What follows belongs to an exercise in optimizing a design on an open flow for small area and a short achievable clock period; a production flow would make more cautious choices.
At most, simulation tests tie the RTL to the original design; equivalence was not proved.
The series may have gaps, and a smaller design here may also do less where the tests do not look.
The RTL of run 6 was laid out without a check of its function.
In runs 7 to 9 the design's own scripts or RTL, not TritonCTS, make the clock network.
No driver is modelled on the clock port, so clock power and skew are understated where the tree is cut down; a real chip needs a root buffer or a tree.

Fig. 1: run 1, cell sizes after repair
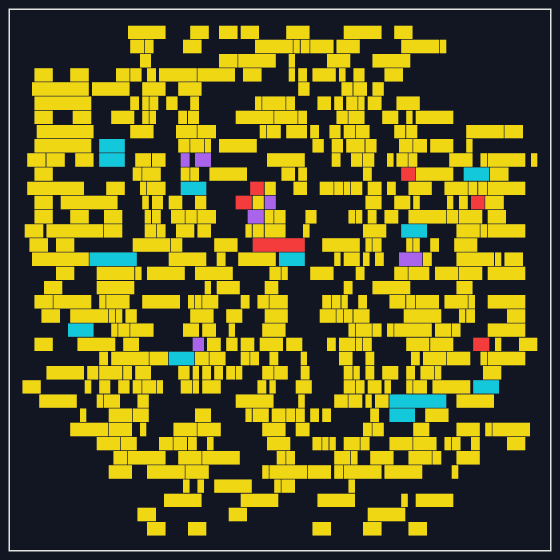
Fig. 2: run 1, selected gate families
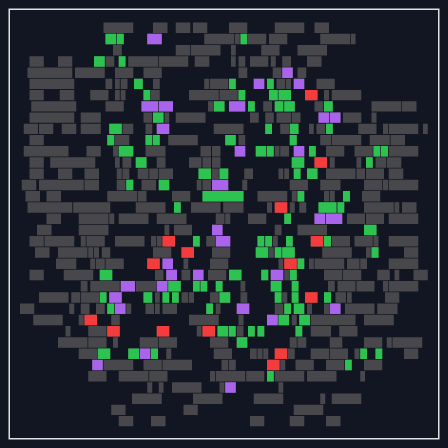
Fig. 3: run 1, routing congestion
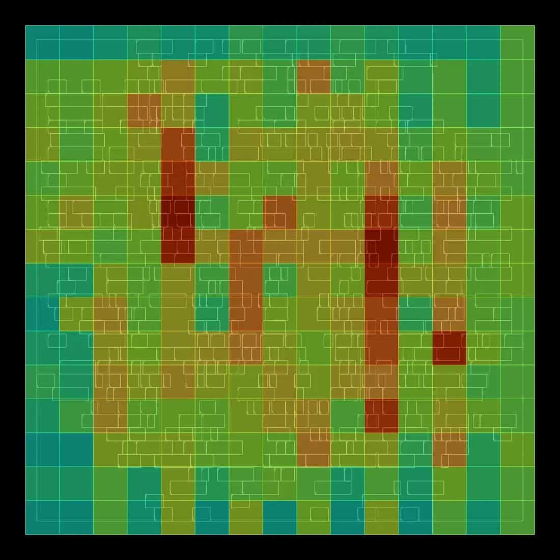
==> design/flow/design.v <==
module top #(parameter clock_frequency = 100000000 )(
	input clk,
	input reset,
	input [31:0]baud_rate,
	input [7:0]data_in,
	input input_valid,
	output [7:0]data_out,
	output finished
	);
localparam [26:0] C_FULL = clock_frequency;
localparam [26:0] C_HALF = clock_frequency / 2;
localparam [3:0] S_P8 = 4'd8, S_P9 = 4'd9, S_P10 = 4'd10, S_G2 = 4'd11,
                 S_PAUSE = 4'd12, S_IDLE = 4'd13, S_ST1 = 4'd14, S_ST2 = 4'd15;
reg [25:0] b;         
reg [26:0] acc;
reg [3:0] state;
reg [7:0] data;
reg par;              
reg fin;
wire last = acc[26:1] < b;              
wire ready = (state == S_IDLE) | ((state == S_P10) & last);
wire force_ = (state == S_PAUSE) | (state == S_IDLE) | (state == S_ST1) | (state == S_ST2);
wire half = data[7] & ((state == S_P8) | (state == S_P9) | (state == S_PAUSE));
always @(posedge clk) begin
	b <= baud_rate[25:0];
	if (force_ | last)
		acc <= half ? C_HALF : C_FULL;
	else
		acc <= acc - {1'b0, b};
	par <= ready ? 1'b0 : ~par;
	if (ready & input_valid)
		data <= data_in;
	if (reset) begin
		state <= S_IDLE;
		fin <= 1'b0;
	end else begin
		fin <= (state == S_P9) & last;
		case (state)
		S_IDLE: if (input_valid) state <= S_ST1;
		S_ST1: state <= S_ST2;
		S_ST2: state <= 4'd0;
		S_PAUSE: state <= S_P9;
		S_P8: if (last) state <= (data[7] & ~par) ? S_PAUSE : S_P9;
		S_P9: if (last) state <= data[7] ? S_G2 : S_P10;
		S_G2: if (last) state <= S_P10;
		S_P10: if (last) state <= input_valid ? S_ST1 : S_IDLE;
		default: if (last) state <= state + 4'd1;
		endcase
	end
end
assign data_out = data;
assign finished = fin;
endmodule
==> design/flow/run.sh <==
#!/bin/bash
# synth_recipe.tcl (not shown) runs the flow's synth.tcl, then flattens the netlist and writes it again
# the make line also repeats each setting of config.mk as NAME=value (left out here)
make -C /OpenROAD-flow-scripts/flow DESIGN_CONFIG=/design/flow/config.mk WORK_HOME=/design/flow/orfs CLKGATE_MAP_FILE= SYNTH_SCRIPT=/design/flow/synth_recipe.tcl finish
==> design/flow/config.mk <==
export PLATFORM = sky130hd
export DESIGN_NAME = top
export DESIGN_NICKNAME = top
export VERILOG_FILES = /design/flow/design.v
export SDC_FILE = /design/flow/constraint.sdc
export NUM_CORES = 4
export LEC_CHECK = 0
export CAP_MARGIN = 20
export CORE_MARGIN = 2
export CORE_UTILIZATION = 40
export SLEW_MARGIN = 20
==> design/flow/constraint.sdc <==
create_clock -name core_clock -period 90.0 [get_ports {clk}]
set_input_delay 18.0000 -clock core_clock [delete_from_list [all_inputs] [get_ports {clk}]]
set_output_delay 18.0000 -clock core_clock [all_outputs]
set_load 0.01 [all_outputs]
==> flow_metrics.env, run 1 <==
export IMPL_dp_cells=603
export IMPL_start_util=0.409
export IMPL_crit_fanout=4
export IMPL_crit_slowest_cell="clkdlybuf4s50_1"
export IMPL_worstPathRequired_ns=72.00
export IMPL_hold_class="reg2reg"
export IMPL_drt_wl_total_um=8530
export IMPL_synth_avg_cell_area_um2=9.20
export IMPL_max_freq_mhz=51.7
export IMPL_synth_ff_latch_count=67
export IMPL_gp_congestion=0.816
export IMPL_routed_via_count=3234
export IMPL_grt_usage=0.171
export IMPL_rsz0062_at_grt="no"
export IMPL_critPathLaunchType="register"
export IMPL_synthCells=431
export IMPL_drt_iter0_drc=77
export IMPL_synth_top_area_frac=0.298
export IMPL_clk_pin_slew_ns=0.08
export IMPL_overflow=0
export IMPL_ant_nets=0
export IMPL_io_pins=52
export IMPL_io_buffers=45
export IMPL_final_nets=580
export IMPL_cpLargestDelayFamily="buffers and inverters"
export IMPL_finalHoldViolCount=0
export IMPL_fin_crit_sh=0.215
export IMPL_fp_row_count=36
export IMPL_core_um2=9680
export IMPL_grt_pass1_vias=3325
export IMPL_crit_type="reg2out"
export IMPL_synthArstFlopShare=0
export IMPL_cts_buffers=9
export IMPL_dpl_cell_area_um2=4560
export IMPL_run_status="finished clean"
export IMPL_setup_viol=0
export IMPL_clk_latency_ns=0.36
export IMPL_finClkSkew_ns=0.0164
export IMPL_root_buffer="clkbuf_8"
export IMPL_post_cts_setup_buffers=0
export IMPL_clock_sinks=67
export IMPL_ys_flop_type="dfxtp_1"
export IMPL_synth_cell_types=61
export IMPL_crit_buf_inv=1
export IMPL_drc=0
export IMPL_first_pass_iters=4
export IMPL_path_cells="clkdlybuf4s50_1"
export IMPL_cts_resized=0
export IMPL_hpwl_um=6630
export IMPL_dieArea_um2=10700
export IMPL_synth_area_um2=3970
export IMPL_synth_seq_area_share=0.358
export IMPL_synth_top_cells_by_count="dfxtp_1 (59), ha_1 (55), inv_1 (36)"
export IMPL_dieHeight_um=104
export IMPL_fin_setup_tns_ns=0
export IMPL_yosysWarnings=1
export IMPL_slew_violations=0
export IMPL_yosysMostFrequentCell="dfxtp_1"
export IMPL_synth_edf_count=8
export IMPL_cp_arrival_ns=1.34
export IMPL_holdWs_ns=0.408
export IMPL_grt_max_degree=19
export IMPL_worstMarginPinSlew_ns=0.725
export IMPL_grt_pass1_wl_um=15000
export IMPL_drive_gt1_frac=0.0494
export IMPL_diodes=0
export IMPL_htree_num_levels=3
export IMPL_clockBufferDepth=2
export IMPL_netlist_top_cells_area="dfxtp_1 (30%), ha_1 (17%), edfxtp_1 (6.1%), a21oi_1 (3.9%), inv_1 (3.4%)"
export IMPL_cp_slowest_stage_delay_ns=0.58
export IMPL_cts_tree="done"
export IMPL_synth_nets=530
export IMPL_die_w_um=104
export IMPL_fin_crit_ns=19.34
export IMPL_slew_headroom=0.516
export IMPL_setup_worst_path_end_class="primary output"
export IMPL_synth_largest_area_cell="dfxtp_1"
export IMPL_routed_via_density=5.22
export IMPL_antenna_found_initial=0
export IMPL_drv_cap=0
export IMPL_ctsHoldBuffers=0
Notes on Fig. 1 above:
x2 -> purple  # cells 6, share 1.2%
x1 and smaller -> yellow  # cells 462, share 95%, most used dfxtp_1
x3 and x4 -> red  # cells 6, share 1.2%, most used clkinvlp_4
x6 and larger -> cyan  # cells 12, share 2.5%, most used clkbuf_8
setup ws final: 70.66 ns
Non-clk bufs: 46
design area: 4780 um^2
Area growth syn-to-layout: 20.6%

Notes on Fig. 2 above:
xor and xnor cells -> red  # cells 15, most used xnor2_1
non-inverting ao/oa cells -> purple  # cells 31, most used a21o_1
aoi and oai cells -> green  # cells 97, most used a21oi_1
multi-input combinational area share: 0.498
Non-Filler Instances: 619
most common cell after layout, fill and taps aside: dfxtp_1

Notes on Fig. 3 above:
met3 Resource Use GR: 0.0560
WL/cell: 13.8 um
M2 GR Usage: 0.282
fin util: 0.494

-- run 1: metal layers --
metal,part of all wire,track usage,vias up
met5,0,0,-
met4,0.013,0.0569,0
met3,0.052,0.0560,8
met2,0.46,0.282,59
met1,0.47,0.212,1485
li1,-,-,1682
-- run 1: registers in the layout, indices dropped and copies added (netlist names) --
| name | count |
|---|---|
| fin | 1 |
| state | 4 |
| b | 26 |
| acc | 27 |
| par | 1 |
| data | 8 |
-- run 1: final cells by class --
class,count,area (um^2)
clock buffer,11,163
fill,954,4900
sequential,67,1420
tap,133,166
clock inverter,5,58.8
multi-input combinational,321,2380
inverter,36,135
timing repair buffer,46,458
-- run 1: stage by stage --
step	utilization	setup WS [ns]
after floorplan	-	71.13
after global placement	0.471	70.54
after detailed placement	0.471	70.50
after CTS	0.494	70.63
after global routing	0.494	70.59
final	0.494	70.66
-- run 1: kinds of logic (layout without fill, tap and decap cells) --
kind of cell | after synthesis | in the layout | share of synthesized area
simple gates | 119 | 119 | 0.159
compound gates | 128 | 128 | 0.222
buf+inv | 43 | 98 | 0.0417
fa+ha+maj | 56 | 56 | 0.179
flops | 67 | 67 | 0.358
xor+xnor | 15 | 15 | 0.0331
mux | 3 | 3 | 0.00757
-- run 1: cells in the final DEF (no fill, tap or decap), types with 7 or more instances in the layout --
| master | count |
|---|---|
| a21o_1 | 10 |
| a21oi_1 | 31 |
| clkbuf_8 | 10 |
| clkdlybuf4s50_1 | 45 |
| dfxtp_1 | 59 |
| edfxtp_1 | 8 |
| ha_1 | 55 |
| inv_1 | 36 |
| nand2_1 | 28 |
| nand2b_1 | 13 |
| nand3_1 | 9 |
| nand4_1 | 7 |
| nor2_1 | 19 |
| nor2b_1 | 7 |
| nor3_1 | 11 |
| o21a_1 | 9 |
| o21ai_0 | 16 |
| o21ai_1 | 11 |
| xnor2_1 | 8 |
| xor2_1 | 7 |
-- run 1: final timing paths --
path	startpoint	endpoint	slack (ns)	cells past startpoint
setup / recovery	data[7]	data_out[7]	70.66	1
setup reg to reg	b[13]	data[1]	87.01	9
hold reg to reg	par	par	0.41	1
hold / removal	par	par	0.41	1
Fig. 4: run 1, M3 wires
Bar = 20 um. Cells faint in the background.
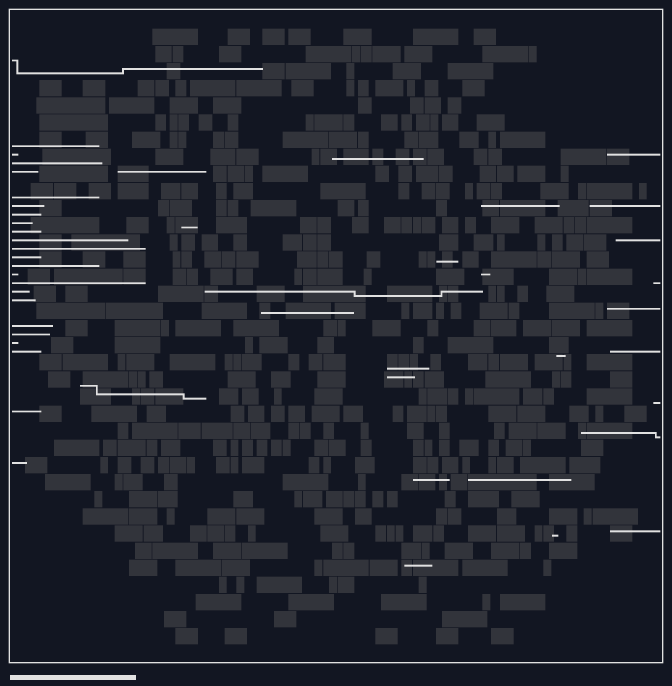

==> run 1 -> run 2 <==
--- a/design/flow/design.v
+++ b/design/flow/design.v
@@ -9,4 +9,4 @@
 	);
-localparam [26:0] C_FULL = clock_frequency;
-localparam [26:0] C_HALF = clock_frequency / 2;
+localparam [27:0] L_FULL = clock_frequency;
+localparam [27:0] L_HALF = clock_frequency / 2;
 localparam [3:0] S_P8 = 4'd8, S_P9 = 4'd9, S_P10 = 4'd10, S_G2 = 4'd11,
@@ -19,12 +19,26 @@
 reg fin;
-wire last = acc[26:1] < b;              
+wire [27:0] sum;
+wire [27:0] cy;
+assign cy[0] = 1'b0;
+genvar i;
+generate for (i = 0; i < 27; i = i + 1) begin : add
+	wire bi = (i < 26) ? b[i] : 1'b0;
+	assign sum[i] = acc[i] ^ bi ^ cy[i];
+	assign cy[i+1] = (acc[i] & bi) | (cy[i] & (acc[i] ^ bi));
+end endgenerate
+assign sum[27] = cy[27];
+wire [28:0] gtf, gth;
+assign gtf[0] = 1'b0;
+assign gth[0] = 1'b0;
+generate for (i = 0; i < 28; i = i + 1) begin : cmp
+	assign gtf[i+1] = L_FULL[i] ? (sum[i] & gtf[i]) : (sum[i] | gtf[i]);
+	assign gth[i+1] = L_HALF[i] ? (sum[i] & gth[i]) : (sum[i] | gth[i]);
+end endgenerate
+wire half = (data[7] & (state == S_P9)) | (state == S_G2);
+wire last = half ? gth[28] : gtf[28];
 wire ready = (state == S_IDLE) | ((state == S_P10) & last);
 wire force_ = (state == S_PAUSE) | (state == S_IDLE) | (state == S_ST1) | (state == S_ST2);
-wire half = data[7] & ((state == S_P8) | (state == S_P9) | (state == S_PAUSE));
 always @(posedge clk) begin
 	b <= baud_rate[25:0];
-	if (force_ | last)
-		acc <= half ? C_HALF : C_FULL;
-	else
-		acc <= acc - {1'b0, b};
+	acc <= (force_ | last) ? {1'b0, b} : sum[26:0];
 	par <= ready ? 1'b0 : ~par;
--- a/design/flow/config.mk
+++ b/design/flow/config.mk
@@ -10,2 +10,3 @@
 export CORE_UTILIZATION = 40
+export CTS_BUF_LIST = sky130_fd_sc_hd__clkbuf_2 sky130_fd_sc_hd__clkbuf_4
 export SLEW_MARGIN = 20
Fig. 5: run 2, M3 wires
Bar = 20 um. Cells faint in the background.
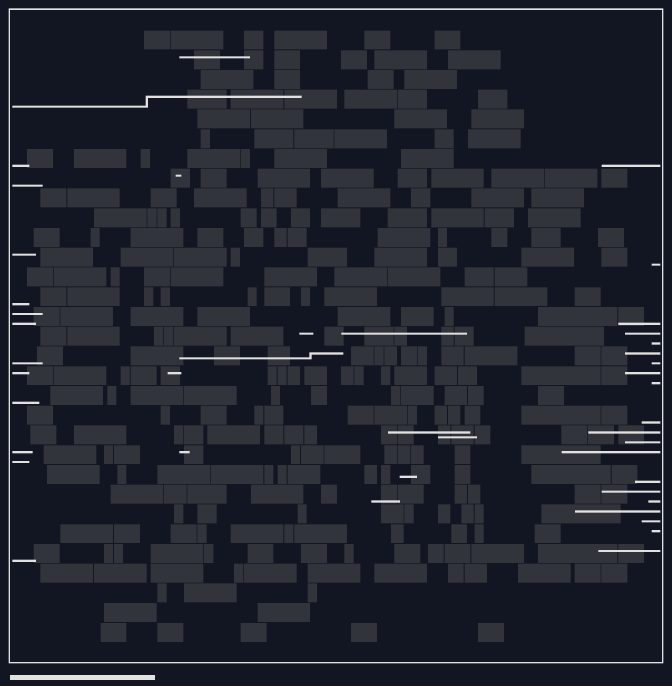
wire length on this layer = 247 um
share of all routed wire = 5.3%
longest straight run = 21.2 um
via count: 1851
DRT Wirelength: 4680 um
met3 Resource Use GR: 0.0352

Fig. 6: run 2, nets reached from selected ports
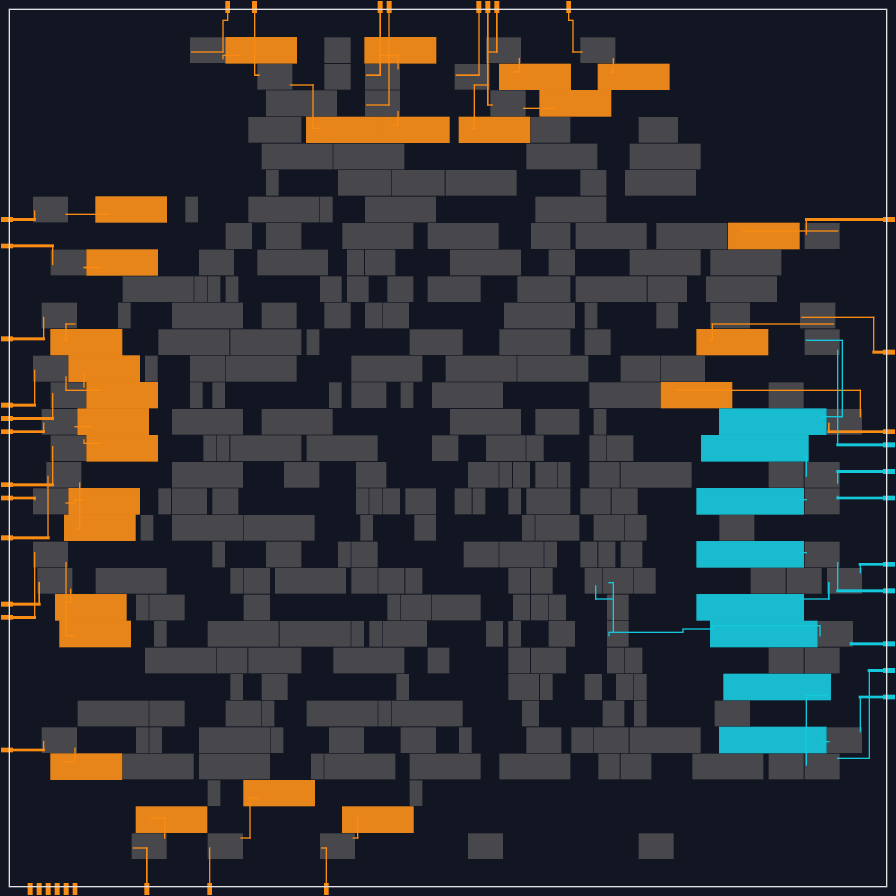
data_out -> cyan  # bits 8, direction output, edge east, end cells 8, buffers 8, wire 122 um
baud_rate -> orange  # bits 32, direction input, edge 12 west, 9 south, 8 north, 3 east, end cells 26, buffers 26, wire 291 um
Port Buf Inserts: 45
Ports: 52

Fig. 7: run 2, routing congestion
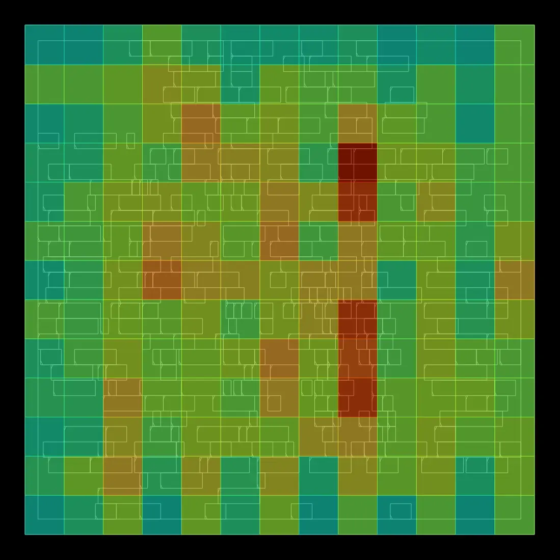
GR Layer Usage met1: 0.175
WL/cell: 11.9 um
busiest grt layer: met2
fin util: 0.501

==> run 2 against run 1 <==
  * Non-clock buffer count unchanged
  * Synthesized cell count decreased by 45%
  * Cell area shrank 25%
  * Wire length decreased by 45%
  * Core utilization rose by 0.69 points
  * Critical endpoint unchanged
  * Highest routed layer unchanged
==> flow_metrics.env, run 2 <==
export IMPL_cpLargestDelayFamily="buffers and inverters"
export IMPL_clk_latency_ns=0.41
export IMPL_final_nets=364
export IMPL_grt_pass1_vias=1878
export IMPL_cp_arrival_ns=1.38
export IMPL_root_buffer="clkbuf_4"
export IMPL_drc=0
export IMPL_drive_gt1_frac=0.108
export IMPL_synthCells=239
export IMPL_gp_congestion=0.775
export IMPL_regMostFlops="acc"
export IMPL_antenna_found_initial=0
export IMPL_diodes=0
export IMPL_clk_pin_slew_ns=0.11
export IMPL_crit_slowest_cell="clkdlybuf4s50_1"
export IMPL_worstMarginPinSlew_ns=0.597
export IMPL_largest_reg_flops=27
export IMPL_synth_largest_area_cell="dfxtp_1"
export IMPL_core_um2=7180
export IMPL_crit_fanout=4
export IMPL_finClkSkew_ns=0.0187
export IMPL_hpwl_um=3530
export IMPL_path_cells="clkdlybuf4s50_1"
export IMPL_synth_area_um2=2950
export IMPL_netlist_top_cells_area="dfxtp_1 (40%), fa_1 (17%), edfxtp_1 (8.2%), inv_1 (4.8%), mux2i_1 (4.4%)"
export IMPL_ff2ff_setup_slack_ns=79.86
export IMPL_cp_slowest_stage_delay_ns=0.55
export IMPL_slew_headroom=0.600
export IMPL_cts_resized=0
export IMPL_reg2reg_depth=38
export IMPL_clockBufferDepth=2
export IMPL_critPathLaunchType="register"
export IMPL_fp_row_count=31
export IMPL_setup_worst_path_end_class="primary output"
export IMPL_run_status="finished clean"
export IMPL_synthArstFlopShare=0
export IMPL_max_freq_mhz=51.6
export IMPL_start_util=0.410
export IMPL_cts_tree="done"
export IMPL_fin_setup_tns_ns=0
export IMPL_final_common_cell="dfxtp_1"
export IMPL_synth_seq_area_share=0.483
export IMPL_crit_buf_inv=1
export IMPL_hold_path_depth=1
export IMPL_htree_num_levels=3
export IMPL_die_w_um=89.8
export IMPL_dieArea_um2=8070
export IMPL_top_regs="acc x27, b x26, data x8"
export IMPL_drv_cap=0
export IMPL_ant_nets=0
export IMPL_layout_common_cells="dfxtp_1 (59), clkdlybuf4s50_1 (45), inv_1 (38)"
export IMPL_drt_iter0_drc=40
export IMPL_grt_max_degree=17
export IMPL_slew_violations=0
export IMPL_synth_cell_types=46
export IMPL_fin_crit_ns=19.38
export IMPL_yosysWarnings=1
export IMPL_grt_usage=0.135
export IMPL_yosysMostFrequentCell="dfxtp_1"
export IMPL_hold_class="reg2reg"
export IMPL_rsz0062_at_grt="no"
export IMPL_crit_type="reg2out"
export IMPL_routed_via_density=4.70
export IMPL_post_cts_setup_buffers=0
export IMPL_ys_flop_type="dfxtp_1"
export IMPL_ctsHoldBuffers=0
[run 2: path summary, 6_finish.rpt]
check	start	endpoint
min reg2reg	par	par
min	par	par
max reg2reg	b[0]	acc[14]
max	data[7]	data_out[7]
[run 2: kinds of logic after synthesis]
kind of cell / Yosys count / share of synthesized area
AO/OA/AOI/OAI: 38 / 0.0905
adder cells (fa/ha/maj): 31 / 0.195
buffers and inverters: 44 / 0.0629
flip-flops: 67 / 0.483
multiplexers: 26 / 0.103
AND/OR/NAND/NOR: 33 / 0.0659
[run 2: per-stage QoR]
stage	instance area (um^2)	std cells	setup WS [ns]	hold WS, ns
after detailed placement	3480	378	70.55	0.425
after global routing	3590	394	70.55	0.470
final	3590	394	70.62	0.446
after CTS	3590	394	70.59	0.446
after global placement	3480	378	70.56	0.422
after floorplan	2950	239	71.20	0.393
[run 2: per-layer routing]
layer	global-route usage	up-vias	wire, um
met1	0.175	883	2200
met2	0.204	47	2130
met4	0.0769	0	106
li1	-	912	-
met3	0.0352	9	246
met5	0	-	0
[run 2: area by class of cell]
cell class	count	area (um^2)
Tap cell	99	124
Timing Repair Buffer	46	458
Fill cell	667	3580
Clock inverter	6	32.5
Inverter	38	143
Multi-Input combinational cell	128	1340
Clock buffer	10	75.1
Sequential cell	67	1420
Fig. 8: run 2, selected gate families
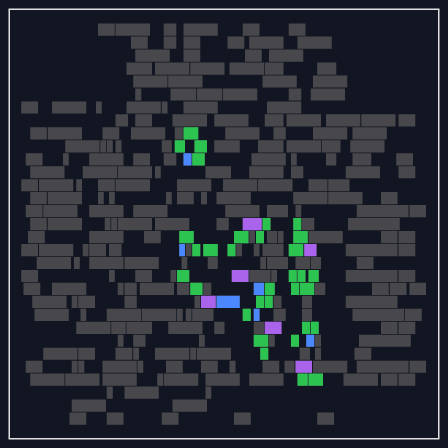

==> run 2 -> run 3 <==
--- a/design/flow/config.mk
+++ b/design/flow/config.mk
@@ -10,3 +10,2 @@
 export CORE_UTILIZATION = 40
-export CTS_BUF_LIST = sky130_fd_sc_hd__clkbuf_2 sky130_fd_sc_hd__clkbuf_4
 export SLEW_MARGIN = 20
Fig. 9: run 3, selected gate families
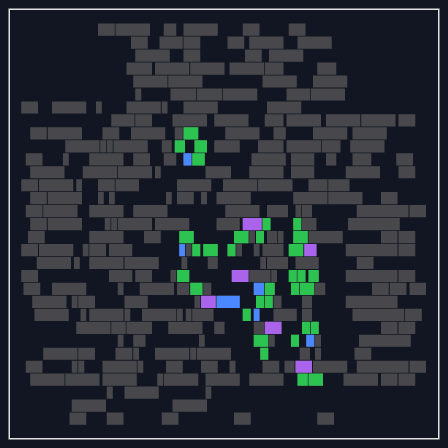
aoi and oai cells -> green  # cells 32, most used o21ai_0
nand cells -> blue  # cells 6
non-inverting ao/oa cells -> purple  # cells 6
Non-Filler Instances: 394
multi-input combinational area share: 0.364

Fig. 10: run 3, routing congestion
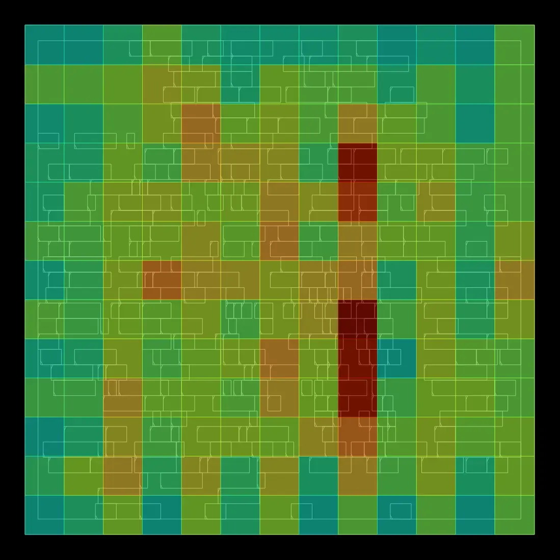
gr usage total: 0.134
M2 GR Usage: 0.205
fin util: 0.512

Fig. 11: run 3, nets reached from selected ports
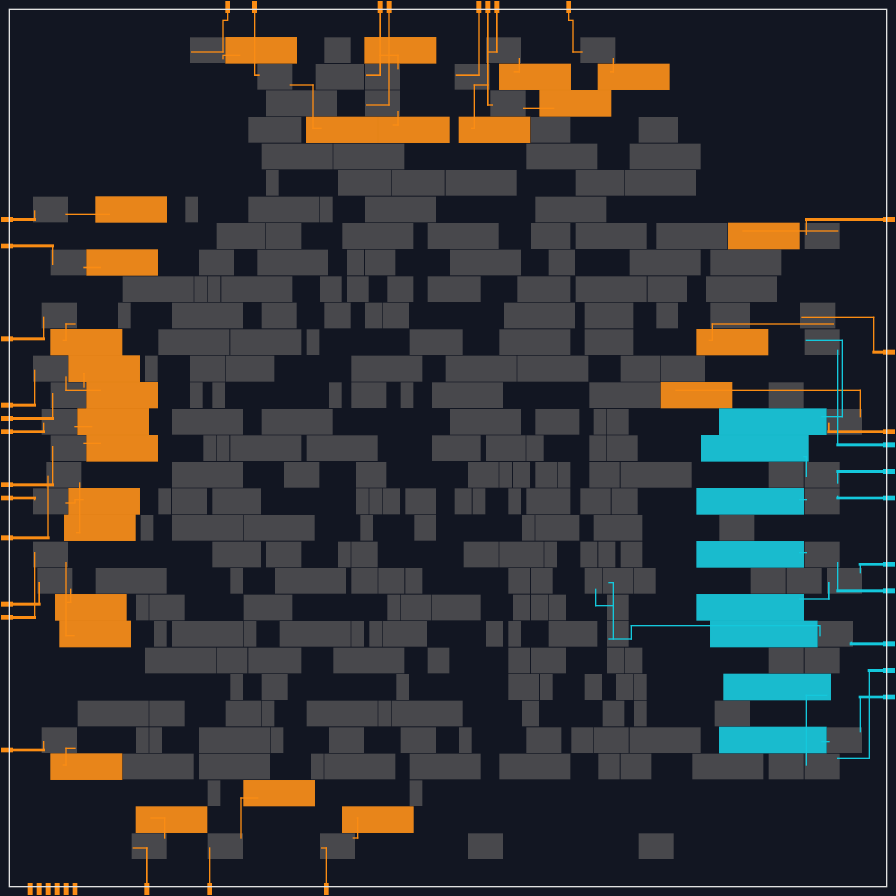
baud_rate -> orange  # bits 32, direction input, edge 12 west, 9 south, 8 north, 3 east, end cells 26, buffers 26, wire 291 um
data_out -> cyan  # bits 8, direction output, edge east, end cells 8, buffers 8, wire 124 um

==> run 3 against run 2 <==
  * Synthesized cell count did not move
  * Via count fell by 0.16%
  * Worst hold slack got worse by 0.0068 ns
  * Cell count did not move
  * Setup slack improved by 0.075 ns
  * Sequential cell count did not move
  * Wire length barely moved
  * Critical path type unchanged
==> flow_metrics.env, run 3 <==
export IMPL_finClkSkew_ns=0.0149
export IMPL_crit_fanout=4
export IMPL_dp_cells=378
export IMPL_synth_avg_cell_area_um2=12.3
export IMPL_place_ws_ns=70.55
export IMPL_crit_type="reg2out"
export IMPL_synthArstFlopShare=0
export IMPL_drive_gt1_frac=0.115
export IMPL_synthCells=239
export IMPL_worstPathRequired_ns=72.00
export IMPL_top_regs="acc x27, b x26, data x8"
export IMPL_clk_pin_slew_ns=0.07
export IMPL_rsz0062_at_grt="no"
export IMPL_crit_buf_inv=1
export IMPL_dpl_cell_area_um2=3480
export IMPL_slew_violations=0
export IMPL_final_nets=364
export IMPL_layout_common_cells="dfxtp_1 (59), clkdlybuf4s50_1 (45), inv_1 (38)"
export IMPL_final_common_cell="dfxtp_1"
export IMPL_ant_nets=0
export IMPL_cpLargestDelayFamily="buffers and inverters"
export IMPL_routed_via_density=4.69
export IMPL_antenna_found_initial=0
export IMPL_clockBufferDepth=2
export IMPL_largest_reg_flops=27
export IMPL_reg2reg_depth=35
export IMPL_synth_ff_latch_count=67
export IMPL_fin_crit_sh=0.214
export IMPL_core_um2=7180
export IMPL_dieArea_um2=8070
export IMPL_yosysMostFrequentCell="dfxtp_1"
export IMPL_post_cts_setup_buffers=0
export IMPL_hold_class="reg2reg"
export IMPL_cp_slowest_stage_delay_ns=0.56
export IMPL_setup_worst_path_end_class="primary output"
export IMPL_dieHeight_um=89.8
export IMPL_clock_sinks=67
export IMPL_reg2reg_to="data[0]"
export IMPL_synth_top_area_frac=0.401
export IMPL_drc=0
export IMPL_drv_cap=0
export IMPL_met3_usage=0.0352
export IMPL_hold_path_depth=1
export IMPL_path_cells="clkdlybuf4s50_1"
export IMPL_synth_seq_area_share=0.483
export IMPL_regMostFlops="acc"
export IMPL_cts_tree="done"
export IMPL_drt_wl_total_um=4680
export IMPL_fp_row_count=31
export IMPL_netlist_top_cells_area="dfxtp_1 (40%), fa_1 (17%), edfxtp_1 (8.2%), inv_1 (4.8%), mux2i_1 (4.4%)"
export IMPL_fin_area_um2=3670
export IMPL_synth_area_um2=2950
export IMPL_start_util=0.410
export IMPL_crit_slowest_cell="clkdlybuf4s50_1"
export IMPL_hold_start="par"
export IMPL_overflow=0
export IMPL_final_setup_worst_slack_ns=70.70
export IMPL_grt_pass1_vias=1868
export IMPL_io_pins=52
export IMPL_min_to="par"
export IMPL_htree_num_levels=3
export IMPL_setup_viol=0
export IMPL_synth_nets=313
export IMPL_area_delta_synth_final_pct=24.8
export IMPL_busiest_layer="met2"
export IMPL_finalHoldViolCount=0
export IMPL_gp_congestion=0.775
export IMPL_cp_arrival_ns=1.30
export IMPL_run_status="finished clean"
export IMPL_diodes=0
export IMPL_max_freq_mhz=51.8
export IMPL_hpwl_um=3530
export IMPL_clk_latency_ns=0.35
export IMPL_worstMarginPinSlew_ns=0.596
export IMPL_synth_largest_area_cell="dfxtp_1"
export IMPL_drt_iter0_drc=38
export IMPL_die_w_um=89.8
export IMPL_yosysWarnings=1
export IMPL_grtUsageMet1=0.173
export IMPL_wl_per_cell_um=11.9
export IMPL_critPathLaunchType="register"
export IMPL_routed_via_count=1848
export IMPL_ctsHoldBuffers=0
export IMPL_grt_pass1_wl_um=8550
export IMPL_reg2reg_from="b[0]"
export IMPL_ys_flop_type="dfxtp_1"
export IMPL_root_buffer="clkbuf_8"
export IMPL_first_pass_iters=4
export IMPL_fin_crit_ns=19.30
export IMPL_synth_cell_types=46
export IMPL_cts_buffers=9
export IMPL_cts_resized=0
export IMPL_grt_max_degree=17
export IMPL_synth_edf_count=8
export IMPL_io_buffers=45
export IMPL_synth_top_cells_by_count="dfxtp_1 (59), inv_1 (38), fa_1 (25)"
export IMPL_fin_setup_tns_ns=0
export IMPL_slew_headroom=0.601
export IMPL_ff2ff_setup_slack_ns=79.87
==> run 3: cell counts after synthesis <==
No cell type changed its count.
==> run 3: per-stage QoR <==
stage          hold slack (ns)  utilization
5_1_grt                  0.464        0.512
2_1_floorplan            0.393            -
4_1_cts                  0.440        0.512
6_report                 0.439        0.512
3_5_place_dp             0.425        0.486
3_3_place_gp             0.422        0.486
==> run 3: cells by family after synthesis <==
| group | Yosys count | share of synthesized area |
|---|---|---|
| flip-flops | 67 | 0.483 |
| buffers and inverters | 44 | 0.0629 |
| AO/OA/AOI/OAI | 38 | 0.0905 |
| AND/OR/NAND/NOR | 33 | 0.0659 |
| adder cells (fa/ha/maj) | 31 | 0.195 |
| multiplexers | 26 | 0.103 |
==> run 3: worst max path at each step <==
stage           startpoint     endpoint  slack, ns  cells after the start
2_1_floorplan  input_valid      data[0]      71.20                      2
3_3_place_gp   input_valid      data[4]      70.56                      3
3_5_place_dp   input_valid      data[4]      70.55                      3
4_1_cts            data[7]  data_out[7]      70.68                      1
5_1_grt            data[7]  data_out[7]      70.65                      1
6_report           data[7]  data_out[7]      70.70                      1
==> run 3: per-layer routing <==
| metal | vias up | share of wire |
|---|---|---|
| met5 | - | 0 |
| met4 | 0 | 0.029 |
| met3 | 11 | 0.059 |
| met2 | 52 | 0.44 |
| met1 | 878 | 0.47 |
| li1 | 907 | - |
==> run 3: area by class of cell <==
class | count | area, um^2
multi-input combinational | 128 | 1340
tap | 99 | 124
timing repair buffer | 46 | 458
clock inverter | 3 | 21.3
sequential | 67 | 1420
clock buffer | 13 | 169
inverter | 38 | 143
fill | 650 | 3500
Fig. 12: run 3, cell sizes after repair
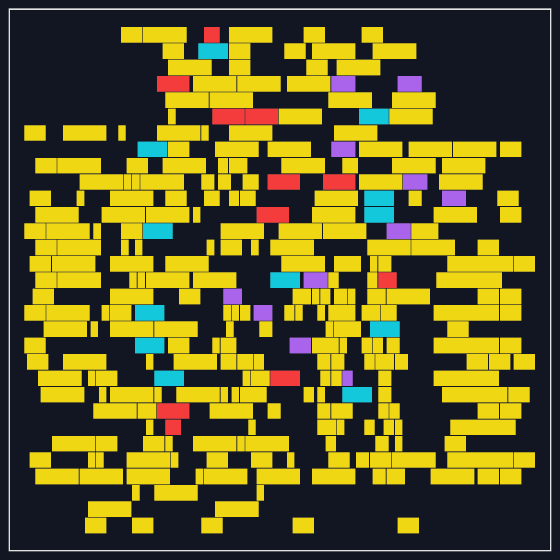

==> run 3 -> run 4 <==
==> design/flow/flow/run.sh (new file) <==
#!/bin/bash
# Standard ORFS layout (standard.sh, standard synthesis unchanged),
# with the port buffers made from the smallest buffer cell.
export BUFFER_PORTS_ARGS="-buffer_cell sky130_fd_sc_hd__buf_1"
bash standard.sh > standard.log 2>&1
==> design/flow/standard.sh (new file) <==
#!/bin/bash
# synth_recipe.tcl (not shown) runs the flow's synth.tcl, then flattens the netlist and writes it again
# the make line also repeats each setting of config.mk as NAME=value (left out here)
make -C /OpenROAD-flow-scripts/flow DESIGN_CONFIG=/design/flow/config.mk WORK_HOME=/design/flow/orfs CLKGATE_MAP_FILE= SYNTH_SCRIPT=/design/flow/synth_recipe.tcl "${@:-finish}"
--- a/design/flow/config.mk
+++ b/design/flow/config.mk
@@ -10,2 +10,5 @@
 export CORE_UTILIZATION = 40
+export CTS_BUF_LIST = sky130_fd_sc_hd__clkbuf_8 sky130_fd_sc_hd__clkbuf_16
+export CTS_CLUSTER_DIAMETER = 500
+export CTS_CLUSTER_SIZE = 100
 export SLEW_MARGIN = 20
removed: design/flow/run.sh
Fig. 13: run 4, cell sizes after repair
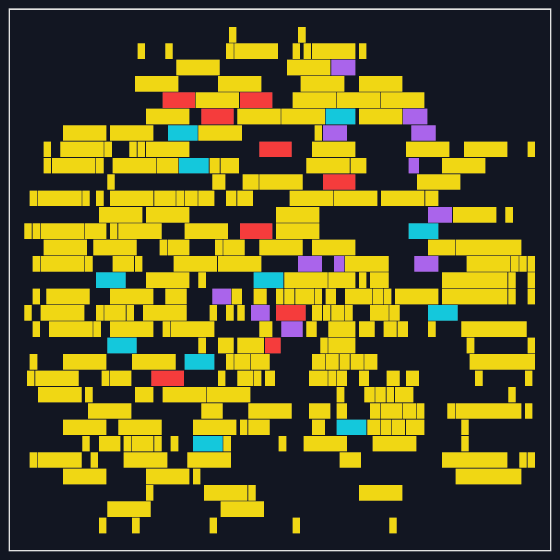
x1 and smaller -> yellow  # cells 263, share 89%, most used dfxtp_1
x2 -> purple  # cells 12, share 4.1%, most used mux2_2
x6 and larger -> cyan  # cells 11, share 3.7%, most used clkbuf_8
x3 and x4 -> red  # cells 9, share 3.1%, most used mux2_4
setup ws final: 71.07 ns
Area growth syn-to-layout: 14.6%
design area: 3380 um^2

Fig. 14: run 4, nets reached from selected ports
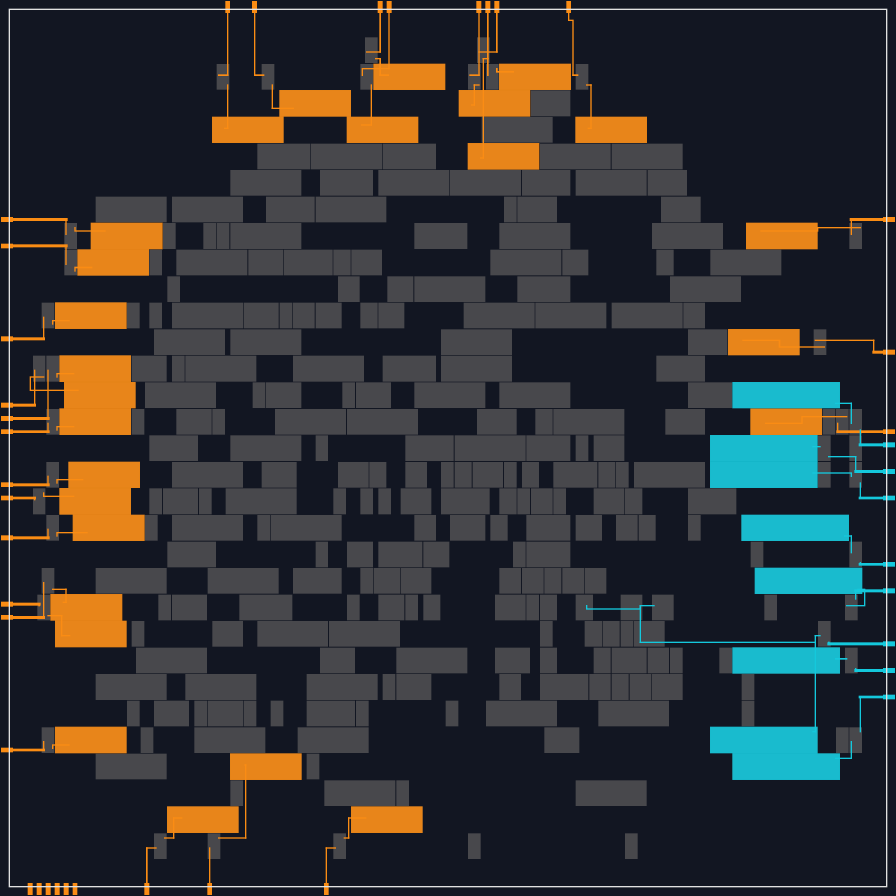

==> run 4 against run 3 <==
  * Still clean on timing, DRC and antenna
  * Core utilization fell by 4.2 points
  * Worst hold slack got worse by 0.016 ns
  * Cell count did not move
  * First-iteration DRC count rose by 21%
==> flow_metrics.env, run 4 <==
export IMPL_critPathLaunchType="register"
export IMPL_synth_ff_latch_count=67
export IMPL_cts_buffers=9
export IMPL_fin_crit_sh=0.210
export IMPL_cts_tree="done"
export IMPL_worstPathRequired_ns=72.00
export IMPL_synth_nets=313
export IMPL_worstMarginPinSlew_ns=0.606
export IMPL_synth_edf_count=8
export IMPL_hold_start="par"
export IMPL_diodes=0
export IMPL_dieArea_um2=8070
export IMPL_holdWs_ns=0.423
export IMPL_setup_viol=0
export IMPL_drt_iter0_drc=46
export IMPL_hold_class="reg2reg"
export IMPL_drv_cap=0
export IMPL_routed_via_density=4.69
export IMPL_ff2ff_setup_slack_ns=79.70
export IMPL_crit_slowest_cell="edfxtp_1"
export IMPL_max_freq_mhz=52.8
export IMPL_hold_path_depth=1
export IMPL_reg2reg_to="acc[14]"
export IMPL_synth_avg_cell_area_um2=12.3
export IMPL_clk_latency_ns=0.34
export IMPL_htree_num_levels=3
export IMPL_drive_gt1_frac=0.108
export IMPL_top_regs="acc x27, b x26, data x8"
export IMPL_fin_crit_ns=18.93
export IMPL_start_util=0.410
export IMPL_io_buffers=45
export IMPL_fin_setup_tns_ns=0
export IMPL_cp_slowest_stage_delay_ns=0.44
export IMPL_path_cells="buf_1"
export IMPL_synth_top_cells_by_count="dfxtp_1 (59), inv_1 (38), fa_1 (25)"
export IMPL_die_w_um=89.8
export IMPL_synth_largest_area_cell="dfxtp_1"
export IMPL_grt_pass1_vias=1825
export IMPL_crit_fanout=4
export IMPL_run_status="finished clean"
export IMPL_netlist_top_cells_area="dfxtp_1 (40%), fa_1 (17%), edfxtp_1 (8.2%), inv_1 (4.8%), mux2i_1 (4.4%)"
export IMPL_grt_max_degree=17
export IMPL_min_to="par"
export IMPL_layout_common_cells="dfxtp_1 (59), buf_1 (45), inv_1 (41)"
export IMPL_fp_row_count=31
export IMPL_cp_arrival_ns=0.93
export IMPL_crit_type="reg2out"
export IMPL_yosysWarnings=1
export IMPL_post_cts_setup_buffers=0
export IMPL_crit_buf_inv=1
export IMPL_synthArstFlopShare=0
export IMPL_ctsHoldBuffers=0
export IMPL_clockBufferDepth=2
export IMPL_finClkSkew_ns=0.00855
export IMPL_grt_pass1_wl_um=8300
export IMPL_clock_sinks=67
export IMPL_final_nets=364
export IMPL_setup_worst_path_end_class="primary output"
export IMPL_reg2reg_from="b[0]"
export IMPL_reg2reg_depth=38
export IMPL_yosysMostFrequentCell="dfxtp_1"
export IMPL_root_buffer="clkbuf_8"
export IMPL_routed_via_count=1848
export IMPL_place_ws_ns=70.92
export IMPL_cts_resized=0
export IMPL_drt_wl_total_um=4730
export IMPL_final_common_cell="dfxtp_1"
export IMPL_synth_cell_types=46
export IMPL_hpwl_um=3530
export IMPL_cpLargestDelayFamily="flip-flops"
export IMPL_first_pass_iters=4
export IMPL_regMostFlops="acc"
export IMPL_wl_per_cell_um=12.0
Fig. 15: run 4, selected gate families
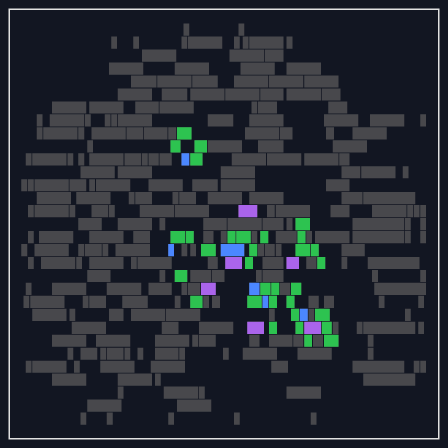
non-inverting ao/oa cells -> purple  # cells 6
nand cells -> blue  # cells 6, where center
aoi and oai cells -> green  # cells 32, most used o21ai_0
multi-input combinational area share: 0.397

==> run 4: cell families after synthesis <==
kind of cell / count (synthesis) / synth area share
mux: 26 / 0.103
compound gates: 38 / 0.0905
simple gates: 33 / 0.0659
buf+inv: 44 / 0.0629
flops: 67 / 0.483
fa+ha+maj: 31 / 0.195
==> run 4: how the worst max path moves through the flow <==
stage / start / to / slack [ns] / cells past startpoint
after floorplan: input_valid / data[0] / 71.20 / 2
after global placement: input_valid / data[4] / 70.94 / 3
after detailed placement: input_valid / data[4] / 70.92 / 3
after CTS: data[7] / data_out[7] / 71.04 / 1
after global routing: data[7] / data_out[7] / 71.01 / 1
final: data[7] / data_out[7] / 71.07 / 1
==> run 4: final cells by class <==
| cell class | instances | area (um^2) |
|---|---|---|
| timing repair buffer | 46 | 176 |
| inverter | 38 | 143 |
| clock inverter | 5 | 21.3 |
| multi-input combinational | 128 | 1340 |
| tap | 99 | 124 |
| clock buffer | 11 | 151 |
| fill | 669 | 3800 |
| sequential | 67 | 1420 |
==> run 4: routing by layer <==
metal,vias to the layer above,track usage,routed length [um]
met5,-,0,0
met4,0,0.0577,80
met3,9,0.0570,309
met2,52,0.198,2120
met1,873,0.168,2220
li1,914,-,-
==> run 4: per-stage QoR <==
stage	area (um^2)	instances
after floorplan	2950	239
after global placement	3200	378
after CTS	3380	394
after detailed placement	3200	378
after global routing	3380	394
final	3380	394
Fig. 16: run 4, M3 wires
Bar = 20 um. Cells faint in the background.
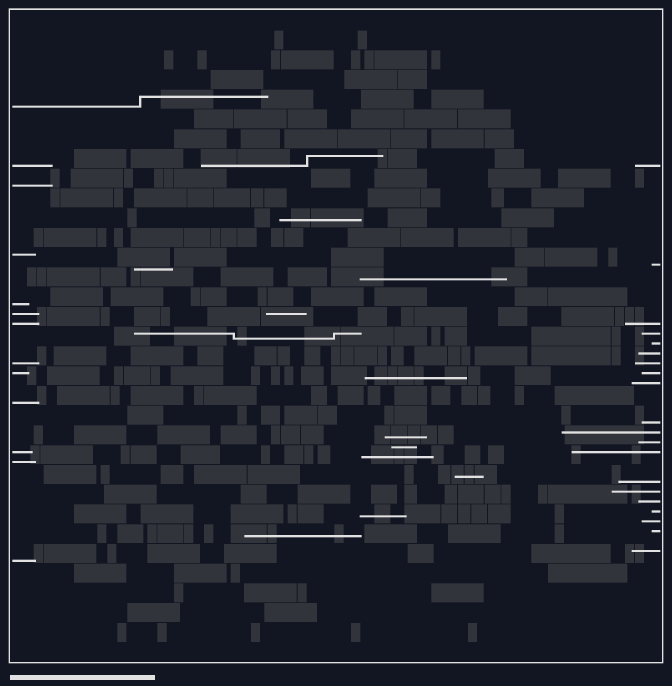

==> run 4 -> run 5 <==
--- a/design/flow/config.mk
+++ b/design/flow/config.mk
@@ -10,5 +10,3 @@
 export CORE_UTILIZATION = 40
-export CTS_BUF_LIST = sky130_fd_sc_hd__clkbuf_8 sky130_fd_sc_hd__clkbuf_16
-export CTS_CLUSTER_DIAMETER = 500
-export CTS_CLUSTER_SIZE = 100
+export CTS_BUF_LIST = sky130_fd_sc_hd__clkbuf_2 sky130_fd_sc_hd__clkbuf_4
 export SLEW_MARGIN = 20
Fig. 17: run 5, M3 wires
Bar = 20 um. Cells faint in the background.
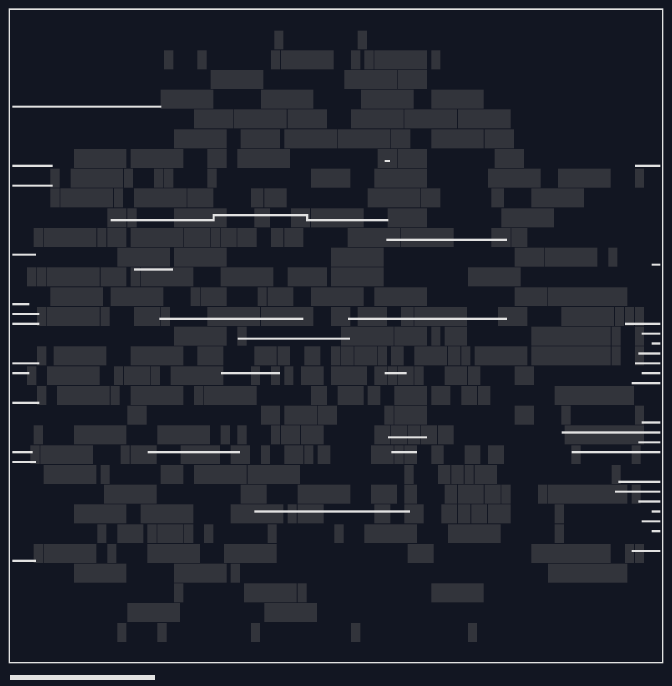
nets with wire on the layer = 39
longest straight run = 21.6 um
wire length on this layer = 305 um
via count: 1866
DRT Wirelength: 4770 um
met3 Resource Use GR: 0.0570

Fig. 18: run 5, routing congestion
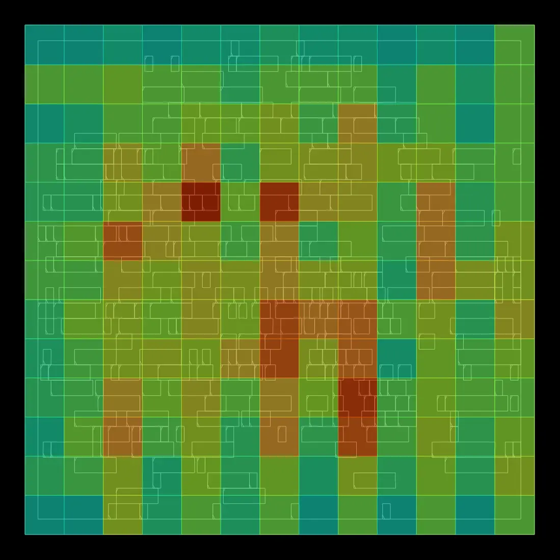
gr usage total: 0.133
M2 GR Usage: 0.201
WL/cell: 12.1 um

==> run 5 against run 4 <==
  * Core utilization decreased by 0.91 points
  * Cell count did not move
  * Register-to-register slack hardly changed
  * Sequential share of layout area increased by 0.83 points
  * Wire length rose by 0.76%
  * First-iteration DRC count increased by 11%
  * Critical path type unchanged
==> flow_metrics.env, run 5 <==
export IMPL_run_status="finished clean"
export IMPL_drc=0
export IMPL_hpwl_um=3530
export IMPL_crit_slowest_cell="edfxtp_1"
export IMPL_synth_top_area_frac=0.401
export IMPL_synthCells=239
export IMPL_fin_area_um2=3310
export IMPL_fp_row_count=31
export IMPL_worstPathRequired_ns=72.00
export IMPL_io_buffers=45
export IMPL_path_cells="buf_1"
export IMPL_max_freq_mhz=52.6
export IMPL_worstMarginPinSlew_ns=0.610
export IMPL_synth_nets=313
export IMPL_dieArea_um2=8070
export IMPL_cts_resized=0
export IMPL_fin_crit_ns=19.02
export IMPL_holdWs_ns=0.429
export IMPL_post_cts_setup_buffers=0
export IMPL_clk_latency_ns=0.42
export IMPL_synth_ff_latch_count=67
export IMPL_cp_slowest_stage_delay_ns=0.46
export IMPL_clk_pin_slew_ns=0.11
export IMPL_synth_cell_types=46
export IMPL_synth_area_um2=2950
export IMPL_synth_largest_area_cell="dfxtp_1"
export IMPL_synth_seq_area_share=0.483
export IMPL_critPathLaunchType="register"
export IMPL_ant_nets=0
export IMPL_synth_avg_cell_area_um2=12.3
export IMPL_overflow=0
export IMPL_setup_viol=0
export IMPL_yosysWarnings=1
export IMPL_final_setup_worst_slack_ns=70.98
export IMPL_cpLargestDelayFamily="flip-flops"
export IMPL_diodes=0
export IMPL_finClkSkew_ns=0.0166
export IMPL_gp_congestion=0.840
export IMPL_start_util=0.410
export IMPL_crit_fanout=4
export IMPL_synthArstFlopShare=0
export IMPL_final_nets=364
export IMPL_routed_via_density=4.74
export IMPL_rsz0062_at_grt="no"
export IMPL_largest_reg_flops=27
export IMPL_dpl_cell_area_um2=3200
export IMPL_busiest_layer="met2"
export IMPL_die_w_um=89.8
export IMPL_core_um2=7180
export IMPL_netlist_top_cells_area="dfxtp_1 (40%), fa_1 (17%), edfxtp_1 (8.2%), inv_1 (4.8%), mux2i_1 (4.4%)"
export IMPL_finalHoldViolCount=0
export IMPL_root_buffer="clkbuf_4"
export IMPL_htree_num_levels=3
export IMPL_grt_pass1_wl_um=8410
export IMPL_cts_tree="done"
export IMPL_area_delta_synth_final_pct=12.4
export IMPL_io_pins=52
export IMPL_synth_edf_count=8
export IMPL_setup_worst_path_end_class="primary output"
export IMPL_place_ws_ns=70.92
export IMPL_layout_common_cells="dfxtp_1 (59), buf_1 (45), inv_1 (38)"
export IMPL_ctsHoldBuffers=0
export IMPL_nFillCells=679
export IMPL_drt_iter0_drc=51
export IMPL_cts_buffers=9
export IMPL_yosysMostFrequentCell="dfxtp_1"
export IMPL_drive_gt1_frac=0.112
export IMPL_synth_top_cells_by_count="dfxtp_1 (59), inv_1 (38), fa_1 (25)"
export IMPL_slew_violations=0
export IMPL_hold_class="reg2reg"
export IMPL_cp_arrival_ns=1.02
export IMPL_first_pass_iters=4
export IMPL_clockBufferDepth=2
export IMPL_regMostFlops="acc"
export IMPL_clock_sinks=67
export IMPL_final_common_cell="dfxtp_1"
export IMPL_crit_buf_inv=1
export IMPL_dieHeight_um=89.8
export IMPL_grtUsageMet1=0.170
export IMPL_slew_headroom=0.592
export IMPL_fin_setup_tns_ns=0
export IMPL_fin_crit_sh=0.211
export IMPL_antenna_found_initial=0
export IMPL_grt_max_degree=17
export IMPL_ys_flop_type="dfxtp_1"
export IMPL_drv_cap=0
export IMPL_top_regs="acc x27, b x26, data x8"
export IMPL_crit_type="reg2out"
export IMPL_grt_pass1_vias=1827
export IMPL_final_util=0.461
Fig. 19: run 5, selected gate families
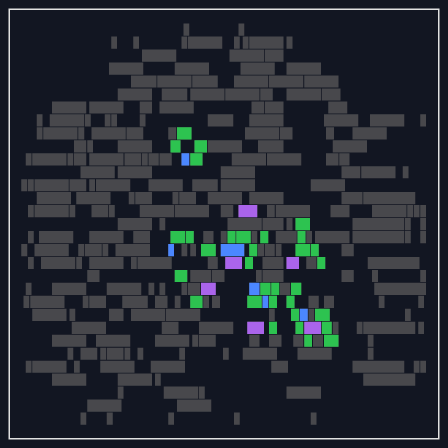
aoi and oai cells -> green  # cells 32, most used o21ai_0
nand cells -> blue  # cells 6, where center
non-inverting ao/oa cells -> purple  # cells 6
multi-input combinational area share: 0.404

run 5: path summary, 6_finish.rpt:
kind	cells past startpoint	start	endpoint	slack (ns)
setup reg to reg	38	b[0]	acc[14]	79.69
setup / recovery	1	data[7]	data_out[7]	70.98
hold reg to reg	1	par	par	0.43
hold / removal	1	par	par	0.43
run 5: cells by family after synthesis:
logic type,Yosys count,synth area share
compound gates,38,0.0905
fa+ha+maj,31,0.195
buf+inv,44,0.0629
flops,67,0.483
mux,26,0.103
simple gates,33,0.0659
run 5: cell type report:
| class | instances | area (um^2) | share of cell area |
|---|---|---|---|
| clock buffer | 12 | 90.1 | 0.0272 |
| clock inverter | 4 | 17.5 | 0.00529 |
| inverter | 38 | 143 | 0.0431 |
| multi-input combinational | 128 | 1340 | 0.404 |
| sequential | 67 | 1420 | 0.429 |
| tap | 99 | 124 | 0.0374 |
| timing repair buffer | 46 | 176 | 0.0533 |
run 5: stage by stage:
stage               instances
floorplan                 239
global placement          378
detailed placement        378
CTS                       394
global route              394
finish                    394
run 5: routing by layer:
layer	up-vias	wire (um)
met4	0	40
met3	5	305
met5	-	0
met1	886	2230
met2	55	2190
li1	920	-
Fig. 20: run 5, nets reached from selected ports
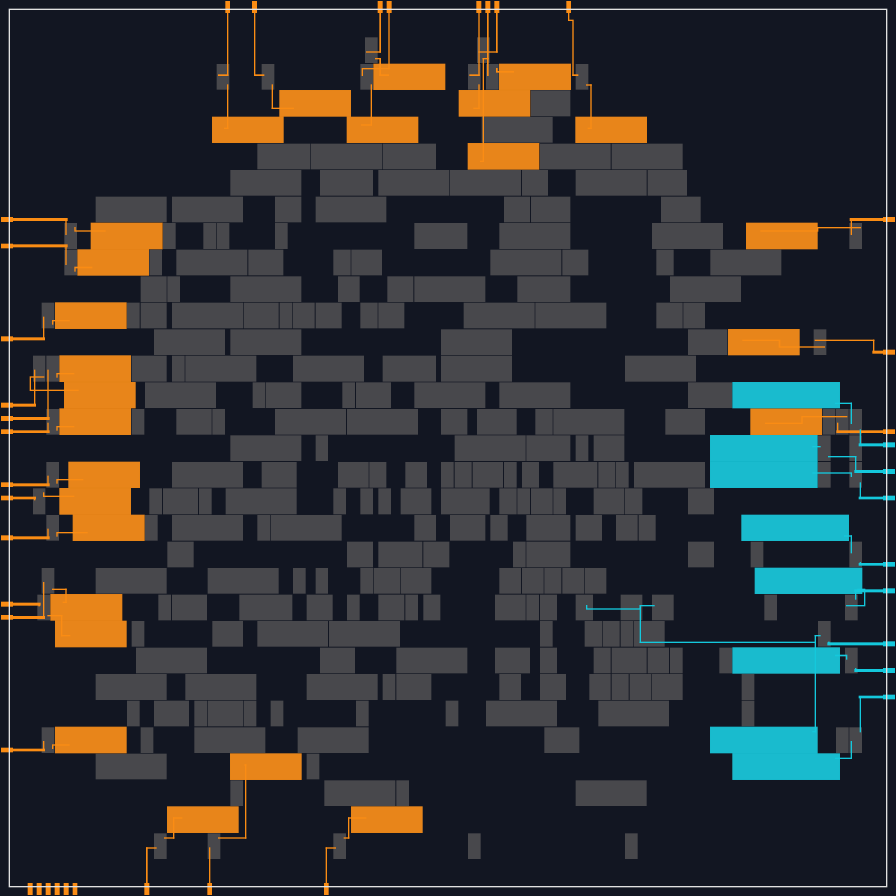

==> run 5 -> run 6 <==
==> design/flow/design.v (replaced) <==
module tx#(parameter clock_frequency = 100000000)(
	input clk,
	input reset,
	input [31:0]baud_rate,
	input [7:0] data_in,
	input input_valid,
	output reg data_out,
	output valid_out,
	output tx_done
	);
localparam wait1 = 3'd0,
		   send_start = 3'd1,
		   send_data = 3'd2,
		   send_stop = 3'd3,
		   wait2 = 3'd4;
reg [2:0]state;
reg [31:0] count;
reg [3:0]index;
reg [7:0]reg_data_in;
reg reg_valid_out;
reg reg_tx_done;
always @(posedge clk)
if(reset)
	begin
		reg_valid_out <= 1'b0;
		state <= wait1;
		count <= 0;
		index <= 0;
		reg_valid_out <= 0;
		reg_tx_done <= 1'b0;
		data_out <= 1'b1;
	end
else begin
	case(state)
	wait1 : begin
				if(input_valid)
				begin
					reg_data_in <= data_in;
					reg_valid_out = 1'b1;
					state <= send_start;			
				end		
			end
	send_start : begin
					if(count < (clock_frequency/baud_rate) - 1)
					begin
						data_out <= 1'b0;
						count <= count + 1;
					end
					else begin
						count <= 0;
						state <= send_data;
					end
				 end
	send_data :  begin
	                if(index < 8)
	                data_out <= reg_data_in [index];
					if(count  < (clock_frequency/baud_rate) -1)
						count <= count + 1; 
					else begin
						count <= 0;
						if(index < 8)
						begin
						index <= index + 1;
						end
						else begin
							index <= 0;
							state <= send_stop;
						end
					end
				 end
	send_stop : begin
					data_out <= 1'b1;
					if(count < (clock_frequency/baud_rate) -1)
					count <= count + 1;
					else begin
						reg_tx_done <= 1;
						count <= 0;
						reg_valid_out <= 0;
						state <= wait2;
					end
				end
	wait2 : begin
				reg_tx_done <= 1'b0;
				state <= wait1;
			end
	default : state <= wait1;
	endcase	
end
assign valid_out = reg_valid_out;
assign tx_done = reg_tx_done;
endmodule
module rx #(parameter clock_frequency = 100000000 )(  
input clk,
input reset,
input data_in,
input [31:0] baud_rate,
output [7:0]data_out,
output finished
	);
localparam  start_bit = 2'b00 , 
			data_bits = 2'b01 , 
			stop_bit = 2'b10 , 
			wait_state =2'b11;
reg [1:0] state;
reg [7:0] reg_data_out;
reg reg_finished;
reg [31:0]count;
reg [3:0] index;
always @(posedge clk)
if(reset)
begin
	reg_finished <= 1'b0;
	state <= start_bit;
	count <= 0;
	index <= 0;
end
else 
begin
	case(state)
	start_bit : begin
					if(data_in == 1'b0 && count == ((clock_frequency/baud_rate)-1)/2 )		 
					begin
						count <= 0;
						state <= data_bits;
					end
					else if(data_in == 1'b0) begin
						count <= count + 1;
					end
					else begin
						count <= 0;
					end
				end
	data_bits : begin
					if(count == (clock_frequency/baud_rate)-1)
					begin
						count <=0;
						if(index < 8)
						begin
							reg_data_out[index] = data_in;
							index <= index + 1; 
						end
						else begin
							index <= 0;
							state <= stop_bit;
						end
					end
					else begin
						count <= count + 1;
					end
				end
	stop_bit : begin
				   if(data_in == 1'b1)
				   begin
				   	state <= wait_state;
				   	reg_finished <= 1'b1;
				   end
			   end
	wait_state : begin
					reg_finished <= 1'b0;
					state <= start_bit;
				 end
	default : state <= start_bit;
	endcase
end
assign data_out = reg_data_out;
assign finished = reg_finished;
endmodule
module top #(parameter clock_frequency = 100000000 )(
	input clk,
	input reset,
	input [31:0]baud_rate,
	input [7:0]data_in,
	input input_valid,
	output [7:0]data_out,
	output finished
	);
wire tx_data_out;
wire tx_done;
wire valid_out;
tx #(.clock_frequency(clock_frequency)) inst1  (
	.clk(clk), 
	.reset(reset),
	.baud_rate(baud_rate),
	.data_in(data_in),
	.data_out(tx_data_out), 
	.tx_done(tx_done),
	.input_valid(input_valid),
	.valid_out(valid_out)
);
rx #(.clock_frequency(clock_frequency)) inst2  (
	.clk(clk), 
	.reset(reset),
	.baud_rate(baud_rate),
	.data_in(tx_data_out),
	.data_out(data_out), 
	.finished(finished)
);
endmodule
==> design/flow/run.sh (new file) <==
#!/bin/bash
# synth_recipe.tcl (not shown) runs the flow's synth.tcl, then flattens the netlist and writes it again
# the make line also repeats each setting of config.mk as NAME=value (left out here)
make -C /OpenROAD-flow-scripts/flow DESIGN_CONFIG=/design/flow/config.mk WORK_HOME=/design/flow/orfs CLKGATE_MAP_FILE= SYNTH_SCRIPT=/design/flow/synth_recipe.tcl finish
--- a/design/flow/config.mk
+++ b/design/flow/config.mk
@@ -10,3 +10,2 @@
 export CORE_UTILIZATION = 40
-export CTS_BUF_LIST = sky130_fd_sc_hd__clkbuf_2 sky130_fd_sc_hd__clkbuf_4
 export SLEW_MARGIN = 20
removed: design/flow/flow/run.sh
removed: design/flow/standard.sh
Fig. 21: run 6, nets reached from selected ports
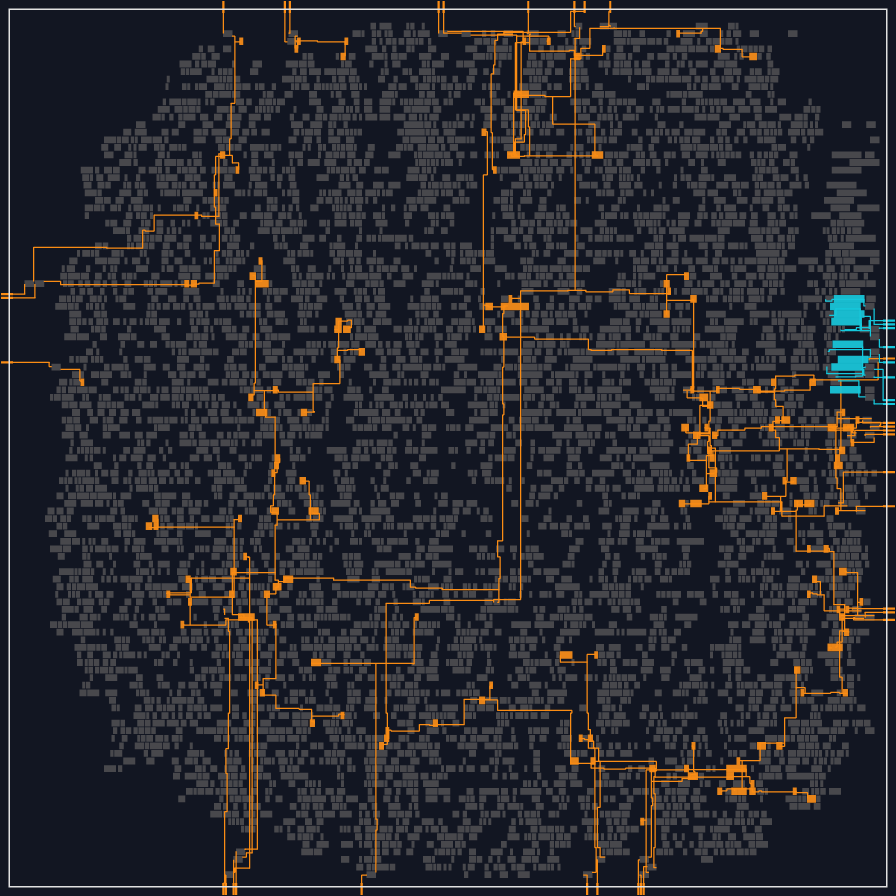
data_out -> cyan  # bits 8, direction output, edge east, end cells 8, buffers 8, wire 204 um
baud_rate -> orange  # bits 32, direction input, edge 10 east, 10 south, 9 north, 3 west, end cells 161, buffers 35, wire 4610 um
Port Buf Inserts: 51

Fig. 22: run 6, cell sizes after repair
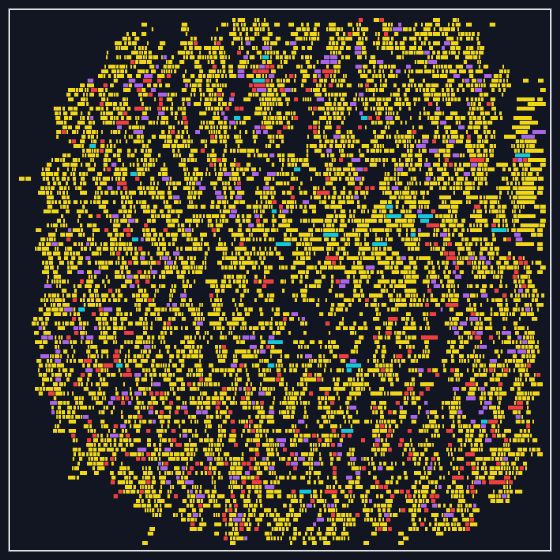
x6 and larger -> cyan  # cells 28, share 0.48%, most used buf_6
x1 and smaller -> yellow  # cells 5178, share 88%, most used nor2_1
x2 -> purple  # cells 286, share 4.9%, most used mux2_2
x3 and x4 -> red  # cells 360, share 6.2%, most used buf_4
design area: 43300 um^2
Non-clk bufs: 376
Area growth syn-to-layout: 12.3%
setup ws final: 3.43 ns

Fig. 23: run 6, routing congestion
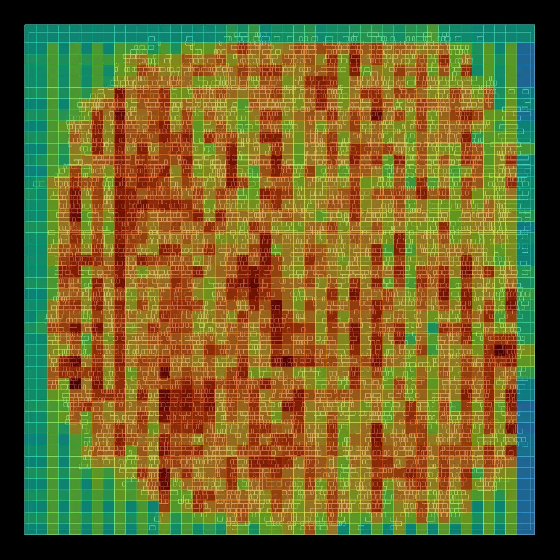
GR Layer Usage met1: 0.462
fin util: 0.454

==> run 6 against run 5 <==
  * Still clean
  * Critical path depth increased by 314
  * Cell count grew to 18 times the previous value
  * Fmax fell by 78%
  * Synthesized cell count rose to 24 times the previous value
  * Critical endpoint is now inst1.count[25]
  * Largest cell class is now multi-input combinational cells
==> flow_metrics.env, run 6 <==
export IMPL_ant_nets=0
export IMPL_synth_area_um2=38600
export IMPL_met3_usage=0.0415
export IMPL_synth_largest_area_cell="ha_1"
export IMPL_critPathLaunchType="input port"
export IMPL_grt_usage=0.327
export IMPL_crit_buf_inv=31
export IMPL_overflow=0
export IMPL_use_met2=0.512
export IMPL_synth_cell_types=118
export IMPL_clk_pin_slew_ns=0.08
export IMPL_netlist_top_cells_area="ha_1 (17%), xnor2_1 (6.5%), nor2_1 (6.4%), a21oi_1 (6.0%), nand2_1 (5.8%)"
export IMPL_finClkSkew_ns=0.0133
export IMPL_antenna_found_initial=4
export IMPL_synth_top_cells_by_count="nor2_1 (660), nand2_1 (592), ha_1 (539)"
export IMPL_max_freq_mhz=11.6
export IMPL_fin_crit_ns=86.57
export IMPL_die_w_um=315
export IMPL_setup_viol=0
export IMPL_cp_slowest_stage_delay_ns=0.59
export IMPL_drt_iter0_drc=4618
export IMPL_drc=0
export IMPL_synthCells=5657
export IMPL_io_pins=52
export IMPL_critical_path_most_common_cell="ha_1"
export IMPL_wl_per_cell_um=23.8
export IMPL_slew_headroom=0.263
export IMPL_routed_via_density=6.33
export IMPL_final_common_cell="nor2_1"
export IMPL_cts_tree="done"
export IMPL_top_regs="inst1.count x32, inst2.count x32"
export IMPL_synth_top_area_frac=0.175
export IMPL_ctsHoldBuffers=0
export IMPL_drv_cap=0
export IMPL_routed_via_count=45100
export IMPL_drt_wl_total_um=169000
export IMPL_grt_pass1_vias=41400
export IMPL_fin_cells=7118
export IMPL_grt_pass1_wl_um=253000
export IMPL_clockBufferDepth=2
export IMPL_crit_type="in2reg"
export IMPL_yosysWarnings=2
export IMPL_grt_max_degree=45
export IMPL_synth_nets=6239
export IMPL_synth_avg_cell_area_um2=6.82
export IMPL_root_buffer="clkbuf_16"
export IMPL_clock_sinks=95
export IMPL_gp_congestion=1.01
export IMPL_hpwl_um=136000
export IMPL_cpLargestDelayFamily="compound AO/OA/AOI/OAI gates"
export IMPL_fin_crit_sh=0.962
export IMPL_ys_flop_type="dfxtp_1"
export IMPL_crit_slowest_cell="or4_4"
export IMPL_hold_class="reg2reg"
export IMPL_start_util=0.405
export IMPL_dpl_cell_area_um2=42100
export IMPL_slew_violations=0
export IMPL_fp_row_count=113
export IMPL_busiest_layer="met2"
export IMPL_run_status="finished clean"
export IMPL_yosysMostFrequentCell="nor2_1"
export IMPL_htree_num_levels=3
export IMPL_final_nets=6429
export IMPL_worstPathRequired_ns=90.31
export IMPL_dieArea_um2=98900
export IMPL_cts_buffers=9
export IMPL_synthArstFlopShare=0
export IMPL_clk_latency_ns=0.38
export IMPL_core_um2=95300
export IMPL_crit_fanout=30
export IMPL_first_pass_iters=6
export IMPL_drive_gt1_frac=0.115
export IMPL_synth_edf_count=16
export IMPL_setup_worst_path_end_class="register"
export IMPL_finalHoldViolCount=0
export IMPL_dp_cells=7074
export IMPL_dieHeight_um=315
export IMPL_synth_ff_latch_count=95
export IMPL_worstMarginPinSlew_ns=1.09
export IMPL_synth_seq_area_share=0.0535
export IMPL_layout_common_cells="nor2_1 (650), nand2_1 (584), ha_1 (535)"
export IMPL_cp_arrival_ns=86.87
run 6: worst paths after layout:
kind                                    startpoint                  to  slack (ns)  cells past startpoint
worst max register to register      inst2.count[0]     inst2.count[15]       86.16                     16
worst min register to register  inst2.reg_finished  inst2.reg_finished        0.49                      2
worst min-delay path            inst2.reg_finished  inst2.reg_finished        0.49                      2
worst max-delay path                 baud_rate[31]     inst1.count[25]        3.43                    315
run 6: repair_timing:
| item | in CTS | in global routing |
|---|---|---|
| gates resized for setup | 14 | 167 |
| endpoints found under the setup margin | 85 | 86 |
| buffers inserted | 0 | 27 |
| gates cloned | 0 | 0 |
| pin swaps | 0 | 23 |
run 6: worst register-to-register path, cell delays in order (launching register included):
cell       delay, ns
dfxtp_1         0.46
xnor2_1         0.17
nor4b_2         0.28
mux2_2          0.21
a41oi_1         0.07
a31oi_2         0.31
nand2b_1        0.09
mux2i_1         0.22
o2111ai_1       0.14
nor4_1          0.26
nand4_1         0.17
nor4_1          0.38
buf_4           0.21
a21oi_1         0.10
o31ai_4         0.23
buf_8           0.29
nor2_1          0.13
run 6: cells by family after synthesis:
family / synth area share
simple gates: 0.269
other cells: 0.0000972
buf+inv: 0.0432
flops: 0.0535
mux: 0.0308
fa+ha+maj: 0.175
compound gates: 0.318
xor+xnor: 0.110
run 6: stage by stage:
stage	TNS [ns]	hold slack (ns)	setup WS (ns)
3_3_place_gp	-44.76	0.480	-0.913
4_1_cts	0	0.491	0.129
6_report	0	0.486	3.43
2_1_floorplan	0	0.475	0.261
5_1_grt	-4.42	0.538	-0.116
3_5_place_dp	-66.11	0.480	-1.23
run 6: cell type report:
cell class,instances,area (um^2)
Antenna cell,1,2.50
Clock buffer,9,225
Clock inverter,7,61.3
Fill cell,10000,52000
Inverter,219,822
Multi-Input combinational cell,5146,35500
Sequential cell,95,2060
Tap cell,1265,1580
Timing Repair Buffer,376,3030
run 6: layer usage:
metal	part of all wire	wire length, um
met1	0.45	76000
met2	0.43	72300
met3	0.085	14400
met4	0.038	6360
met5	0.000077	13
Fig. 24: run 6, M3 wires
Bar = 100 um. Cells faint in the background.
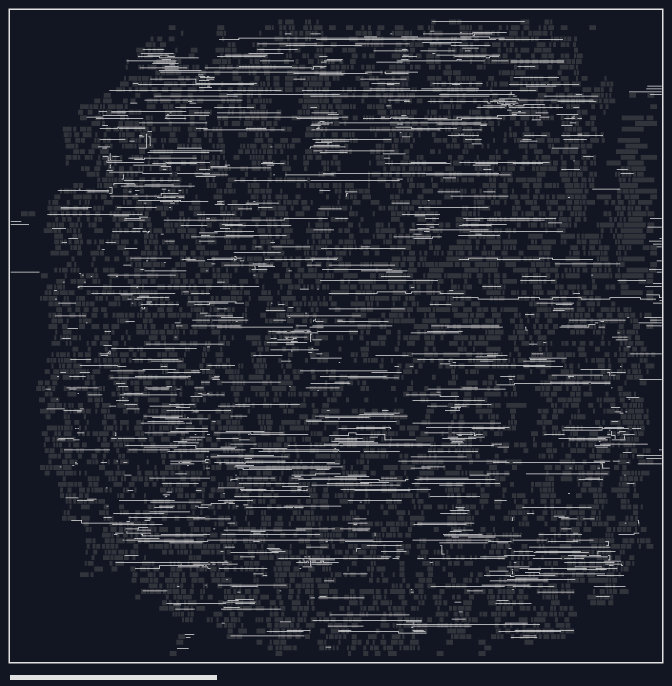

--- run 7 (changed files replaced; the others as in run 6) ---
removed: design/flow/run.sh
==> design/flow/design.v <==
module top #(parameter clock_frequency = 100000000 )(
	input clk,
	input reset,
	input [31:0]baud_rate,
	input [7:0]data_in,
	input input_valid,
	output [7:0]data_out,
	output finished
	);
localparam [27:0] L_FULL = clock_frequency;
localparam [27:0] L_HALF = clock_frequency / 2;
localparam [3:0] S_PAUSE = 4'd10,
                 S_P9 = 4'd5,
                 S_P10 = 4'd11,
                 S_G2 = 4'd7,
                 S_IDLE = 4'd15,
                 S_ST = 4'd14;
reg [25:0] b;         
reg [26:0] acc;
reg [3:0] state;
reg [7:0] data;
reg par;              
reg fin;
wire [27:0] sum;
wire [27:0] cy;
assign cy[0] = 1'b0;
genvar i;
generate for (i = 0; i < 27; i = i + 1) begin : add
	wire bi = (i < 26) ? b[i] : 1'b0;
	assign sum[i] = acc[i] ^ bi ^ cy[i];
	assign cy[i+1] = (acc[i] & bi) | (acc[i] & cy[i]) | (bi & cy[i]);
end endgenerate
assign sum[27] = cy[27];
wire [28:0] gtf, gth;
assign gtf[0] = 1'b0;
assign gth[0] = 1'b0;
generate for (i = 0; i < 28; i = i + 1) begin : cmp
	assign gtf[i+1] = L_FULL[i] ? (sum[i] & gtf[i]) : (sum[i] | gtf[i]);
	assign gth[i+1] = L_HALF[i] ? (sum[i] & gth[i]) : (sum[i] | gth[i]);
end endgenerate
wire half = (data[7] & (state == S_P9)) | (state == S_G2);
wire last = half ? gth[28] : gtf[28];
wire done = last & ((state == S_G2) | (~data[7] & (state == S_P10)));
wire ready = (state == S_IDLE) | done;
wire force_ = (state == S_PAUSE) | (state == S_IDLE) | (state == S_ST);
wire adv = last | (state == S_ST) | ((state == S_PAUSE) & (par | ~data[7]));
always @(posedge clk) begin
	b <= baud_rate[25:0];
	acc <= (force_ | last) ? {1'b0, b} : sum[26:0];
	par <= ready ? 1'b0 : ~par;
	if (ready)
		data <= data_in;
	if (reset) begin
		state <= S_IDLE;
		fin <= 1'b0;
	end else begin
		fin <= (state == S_P9) & last;
		if (ready)
			state <= input_valid ? S_ST : S_IDLE;
		else if (adv)
			state <= {state[2:0], state[3] ^ state[2]};
	end
end
assign data_out = data;
assign finished = fin;
endmodule
==> design/flow/flow/run.sh <==
#!/bin/bash
# Layout: the standard ORFS flow (standard.sh) with these changes.
#      * Yosys's synth skips its quick intermediate "abc -fast" (-noabc), so
#        the full-adder extraction sees the ripple-carry adder as written;
#      * the final ABC mapping uses flow/abc_area.script (area-oriented
#        mapping) instead of ORFS's speed script.
#  - The port buffers are the smallest buffer cell (buf_1).
#  - The clock tree is one level of clock buffers built by flow/clkbuf.tcl
#    before the CTS step (see that file).
# All tool output goes to standard.log in this folder.
set -euo pipefail
W=$PWD
sed "s#log_cmd abc {\*}\$abc_args#log_cmd abc {*}[lreplace \$abc_args 1 1 $W/flow/abc_area.script]#" \
  "$FLOW_HOME/scripts/synth.tcl" > flow_synth_main.tcl
grep -q "abc_area.script" flow_synth_main.tcl
sed -e 's/yosys synth -nofsm -noshare /yosys synth -nofsm -noshare -noabc /' \
    -e "s#source \$::env(SCRIPTS_DIR)/synth.tcl#source $W/flow_synth_main.tcl#" \
    synth_recipe.tcl > flow_synth.tcl
grep -q -- '-noabc' flow_synth.tcl
grep -q "flow_synth_main.tcl" flow_synth.tcl
sed "s#SYNTH_SCRIPT=[^ ]*#SYNTH_SCRIPT=$W/flow_synth.tcl#" standard.sh > flow_standard.sh
grep -q "SYNTH_SCRIPT=$W/flow_synth.tcl" flow_standard.sh
export BUFFER_PORTS_ARGS="-buffer_cell sky130_fd_sc_hd__buf_1"
export PRE_CTS_TCL="$W/flow/clkbuf.tcl"
export CLKBUF_N=2
export CLKBUF_CELL=sky130_fd_sc_hd__clkbuf_16
bash flow_standard.sh > standard.log 2>&1
==> design/flow/flow/abc_area.script <==
strash
dch
map -a
topo
stime -c
==> design/flow/flow/clkbuf.tcl <==
# Clock distribution (runs before ORFS's CTS step, PRE_CTS_TCL).
# The flip-flops are split into CLKBUF_N groups by recursive bisection of
# their placement; each group is driven by one clock buffer (CLKBUF_CELL) at
# the group's centre, and the clock port feeds only these buffers, all of one
# type, so every register sees the same one-buffer clock path. TritonCTS is
# then skipped for this design.
set nbuf [expr {[info exists ::env(CLKBUF_N)] ? $::env(CLKBUF_N) : 2}]
set cell [expr {[info exists ::env(CLKBUF_CELL)] ? $::env(CLKBUF_CELL) : "sky130_fd_sc_hd__clkbuf_16"}]
set block [ord::get_db_block]
set clk_net [$block findNet clk]
set master [[ord::get_db] findMaster $cell]

set sinks {}
foreach it [$clk_net getITerms] {
  set loc [[$it getInst] getLocation]
  lappend sinks [list [lindex $loc 0] [lindex $loc 1] $it]
}

proc split_groups {items n} {
  if {$n <= 1 || [llength $items] < 2} { return [list $items] }
  set xs [lmap s $items {lindex $s 0}]
  set ys [lmap s $items {lindex $s 1}]
  set dx [expr {[tcl::mathfunc::max {*}$xs] - [tcl::mathfunc::min {*}$xs]}]
  set dy [expr {[tcl::mathfunc::max {*}$ys] - [tcl::mathfunc::min {*}$ys]}]
  set key [expr {$dx >= $dy ? 0 : 1}]
  set sorted [lsort -integer -index $key $items]
  set n1 [expr {$n / 2}]
  set cut [expr {([llength $sorted] * $n1) / $n}]
  return [concat [split_groups [lrange $sorted 0 [expr {$cut - 1}]] $n1] \
                 [split_groups [lrange $sorted $cut end] [expr {$n - $n1}]]]
}

set g 0
foreach grp [split_groups $sinks $nbuf] {
  set inst [odb::dbInst_create $block $master clkbuf_root_$g]
  set net [odb::dbNet_create $block clk_root_$g]
  $net setSigType CLOCK
  set sx 0; set sy 0
  foreach s $grp {
    set sx [expr {$sx + [lindex $s 0]}]; set sy [expr {$sy + [lindex $s 1]}]
    set it [lindex $s 2]
    $it disconnect
    $it connect $net
  }
  [$inst findITerm A] connect $clk_net
  [$inst findITerm X] connect $net
  $inst setLocation [expr {$sx / [llength $grp]}] [expr {$sy / [llength $grp]}]
  $inst setPlacementStatus PLACED
  puts "clkbuf.tcl: $cell clkbuf_root_$g drives [llength $grp] clock pins"
  incr g
}
global_connect

# the clock tree is built; leave ORFS's CTS step without TritonCTS
rename clock_tree_synthesis _tritoncts_unused
proc clock_tree_synthesis {args} { puts "clkbuf.tcl: clock tree built by hand, TritonCTS not run" }
==> design/flow/standard.sh <==
#!/bin/bash
# synth_recipe.tcl (not shown) runs the flow's synth.tcl, then flattens the netlist and writes it again
# the make line also repeats each setting of config.mk as NAME=value (left out here)
make -C /OpenROAD-flow-scripts/flow DESIGN_CONFIG=/design/flow/config.mk WORK_HOME=/design/flow/orfs CLKGATE_MAP_FILE= SYNTH_SCRIPT=/design/flow/synth_recipe.tcl "${@:-finish}"
Fig. 25: run 7, M3 wires
Bar = 20 um. Cells faint in the background.
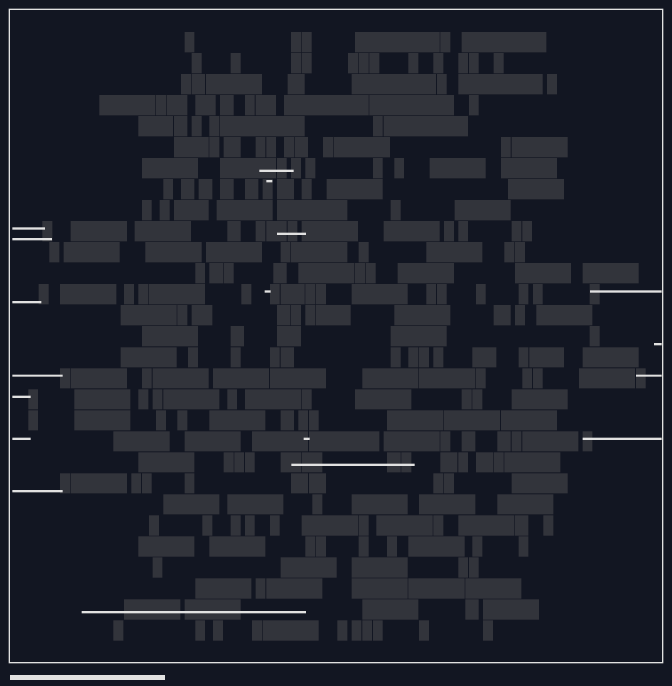
via count: 1655
DRT Wirelength: 4210 um

Fig. 26: run 7, nets reached from selected ports
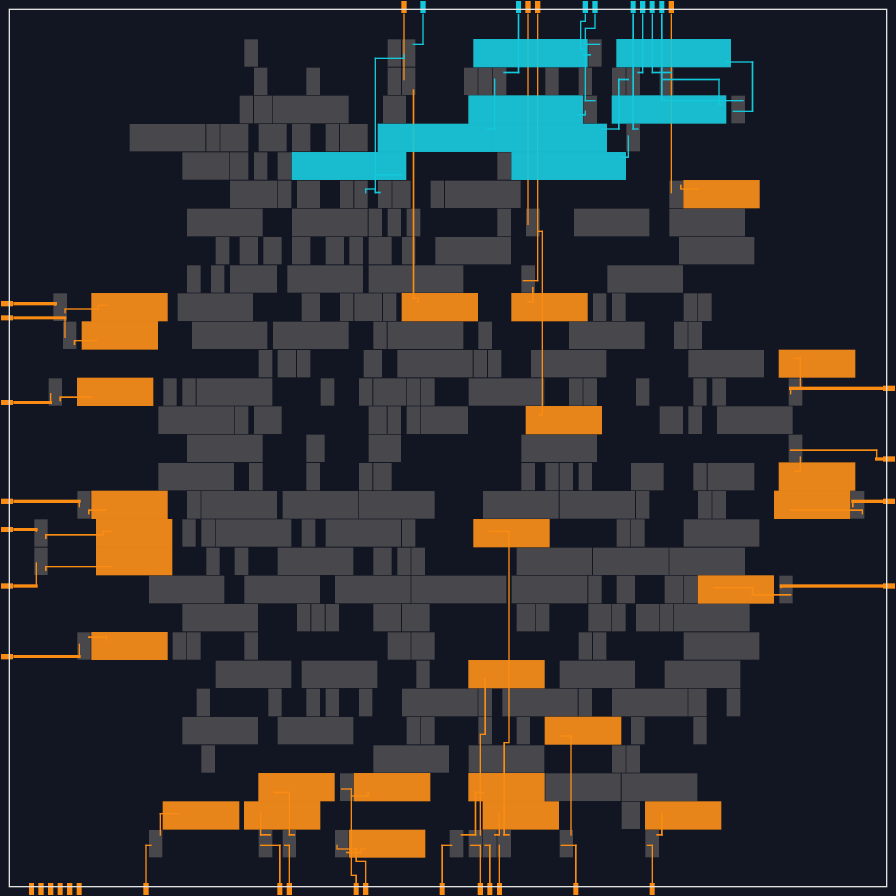
data_out -> cyan  # bits 8, direction output, edge north, end cells 8, buffers 8, wire 122 um
baud_rate -> orange  # bits 32, direction input, edge 17 south, 7 west, 4 east, 4 north, end cells 26, buffers 26, wire 373 um
Port Buf Inserts: 45

==> run 7 against run 6 <==
  * Still clean
  * Synthesized area decreased by 93%
  * Setup slack improved by 68 ns
  * Global-route usage decreased by 20 points
  * Fmax increased to 4.6 times the previous value
  * First-iteration DRC count decreased by 99%
  * Critical path type is now reg2out
  * Largest cell class is now sequential cells
==> flow_metrics.env, run 7 <==
export IMPL_grt_pass1_wl_um=7430
export IMPL_synth_avg_cell_area_um2=11.0
export IMPL_synth_nets=308
export IMPL_worstMarginPinSlew_ns=0.562
export IMPL_cp_slowest_stage_delay_ns=0.44
export IMPL_dieHeight_um=84.4
export IMPL_hpwl_um=3200
export IMPL_min_to="par"
export IMPL_final_common_cell="nand2_1"
export IMPL_fp_row_count=29
export IMPL_synth_area_um2=2580
export IMPL_yosysMostFrequentCell="nand2_1"
export IMPL_start_util=0.409
export IMPL_multi_input_area_um2=1100
export IMPL_grt_pass1_vias=1723
export IMPL_synth_cell_types=20
export IMPL_regMostFlops="acc"
export IMPL_synth_ff_latch_count=67
export IMPL_clk_latency_ns=0.18
export IMPL_hold_start="par"
export IMPL_io_pins=52
export IMPL_final_util=0.461
export IMPL_synth_seq_area_share=0.550
export IMPL_post_cts_setup_buffers=0
export IMPL_final_nets=358
export IMPL_die_w_um=84.4
export IMPL_netlist_top_cells_area="dfxtp_1 (46%), fa_1 (19%), nand2_1 (11%), edfxtp_1 (9.3%), clkinv_1 (2.5%)"
export IMPL_finalHoldViolCount=0
export IMPL_cts_resized=0
export IMPL_dieArea_um2=7120
export IMPL_reg2reg_depth=37
export IMPL_ys_flop_type="dfxtp_1"
export IMPL_slew_headroom=0.623
export IMPL_cp_arrival_ns=0.77
export IMPL_area_delta_synth_final_pct=12.5
export IMPL_worstPathRequired_ns=72.00
export IMPL_critPathLaunchType="register"
export IMPL_layout_common_cells="nand2_1 (77), dfxtp_1 (59), buf_1 (45)"
export IMPL_synth_largest_area_cell="dfxtp_1"
export IMPL_dpl_cell_area_um2=2860
export IMPL_gp_congestion=0.868
export IMPL_cp_startpoint="data[7]"
export IMPL_drive_gt1_frac=0.0177
export IMPL_top_regs="acc x27, b x26, data x8"
export IMPL_hold_path_depth=1
export IMPL_ff2ff_setup_slack_ns=76.38
export IMPL_drt_iter0_drc=57
export IMPL_reg2reg_from="b[0]"
export IMPL_rsz0062_at_grt="no"
export IMPL_fin_area_um2=2910
export IMPL_drc=0
export IMPL_crit_buf_inv=1
export IMPL_run_status="finished clean"
export IMPL_synth_top_area_frac=0.457
export IMPL_cpLargestDelayFamily="flip-flops"
export IMPL_crit_fanout=3
export IMPL_routed_via_density=4.60
export IMPL_synth_top_cells_by_count="nand2_1 (77), dfxtp_1 (59), fa_1 (25)"
export IMPL_setup_viol=0
export IMPL_register_area_um2=1420
export IMPL_antenna_found_initial=0
export IMPL_finClkSkew_ns=0.0148
export IMPL_nFillCells=631
export IMPL_fin_crit_ns=18.77
export IMPL_synthCells=235
export IMPL_synthArstFlopShare=0
export IMPL_first_pass_iters=4
export IMPL_crit_slowest_cell="edfxtp_1"
export IMPL_path_cells="buf_1"
export IMPL_fin_setup_tns_ns=0
export IMPL_overflow=0
export IMPL_grt_max_degree=35
export IMPL_largest_reg_flops=27
export IMPL_reg2reg_to="acc[23]"
export IMPL_setup_worst_path_end_class="primary output"
Fig. 27: run 7, routing congestion
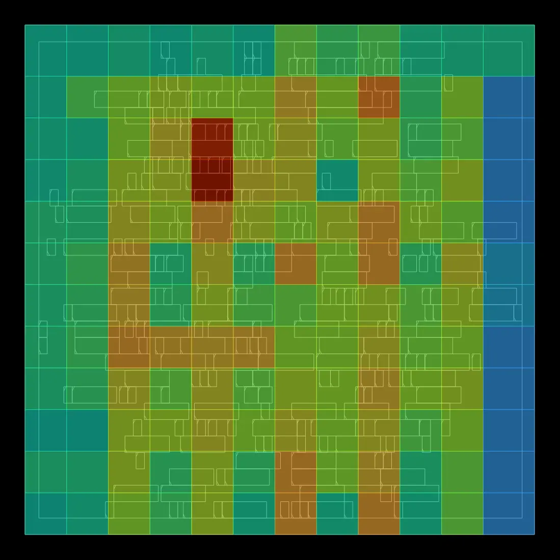
gr usage total: 0.123
met3 Resource Use GR: 0.00590
M2 GR Usage: 0.229
WL/cell: 11.7 um

run 7: changes by cell type after synthesis, sizes merged, moves of 137 or more:
cell    delta
ha       -534
xnor2    -287
a21o     -190
a21oi    -467
nor2     -656
nand3    -178
o21a     -143
o21ai    -364
nor3     -165
nand2    -516
inv      -219
xor2     -189
clkbuf   -137
run 7: metal layers:
metal  track usage  share of wire  up-vias
met5             0              0        -
met4        0.0202          0.015        0
met3       0.00590          0.024        5
met2         0.229           0.52       20
met1         0.161           0.44      769
li1              -              -      861
run 7: per-stage QoR:
stage               cells  hold WS [ns]  worst slack [ns]
floorplan             235         0.387             71.58
global placement      358         0.405             71.46
detailed placement    358         0.400             71.45
CTS                   360         0.408             71.42
global route          360         0.457             71.19
finish                360         0.425             71.23
run 7: logic make-up (layout without fill, tap and decap cells):
family | count (synthesis) | in the layout | share of synthesized area
AO/OA/AOI/OAI | 24 | 24 | 0.0552
adder cells (fa/ha/maj) | 30 | 30 | 0.218
buffers and inverters | 17 | 65 | 0.0247
flip-flops | 67 | 67 | 0.550
AND/OR/NAND/NOR | 97 | 97 | 0.152
run 7: cell type report:
| cell class | instances | share of cell area |
|---|---|---|
| Timing Repair Buffer | 46 | 0.0607 |
| Tap cell | 77 | 0.0331 |
| Buffer | 2 | 0.0172 |
| Multi-Input combinational cell | 151 | 0.378 |
| Inverter | 17 | 0.0219 |
| Sequential cell | 67 | 0.489 |
run 7: worst max path at each step:
stage                  endpoint  slack [ns]  cells past startpoint
floorplan           data_out[7]       71.58                      0
global placement    data_out[7]       71.46                      1
detailed placement  data_out[7]       71.45                      1
CTS                         fin       71.42                      2
global route        data_out[7]       71.19                      1
finish              data_out[7]       71.23                      1
Fig. 28: run 7, cell sizes after repair
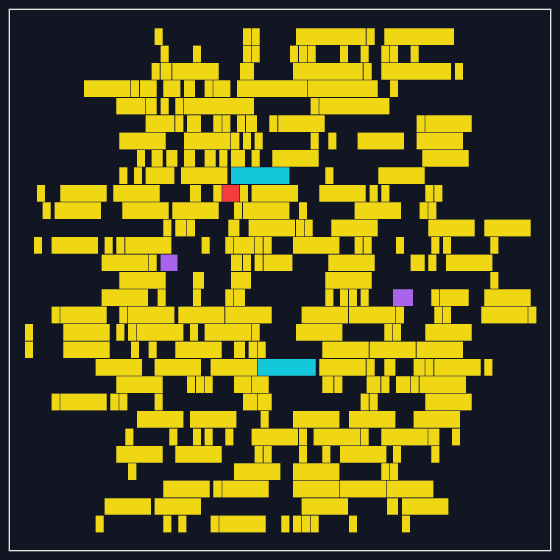

==> run 7 -> run 8 <==
--- a/design/flow/design.v
+++ b/design/flow/design.v
@@ -30,3 +30,3 @@
 	assign sum[i] = acc[i] ^ bi ^ cy[i];
-	assign cy[i+1] = (acc[i] & bi) | (acc[i] & cy[i]) | (bi & cy[i]);
+	assign cy[i+1] = (acc[i] & bi) | (cy[i] & (acc[i] ^ bi));
 end endgenerate
==> design/flow/flow/run.sh (replaced) <==
#!/bin/bash
# Layout: the standard ORFS flow (standard.sh, standard synthesis
# unchanged) with two changes:
#  - the port buffers are the smallest buffer cell (buf_1);
#  - the clock tree is a single level of clock buffers built by
#    flow/clkbuf.tcl before the CTS step (see that file).
# All tool output goes to standard.log in this folder.
export BUFFER_PORTS_ARGS="-buffer_cell sky130_fd_sc_hd__buf_1"
export PRE_CTS_TCL="$PWD/flow/clkbuf.tcl"
export CLKBUF_N=2
export CLKBUF_CELL=sky130_fd_sc_hd__clkbuf_16
bash standard.sh > standard.log 2>&1
removed: design/flow/flow/abc_area.script
Fig. 29: run 8, cell sizes after repair
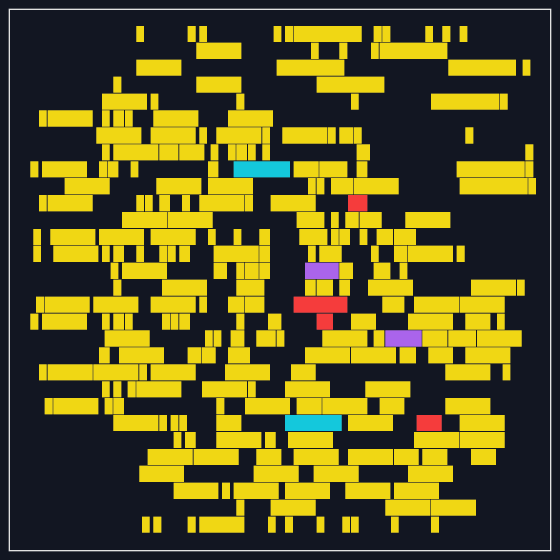
x3 and x4 -> red  # cells 4, share 1.5%
x6 and larger -> cyan  # cells 2, share 0.75%, most used clkbuf_16
x1 and smaller -> yellow  # cells 259, share 97%, most used dfxtp_1
x2 -> purple  # cells 2, share 0.75%
design area: 3060 um^2
setup ws final: 71.21 ns
Area growth syn-to-layout: 11.4%

Fig. 30: run 8, nets reached from selected ports
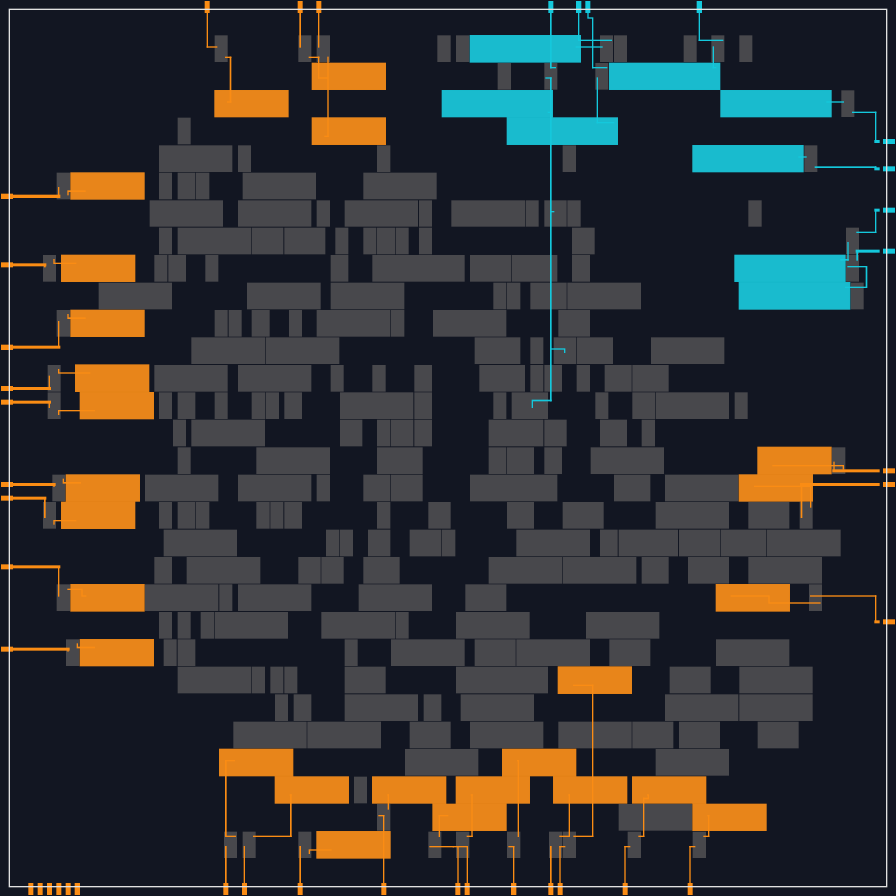
baud_rate -> orange  # bits 32, direction input, edge 17 south, 9 west, 3 east, 3 north, end cells 26, buffers 26, wire 261 um
data_out -> cyan  # bits 8, direction output, edge 4 east, 4 north, end cells 8, buffers 8, wire 102 um

Fig. 31: run 8, routing congestion
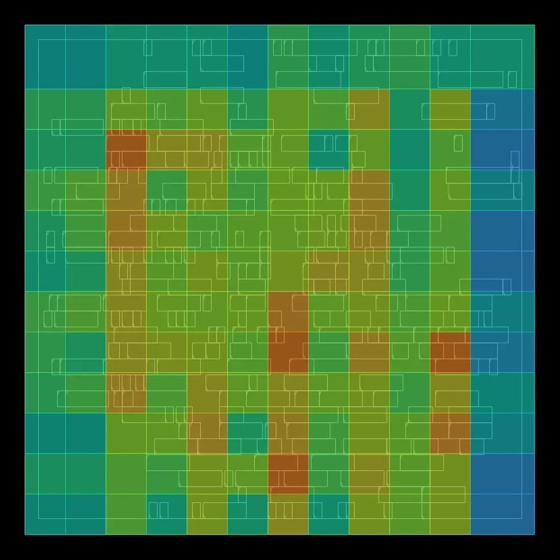
M2 GR Usage: 0.195
met3 Resource Use GR: 0.00762
GR Layer Usage met1: 0.158
fin util: 0.455
WL/cell: 11.2 um

==> run 8 against run 7 <==
  * Still clean
  * Cell area grew 5.1%
  * Synthesized area grew 6.1%
  * Worst hold slack got worse by 0.016 ns
  * Critical path depth stayed put
  * Clock skew shrank 0.0053 ns
  * Fmax decreased by 0.13%
  * Sequential cell count is the same
  * Global-route usage fell by 1.1 points
==> flow_metrics.env, run 8 <==
export IMPL_run_status="finished clean"
export IMPL_synth_ff_latch_count=67
export IMPL_top_regs="acc x27, b x26, data x8"
export IMPL_clk_latency_ns=0.18
export IMPL_cp_arrival_ns=0.79
export IMPL_setup_worst_path_end_class="primary output"
export IMPL_die_w_um=86.8
export IMPL_path_cells="buf_1"
export IMPL_dieHeight_um=86.8
export IMPL_synth_edf_count=8
export IMPL_dp_cells=345
export IMPL_overflow=0
export IMPL_routed_via_density=4.54
export IMPL_drt_wl_total_um=3890
export IMPL_ys_flop_type="dfxtp_1"
export IMPL_finClkSkew_ns=0.00953
export IMPL_ant_nets=0
export IMPL_synthSimpleGateAreaFrac=0.0785
export IMPL_drc=0
export IMPL_synth_compound_area_frac=0.0776
export IMPL_yosysWarnings=1
export IMPL_synth_seq_area_share=0.518
export IMPL_synth_cell_types=38
export IMPL_start_util=0.408
export IMPL_fin_crit_sh=0.209
export IMPL_fin_cells=347
export IMPL_core_um2=6720
export IMPL_synth_xor_area_share=0
export IMPL_setup_viol=0
export IMPL_io_pins=52
export IMPL_synth_avg_cell_area_um2=12.2
export IMPL_gp_congestion=0.780
export IMPL_first_pass_iters=3
export IMPL_synth_area_um2=2740
export IMPL_synth_nets=297
export IMPL_synth_fa_ha_area_frac=0.205
export IMPL_hpwl_um=3040
export IMPL_grt_pass1_vias=1574
export IMPL_worstMarginPinSlew_ns=0.762
export IMPL_worstPathRequired_ns=72.00
export IMPL_grt_max_degree=40
export IMPL_drive_gt1_frac=0.0300
export IMPL_synth_top_cells_by_count="dfxtp_1 (59), inv_1 (35), fa_1 (25)"
export IMPL_max_freq_mhz=53.2
export IMPL_routed_via_count=1577
export IMPL_synth_top_family_by_area="adder cells"
export IMPL_regMostFlops="acc"
export IMPL_grt_pass1_wl_um=7080
export IMPL_clk_pin_slew_ns=0.12
export IMPL_dieArea_um2=7540
export IMPL_drv_cap=0
export IMPL_critPathLaunchType="register"
export IMPL_synthCells=224
export IMPL_fp_row_count=30
export IMPL_slew_violations=0
export IMPL_finalHoldViolCount=0
export IMPL_layout_common_cells="dfxtp_1 (59), buf_1 (45), inv_1 (35)"
export IMPL_fin_crit_ns=18.79
export IMPL_crit_type="reg2out"
export IMPL_crit_buf_inv=1
export IMPL_final_common_cell="dfxtp_1"
export IMPL_yosysMostFrequentCell="dfxtp_1"
export IMPL_crit_slowest_cell="edfxtp_1"
export IMPL_netlist_top_cells_area="dfxtp_1 (43%), fa_1 (18%), edfxtp_1 (8.8%), mux2_1 (5.3%), inv_1 (4.8%)"
export IMPL_cts_resized=0
export IMPL_post_cts_setup_buffers=0
export IMPL_synthArstFlopShare=0
export IMPL_synth_largest_area_cell="dfxtp_1"
export IMPL_io_buffers=45
export IMPL_hold_class="reg2reg"
export IMPL_cp_slowest_stage_delay_ns=0.46
export IMPL_largest_reg_flops=27
export IMPL_grt_usage=0.112
export IMPL_final_nets=342
export IMPL_fin_setup_tns_ns=0
export IMPL_slew_headroom=0.489
export IMPL_crit_fanout=4
export IMPL_ctsHoldBuffers=0
export IMPL_drt_iter0_drc=59
export IMPL_cpLargestDelayFamily="flip-flops"
export IMPL_synthMuxAreaShare=0.0643
export IMPL_rsz0062_at_grt="no"
export IMPL_diodes=0
export IMPL_synth_top_area_frac=0.431
export IMPL_antenna_found_initial=0
## run 8: cell count changes in the layout (fill, tap and decap cells not counted), moves of 3 or more
cell and change:
inv_1 +35, nand3_1 -4, a21oi_1 +8, nor2_1 +9, o21ai_0 -8, nand2_1 -71, clkinv_1 -17, mux2i_1 +3
o211ai_1 -3, mux2_1 +13, o21ai_1 +4
## run 8: cell type report
type	instances	area (um^2)
Timing Repair Buffer	46	176
Sequential cell	67	1420
Multi-Input combinational cell	117	1180
Inverter	35	131
Buffer	2	50.0
Fill cell	647	3660
Tap cell	80	100
## run 8: routing by layer
layer | vias to the layer above | wire, um | GRT usage
met5 | - | 0 | 0
met1 | 724 | 1820 | 0.158
met3 | 4 | 121 | 0.00762
li1 | 827 | - | -
met4 | 0 | 52 | 0.0114
met2 | 22 | 1890 | 0.195
## run 8: per-stage QoR
stage	setup slack [ns]	utilization	hold slack [ns]	instance area (um^2)
6_report	71.21	0.455	0.409	3060
3_5_place_dp	71.39	0.447	0.393	3010
5_1_grt	71.16	0.455	0.420	3060
2_1_floorplan	71.56	-	0.383	2740
4_1_cts	71.38	0.455	0.393	3060
3_3_place_gp	71.39	0.447	0.393	3010
## run 8: cell families (layout without fill, tap and decap cells)
family | after synthesis | count (layout)
buffers and inverters | 40 | 83
flip-flops | 67 | 67
adder cells (fa/ha/maj) | 30 | 30
AND/OR/NAND/NOR | 40 | 40
AO/OA/AOI/OAI | 31 | 31
multiplexers | 16 | 16
## run 8: worst paths after layout
path	start	to	slack, ns	cells after the start
hold / removal	par	par	0.41	1
setup reg to reg	b[0]	acc[23]	80.16	36
hold reg to reg	par	par	0.41	1
setup / recovery	data[7]	data_out[7]	71.21	1
Fig. 32: run 8, M3 wires
Bar = 20 um. Cells faint in the background.
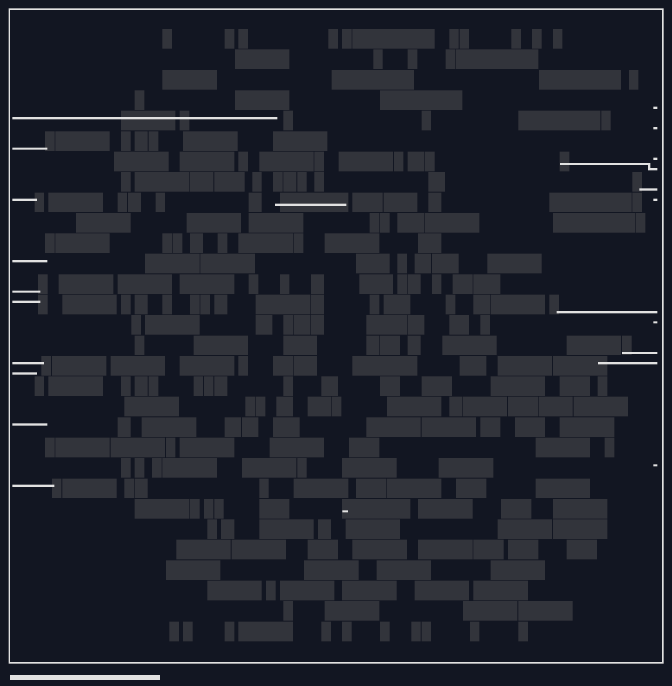

==> run 8 -> run 9 <==
--- a/design/flow/design.v
+++ b/design/flow/design.v
@@ -30,3 +30,3 @@
 	assign sum[i] = acc[i] ^ bi ^ cy[i];
-	assign cy[i+1] = (acc[i] & bi) | (cy[i] & (acc[i] ^ bi));
+	assign cy[i+1] = (acc[i] & bi) | (acc[i] & cy[i]) | (bi & cy[i]);
 end endgenerate
==> design/flow/flow/run.sh (replaced) <==
#!/bin/bash
# Layout: the standard ORFS flow (standard.sh) with three changes.
#  - Synthesis: the standard flow's synthesis script with one pass left out: the quick
#    "abc -fast" that Yosys's synth runs in its fine stage (synth -noabc), so
#    that the full-adder extraction sees the ripple-carry adder as written in
#    the RTL instead of an ABC-restructured one. Registers are inferred,
#    named and mapped exactly as in the standard synthesis (-nofsm -noshare,
#    flatten and renaming as synth_recipe.tcl does them).
#  - The port buffers are the smallest buffer cell (buf_1).
#  - The clock tree is one level of clock buffers built by flow/clkbuf.tcl
#    before the CTS step (see that file).
# All tool output goes to standard.log in this folder.
set -euo pipefail
sed 's/yosys synth -nofsm -noshare /yosys synth -nofsm -noshare -noabc /' synth_recipe.tcl > flow_synth.tcl
grep -q -- '-noabc' flow_synth.tcl
sed "s#SYNTH_SCRIPT=[^ ]*#SYNTH_SCRIPT=$PWD/flow_synth.tcl#" standard.sh > flow_standard.sh
grep -q "SYNTH_SCRIPT=$PWD/flow_synth.tcl" flow_standard.sh
export BUFFER_PORTS_ARGS="-buffer_cell sky130_fd_sc_hd__buf_1"
export PRE_CTS_TCL="$PWD/flow/clkbuf.tcl"
export CLKBUF_N=2
export CLKBUF_CELL=sky130_fd_sc_hd__clkbuf_16
bash flow_standard.sh > standard.log 2>&1
Fig. 33: run 9, M3 wires
Bar = 20 um. Cells faint in the background.
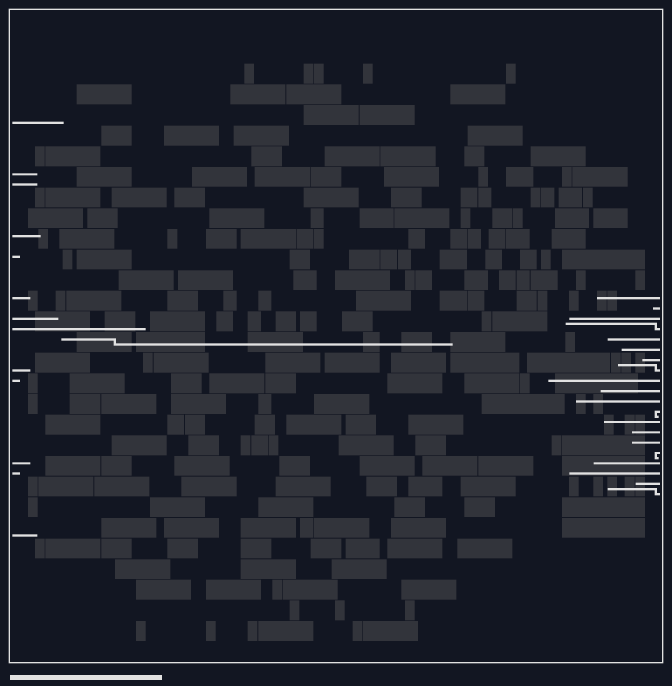
share of all routed wire = 6.0%
nets with wire on the layer = 33
wire length on this layer = 234 um
main direction = horizontal
via count: 1494
met3 Resource Use GR: 0.0135
DRT Wirelength: 3930 um

Fig. 34: run 9, nets reached from selected ports
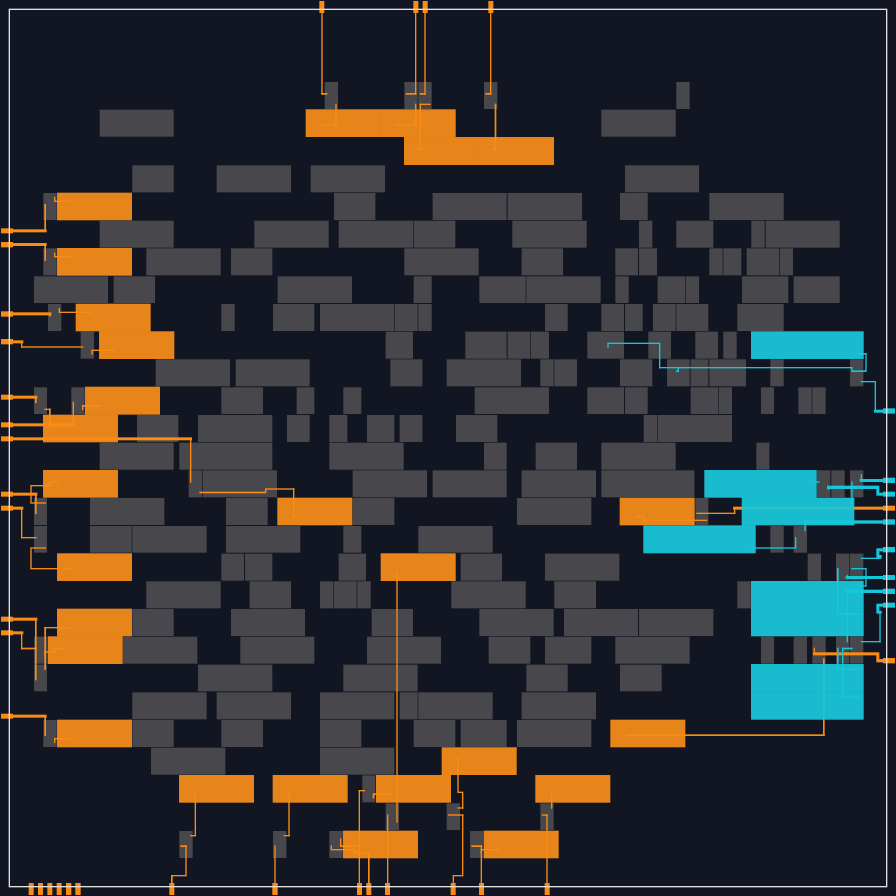
baud_rate -> orange  # bits 32, direction input, edge 14 south, 12 west, 4 north, 2 east, end cells 26, buffers 26, wire 342 um
data_out -> cyan  # bits 8, direction output, edge east, end cells 8, buffers 8, wire 105 um

Fig. 35: run 9, routing congestion
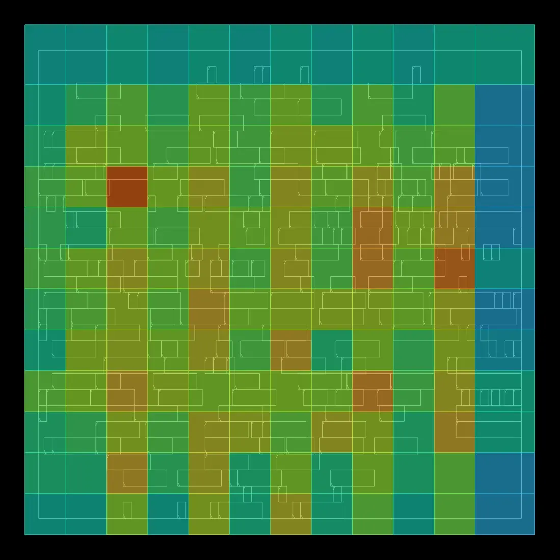
M2 GR Usage: 0.187
GR Layer Usage met1: 0.156
fin util: 0.460

==> run 9 against run 8 <==
  * Still clean on timing, DRC and antenna
  * Via count is 5.3% lower
  * Cell area decreased by 3.3%
  * Clock skew rose by 0.0020 ns
  * Fmax about the same
  * Wire length is 1.1% higher
  * Worst hold slack improved by 0.011 ns
  * Die area down 2.1%
==> flow_metrics.env, run 9 <==
export IMPL_run_status="finished clean"
export IMPL_ctsHoldBuffers=0
export IMPL_top_regs="acc x27, b x26, data x8"
export IMPL_io_pins=52
export IMPL_synthSimpleGateAreaFrac=0.0597
export IMPL_largest_reg_flops=27
export IMPL_reg2reg_from="acc[0]"
export IMPL_hold_class="reg2reg"
export IMPL_finalHoldViolCount=0
export IMPL_fin_cells=306
export IMPL_setup_worst_path_end_class="primary output"
export IMPL_crit_buf_inv=1
export IMPL_dieHeight_um=85.9
export IMPL_clk_pin_slew_ns=0.12
export IMPL_nFillCells=591
export IMPL_regMostFlops="acc"
export IMPL_cts_resized=0
export IMPL_grt_pass1_wl_um=6820
export IMPL_hold_start="par"
export IMPL_first_pass_iters=3
export IMPL_crit_type="reg2out"
export IMPL_synth_xor_area_share=0
export IMPL_ff2ff_setup_slack_ns=76.49
export IMPL_synth_top_family_by_area="adder cells"
export IMPL_place_ws_ns=71.43
export IMPL_dp_cells=304
export IMPL_min_to="par"
export IMPL_grt_usage=0.109
export IMPL_grt_max_degree=35
export IMPL_synth_seq_area_share=0.530
export IMPL_reg2reg_to="acc[20]"
export IMPL_synth_fa_ha_area_frac=0.210
export IMPL_max_freq_mhz=53.2
export IMPL_worstPathRequired_ns=72.00
export IMPL_drc=0
export IMPL_rsz0062_at_grt="no"
export IMPL_yosysWarnings=1
export IMPL_final_common_cell="dfxtp_1"
export IMPL_cpLargestDelayFamily="flip-flops"
export IMPL_multi_input_area_um2=1200
export IMPL_holdWs_ns=0.419
export IMPL_synth_area_um2=2680
export IMPL_layout_common_cells="dfxtp_1 (59), buf_1 (45), mux2_2 (26)"
export IMPL_wl_per_cell_um=12.9
export IMPL_drv_cap=0
export IMPL_overflow=0
export IMPL_synth_top_cells_by_count="dfxtp_1 (59), mux2_2 (26), fa_1 (25)"
export IMPL_yosysMostFrequentCell="dfxtp_1"
export IMPL_drt_iter0_drc=57
export IMPL_synthCells=187
export IMPL_routed_via_density=4.88
export IMPL_fp_row_count=29
export IMPL_crit_slowest_cell="edfxtp_1"
export IMPL_hpwl_um=3050
export IMPL_antenna_found_initial=0
export IMPL_synthArstFlopShare=0
export IMPL_grt_pass1_vias=1498
export IMPL_die_w_um=85.9
export IMPL_crit_fanout=4
export IMPL_ys_flop_type="dfxtp_1"
export IMPL_post_cts_setup_buffers=0
export IMPL_synth_cell_types=39
export IMPL_gp_congestion=0.726
export IMPL_synth_top_area_frac=0.440
export IMPL_critPathLaunchType="register"
export IMPL_start_util=0.418
export IMPL_slew_headroom=0.565
export IMPL_dieArea_um2=7380
export IMPL_netlist_top_cells_area="dfxtp_1 (44%), fa_1 (19%), mux2_2 (11%), edfxtp_1 (9.0%), ha_1 (2.3%)"
export IMPL_ant_nets=0
export IMPL_synth_compound_area_frac=0.0634
export IMPL_reg2reg_depth=34
export IMPL_area_delta_synth_final_pct=10.1
export IMPL_worstSetupPathDepth=1
export IMPL_synthMuxAreaShare=0.113
export IMPL_register_area_um2=1420
export IMPL_hold_path_depth=1
export IMPL_finClkSkew_ns=0.0116
export IMPL_diodes=0
export IMPL_slew_violations=0
export IMPL_synth_ff_latch_count=67
export IMPL_setup_viol=0
export IMPL_fin_crit_ns=18.79
export IMPL_final_nets=304
export IMPL_synth_nets=260
export IMPL_synth_avg_cell_area_um2=14.4
export IMPL_path_cells="buf_1"
export IMPL_final_setup_worst_slack_ns=71.21
export IMPL_synth_largest_area_cell="dfxtp_1"
export IMPL_worstMarginPinSlew_ns=0.650
export IMPL_synth_edf_count=8
export IMPL_drive_gt1_frac=0.144
export IMPL_clk_latency_ns=0.18
export IMPL_cp_arrival_ns=0.79
export IMPL_core_um2=6420
export IMPL_fin_crit_sh=0.209
export IMPL_cp_slowest_stage_delay_ns=0.46
export IMPL_io_buffers=45
export IMPL_fin_setup_tns_ns=0
run 9: cell count changes after synthesis, moves of 12 or more:
cell | before | now
mux2_2 | 0 | 26
mux2_1 | 13 | 0
nor2_1 | 16 | 4
inv_1 | 35 | 6
a21oi_1 | 14 | 2
run 9: worst max-delay path by stage:
stage	endpoint	slack [ns]	from
3_3_place_gp	data_out[7]	71.42	data[7]
2_1_floorplan	data_out[7]	71.57	data[7]
6_report	data_out[7]	71.21	data[7]
4_1_cts	data_out[7]	71.43	data[7]
3_5_place_dp	data_out[7]	71.43	data[7]
5_1_grt	data_out[7]	71.17	data[7]
run 9: kinds of logic (layout without fill, tap and decap cells):
| group | count (synthesis) | in the layout |
|---|---|---|
| buf+inv | 11 | 53 |
| fa+ha+maj | 30 | 30 |
| mux | 27 | 27 |
| simple gates | 28 | 28 |
| flops | 67 | 67 |
| compound gates | 24 | 24 |
run 9: cell type report:
class                   instances  share of cell area
flip-flops and latches         67               0.481
well taps                      77              0.0326
plain buffers                   2              0.0169
multi-input cells             109               0.405
inverters                       6             0.00762
repair buffers                 45              0.0572
run 9: worst reg2reg max path: cells and delay by family (launching register included):
kind,cells,cell delay (ns)
muxes,1,0.41
and+or+nand+nor,3,0.84
adders and majority gates,27,11.36
DFF,1,0.32
AOI/OAI and AO/OA,3,0.49
run 9: metal layers:
metal / track usage / vias up / wire [um]
met2: 0.187 / 34 / 1820
met5: 0 / - / 0
li1: - / 740 / -
met4: 0.00722 / 0 / 28
met3: 0.0135 / 2 / 234
met1: 0.156 / 718 / 1850
run 9: metrics by stage:
stage          instance area (um^2)
3_3_place_gp                   2910
6_report                       2960
3_5_place_dp                   2910
4_1_cts                        2960
5_1_grt                        2960
2_1_floorplan                  2680

==> gallery <==
Selected gate families.
image #1
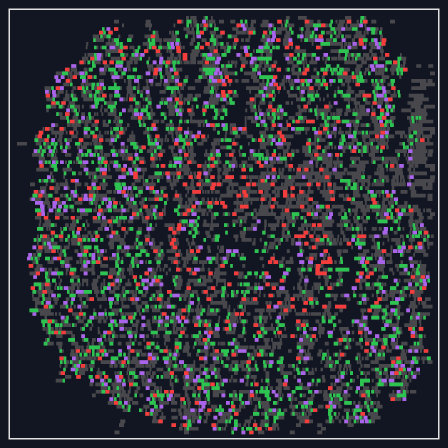
image #2
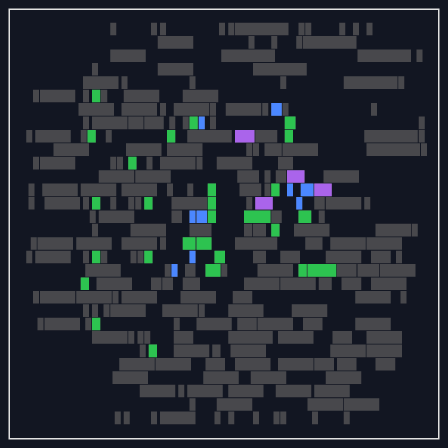
image #3
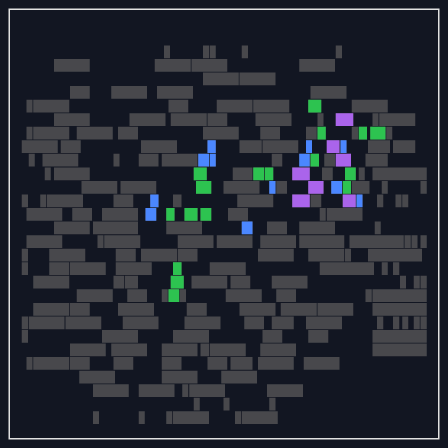
image #4
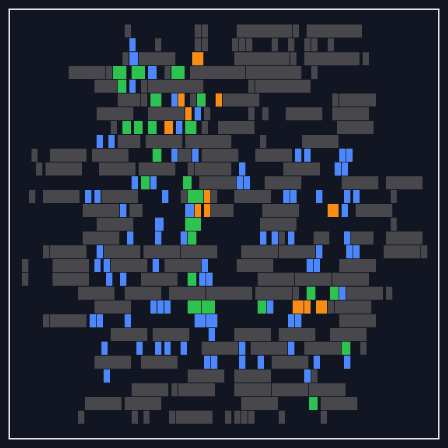
| picture | from |
|---|---|
| image #3 | run 9 |
| image #2 | run 8 |
| image #1 | run 6 |
| image #4 | run 7 |
- most cells: image #1

Key to image #1:
xor and xnor cells -> red  # cells 480, most used xnor2_1, where all over the die
non-inverting ao/oa cells -> purple  # cells 495, most used a21o_1, where all over the die
aoi and oai cells -> green  # cells 1344, most used a21oi_1, where all over the die


==> gallery <==
Cell sizes after repair.
picture 1
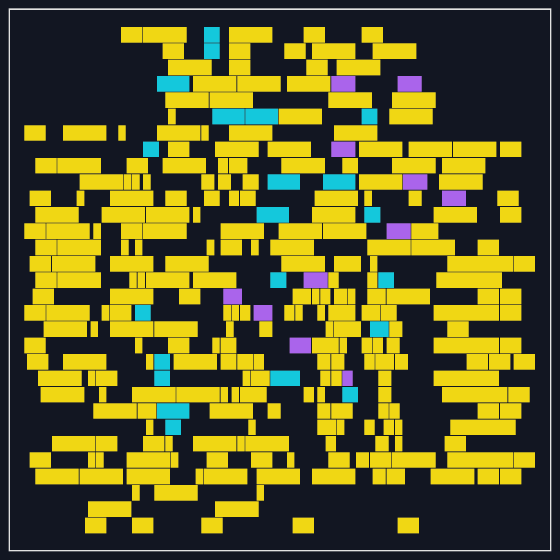
picture 2
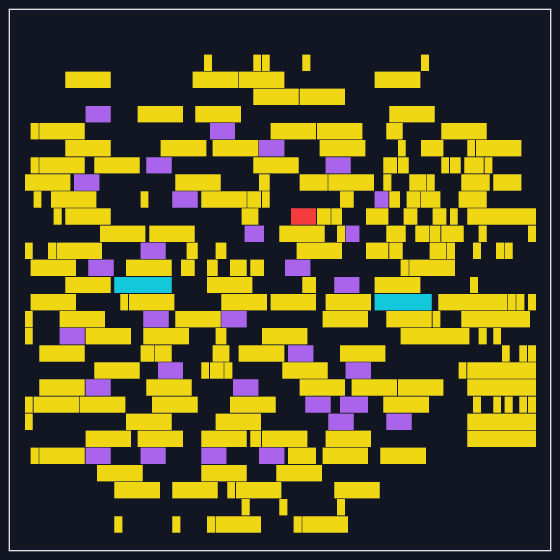
The one with the most cells is picture 1.
- run 2 = picture 1
- run 9 = picture 2

Key to picture 1:
x2 -> purple  # cells 11, share 3.7%, most used mux2_2
x1 and smaller -> yellow  # cells 263, share 89%, most used dfxtp_1
x3 and x4 -> cyan  # cells 21, share 7.1%, most used clkbuf_4

[static timing again, ports no longer ideal]
No port has a modelled driver above. Below, the same layouts with a new extraction and two added sets of constraints. Step 1 (the two cells are an assumption about what drives the block):
set clk [get_ports {clk}]
set_driving_cell -lib_cell sky130_fd_sc_hd__clkbuf_16 $clk
set_driving_cell -lib_cell sky130_fd_sc_hd__buf_2 [delete_from_list [all_inputs] $clk]
Step 2, shift: input delay + t, output delay - t, t = (earliest + latest rising clock arrival at the registers) / 2. This alone moves slack from input paths to output paths. Three values: ideal ports, drivers, drivers and shift; two values: the first two.
run | t, ns | setup WS [ns] | worst setup path after step 2 | worst register clock-pin slew, ns | worst data-port slew with drivers (ns)
run 1 | 0.382 | 70.658 / 70.626 / 70.503 | input to register | 0.08 / 0.08 | 0.04
run 2 | 0.422 | 70.621 / 70.595 / 70.570 | input to register | 0.11 / 0.11 | 0.04
run 3 | 0.367 | 70.696 / 70.666 / 70.569 | input to register | 0.08 / 0.08 | 0.04
run 4 | 0.367 | 71.066 / 71.037 / 70.941 | input to register | 0.07 / 0.07 | 0.04
run 5 | 0.436 | 70.981 / 70.955 / 70.942 | input to register | 0.11 / 0.11 | 0.04
run 6 | 0.419 | 3.434 / 3.456 / 3.037 | input to register | 0.08 / 0.08 | 0.09
run 7 | 0.218 | 71.235 / 71.189 / 71.407 | register to output | 0.12 / 0.12 | 0.04
run 8 | 0.221 | 71.211 / 71.162 / 71.382 | register to output | 0.12 / 0.12 | 0.04
run 9 | 0.216 | 71.213 / 71.166 / 71.382 | register to output | 0.12 / 0.12 | 0.04
After both steps every run listed still meets setup and hold. The setup slack of run 6, which loses most, moves by +0.022 ns with the drivers and by -0.397 ns with both steps.
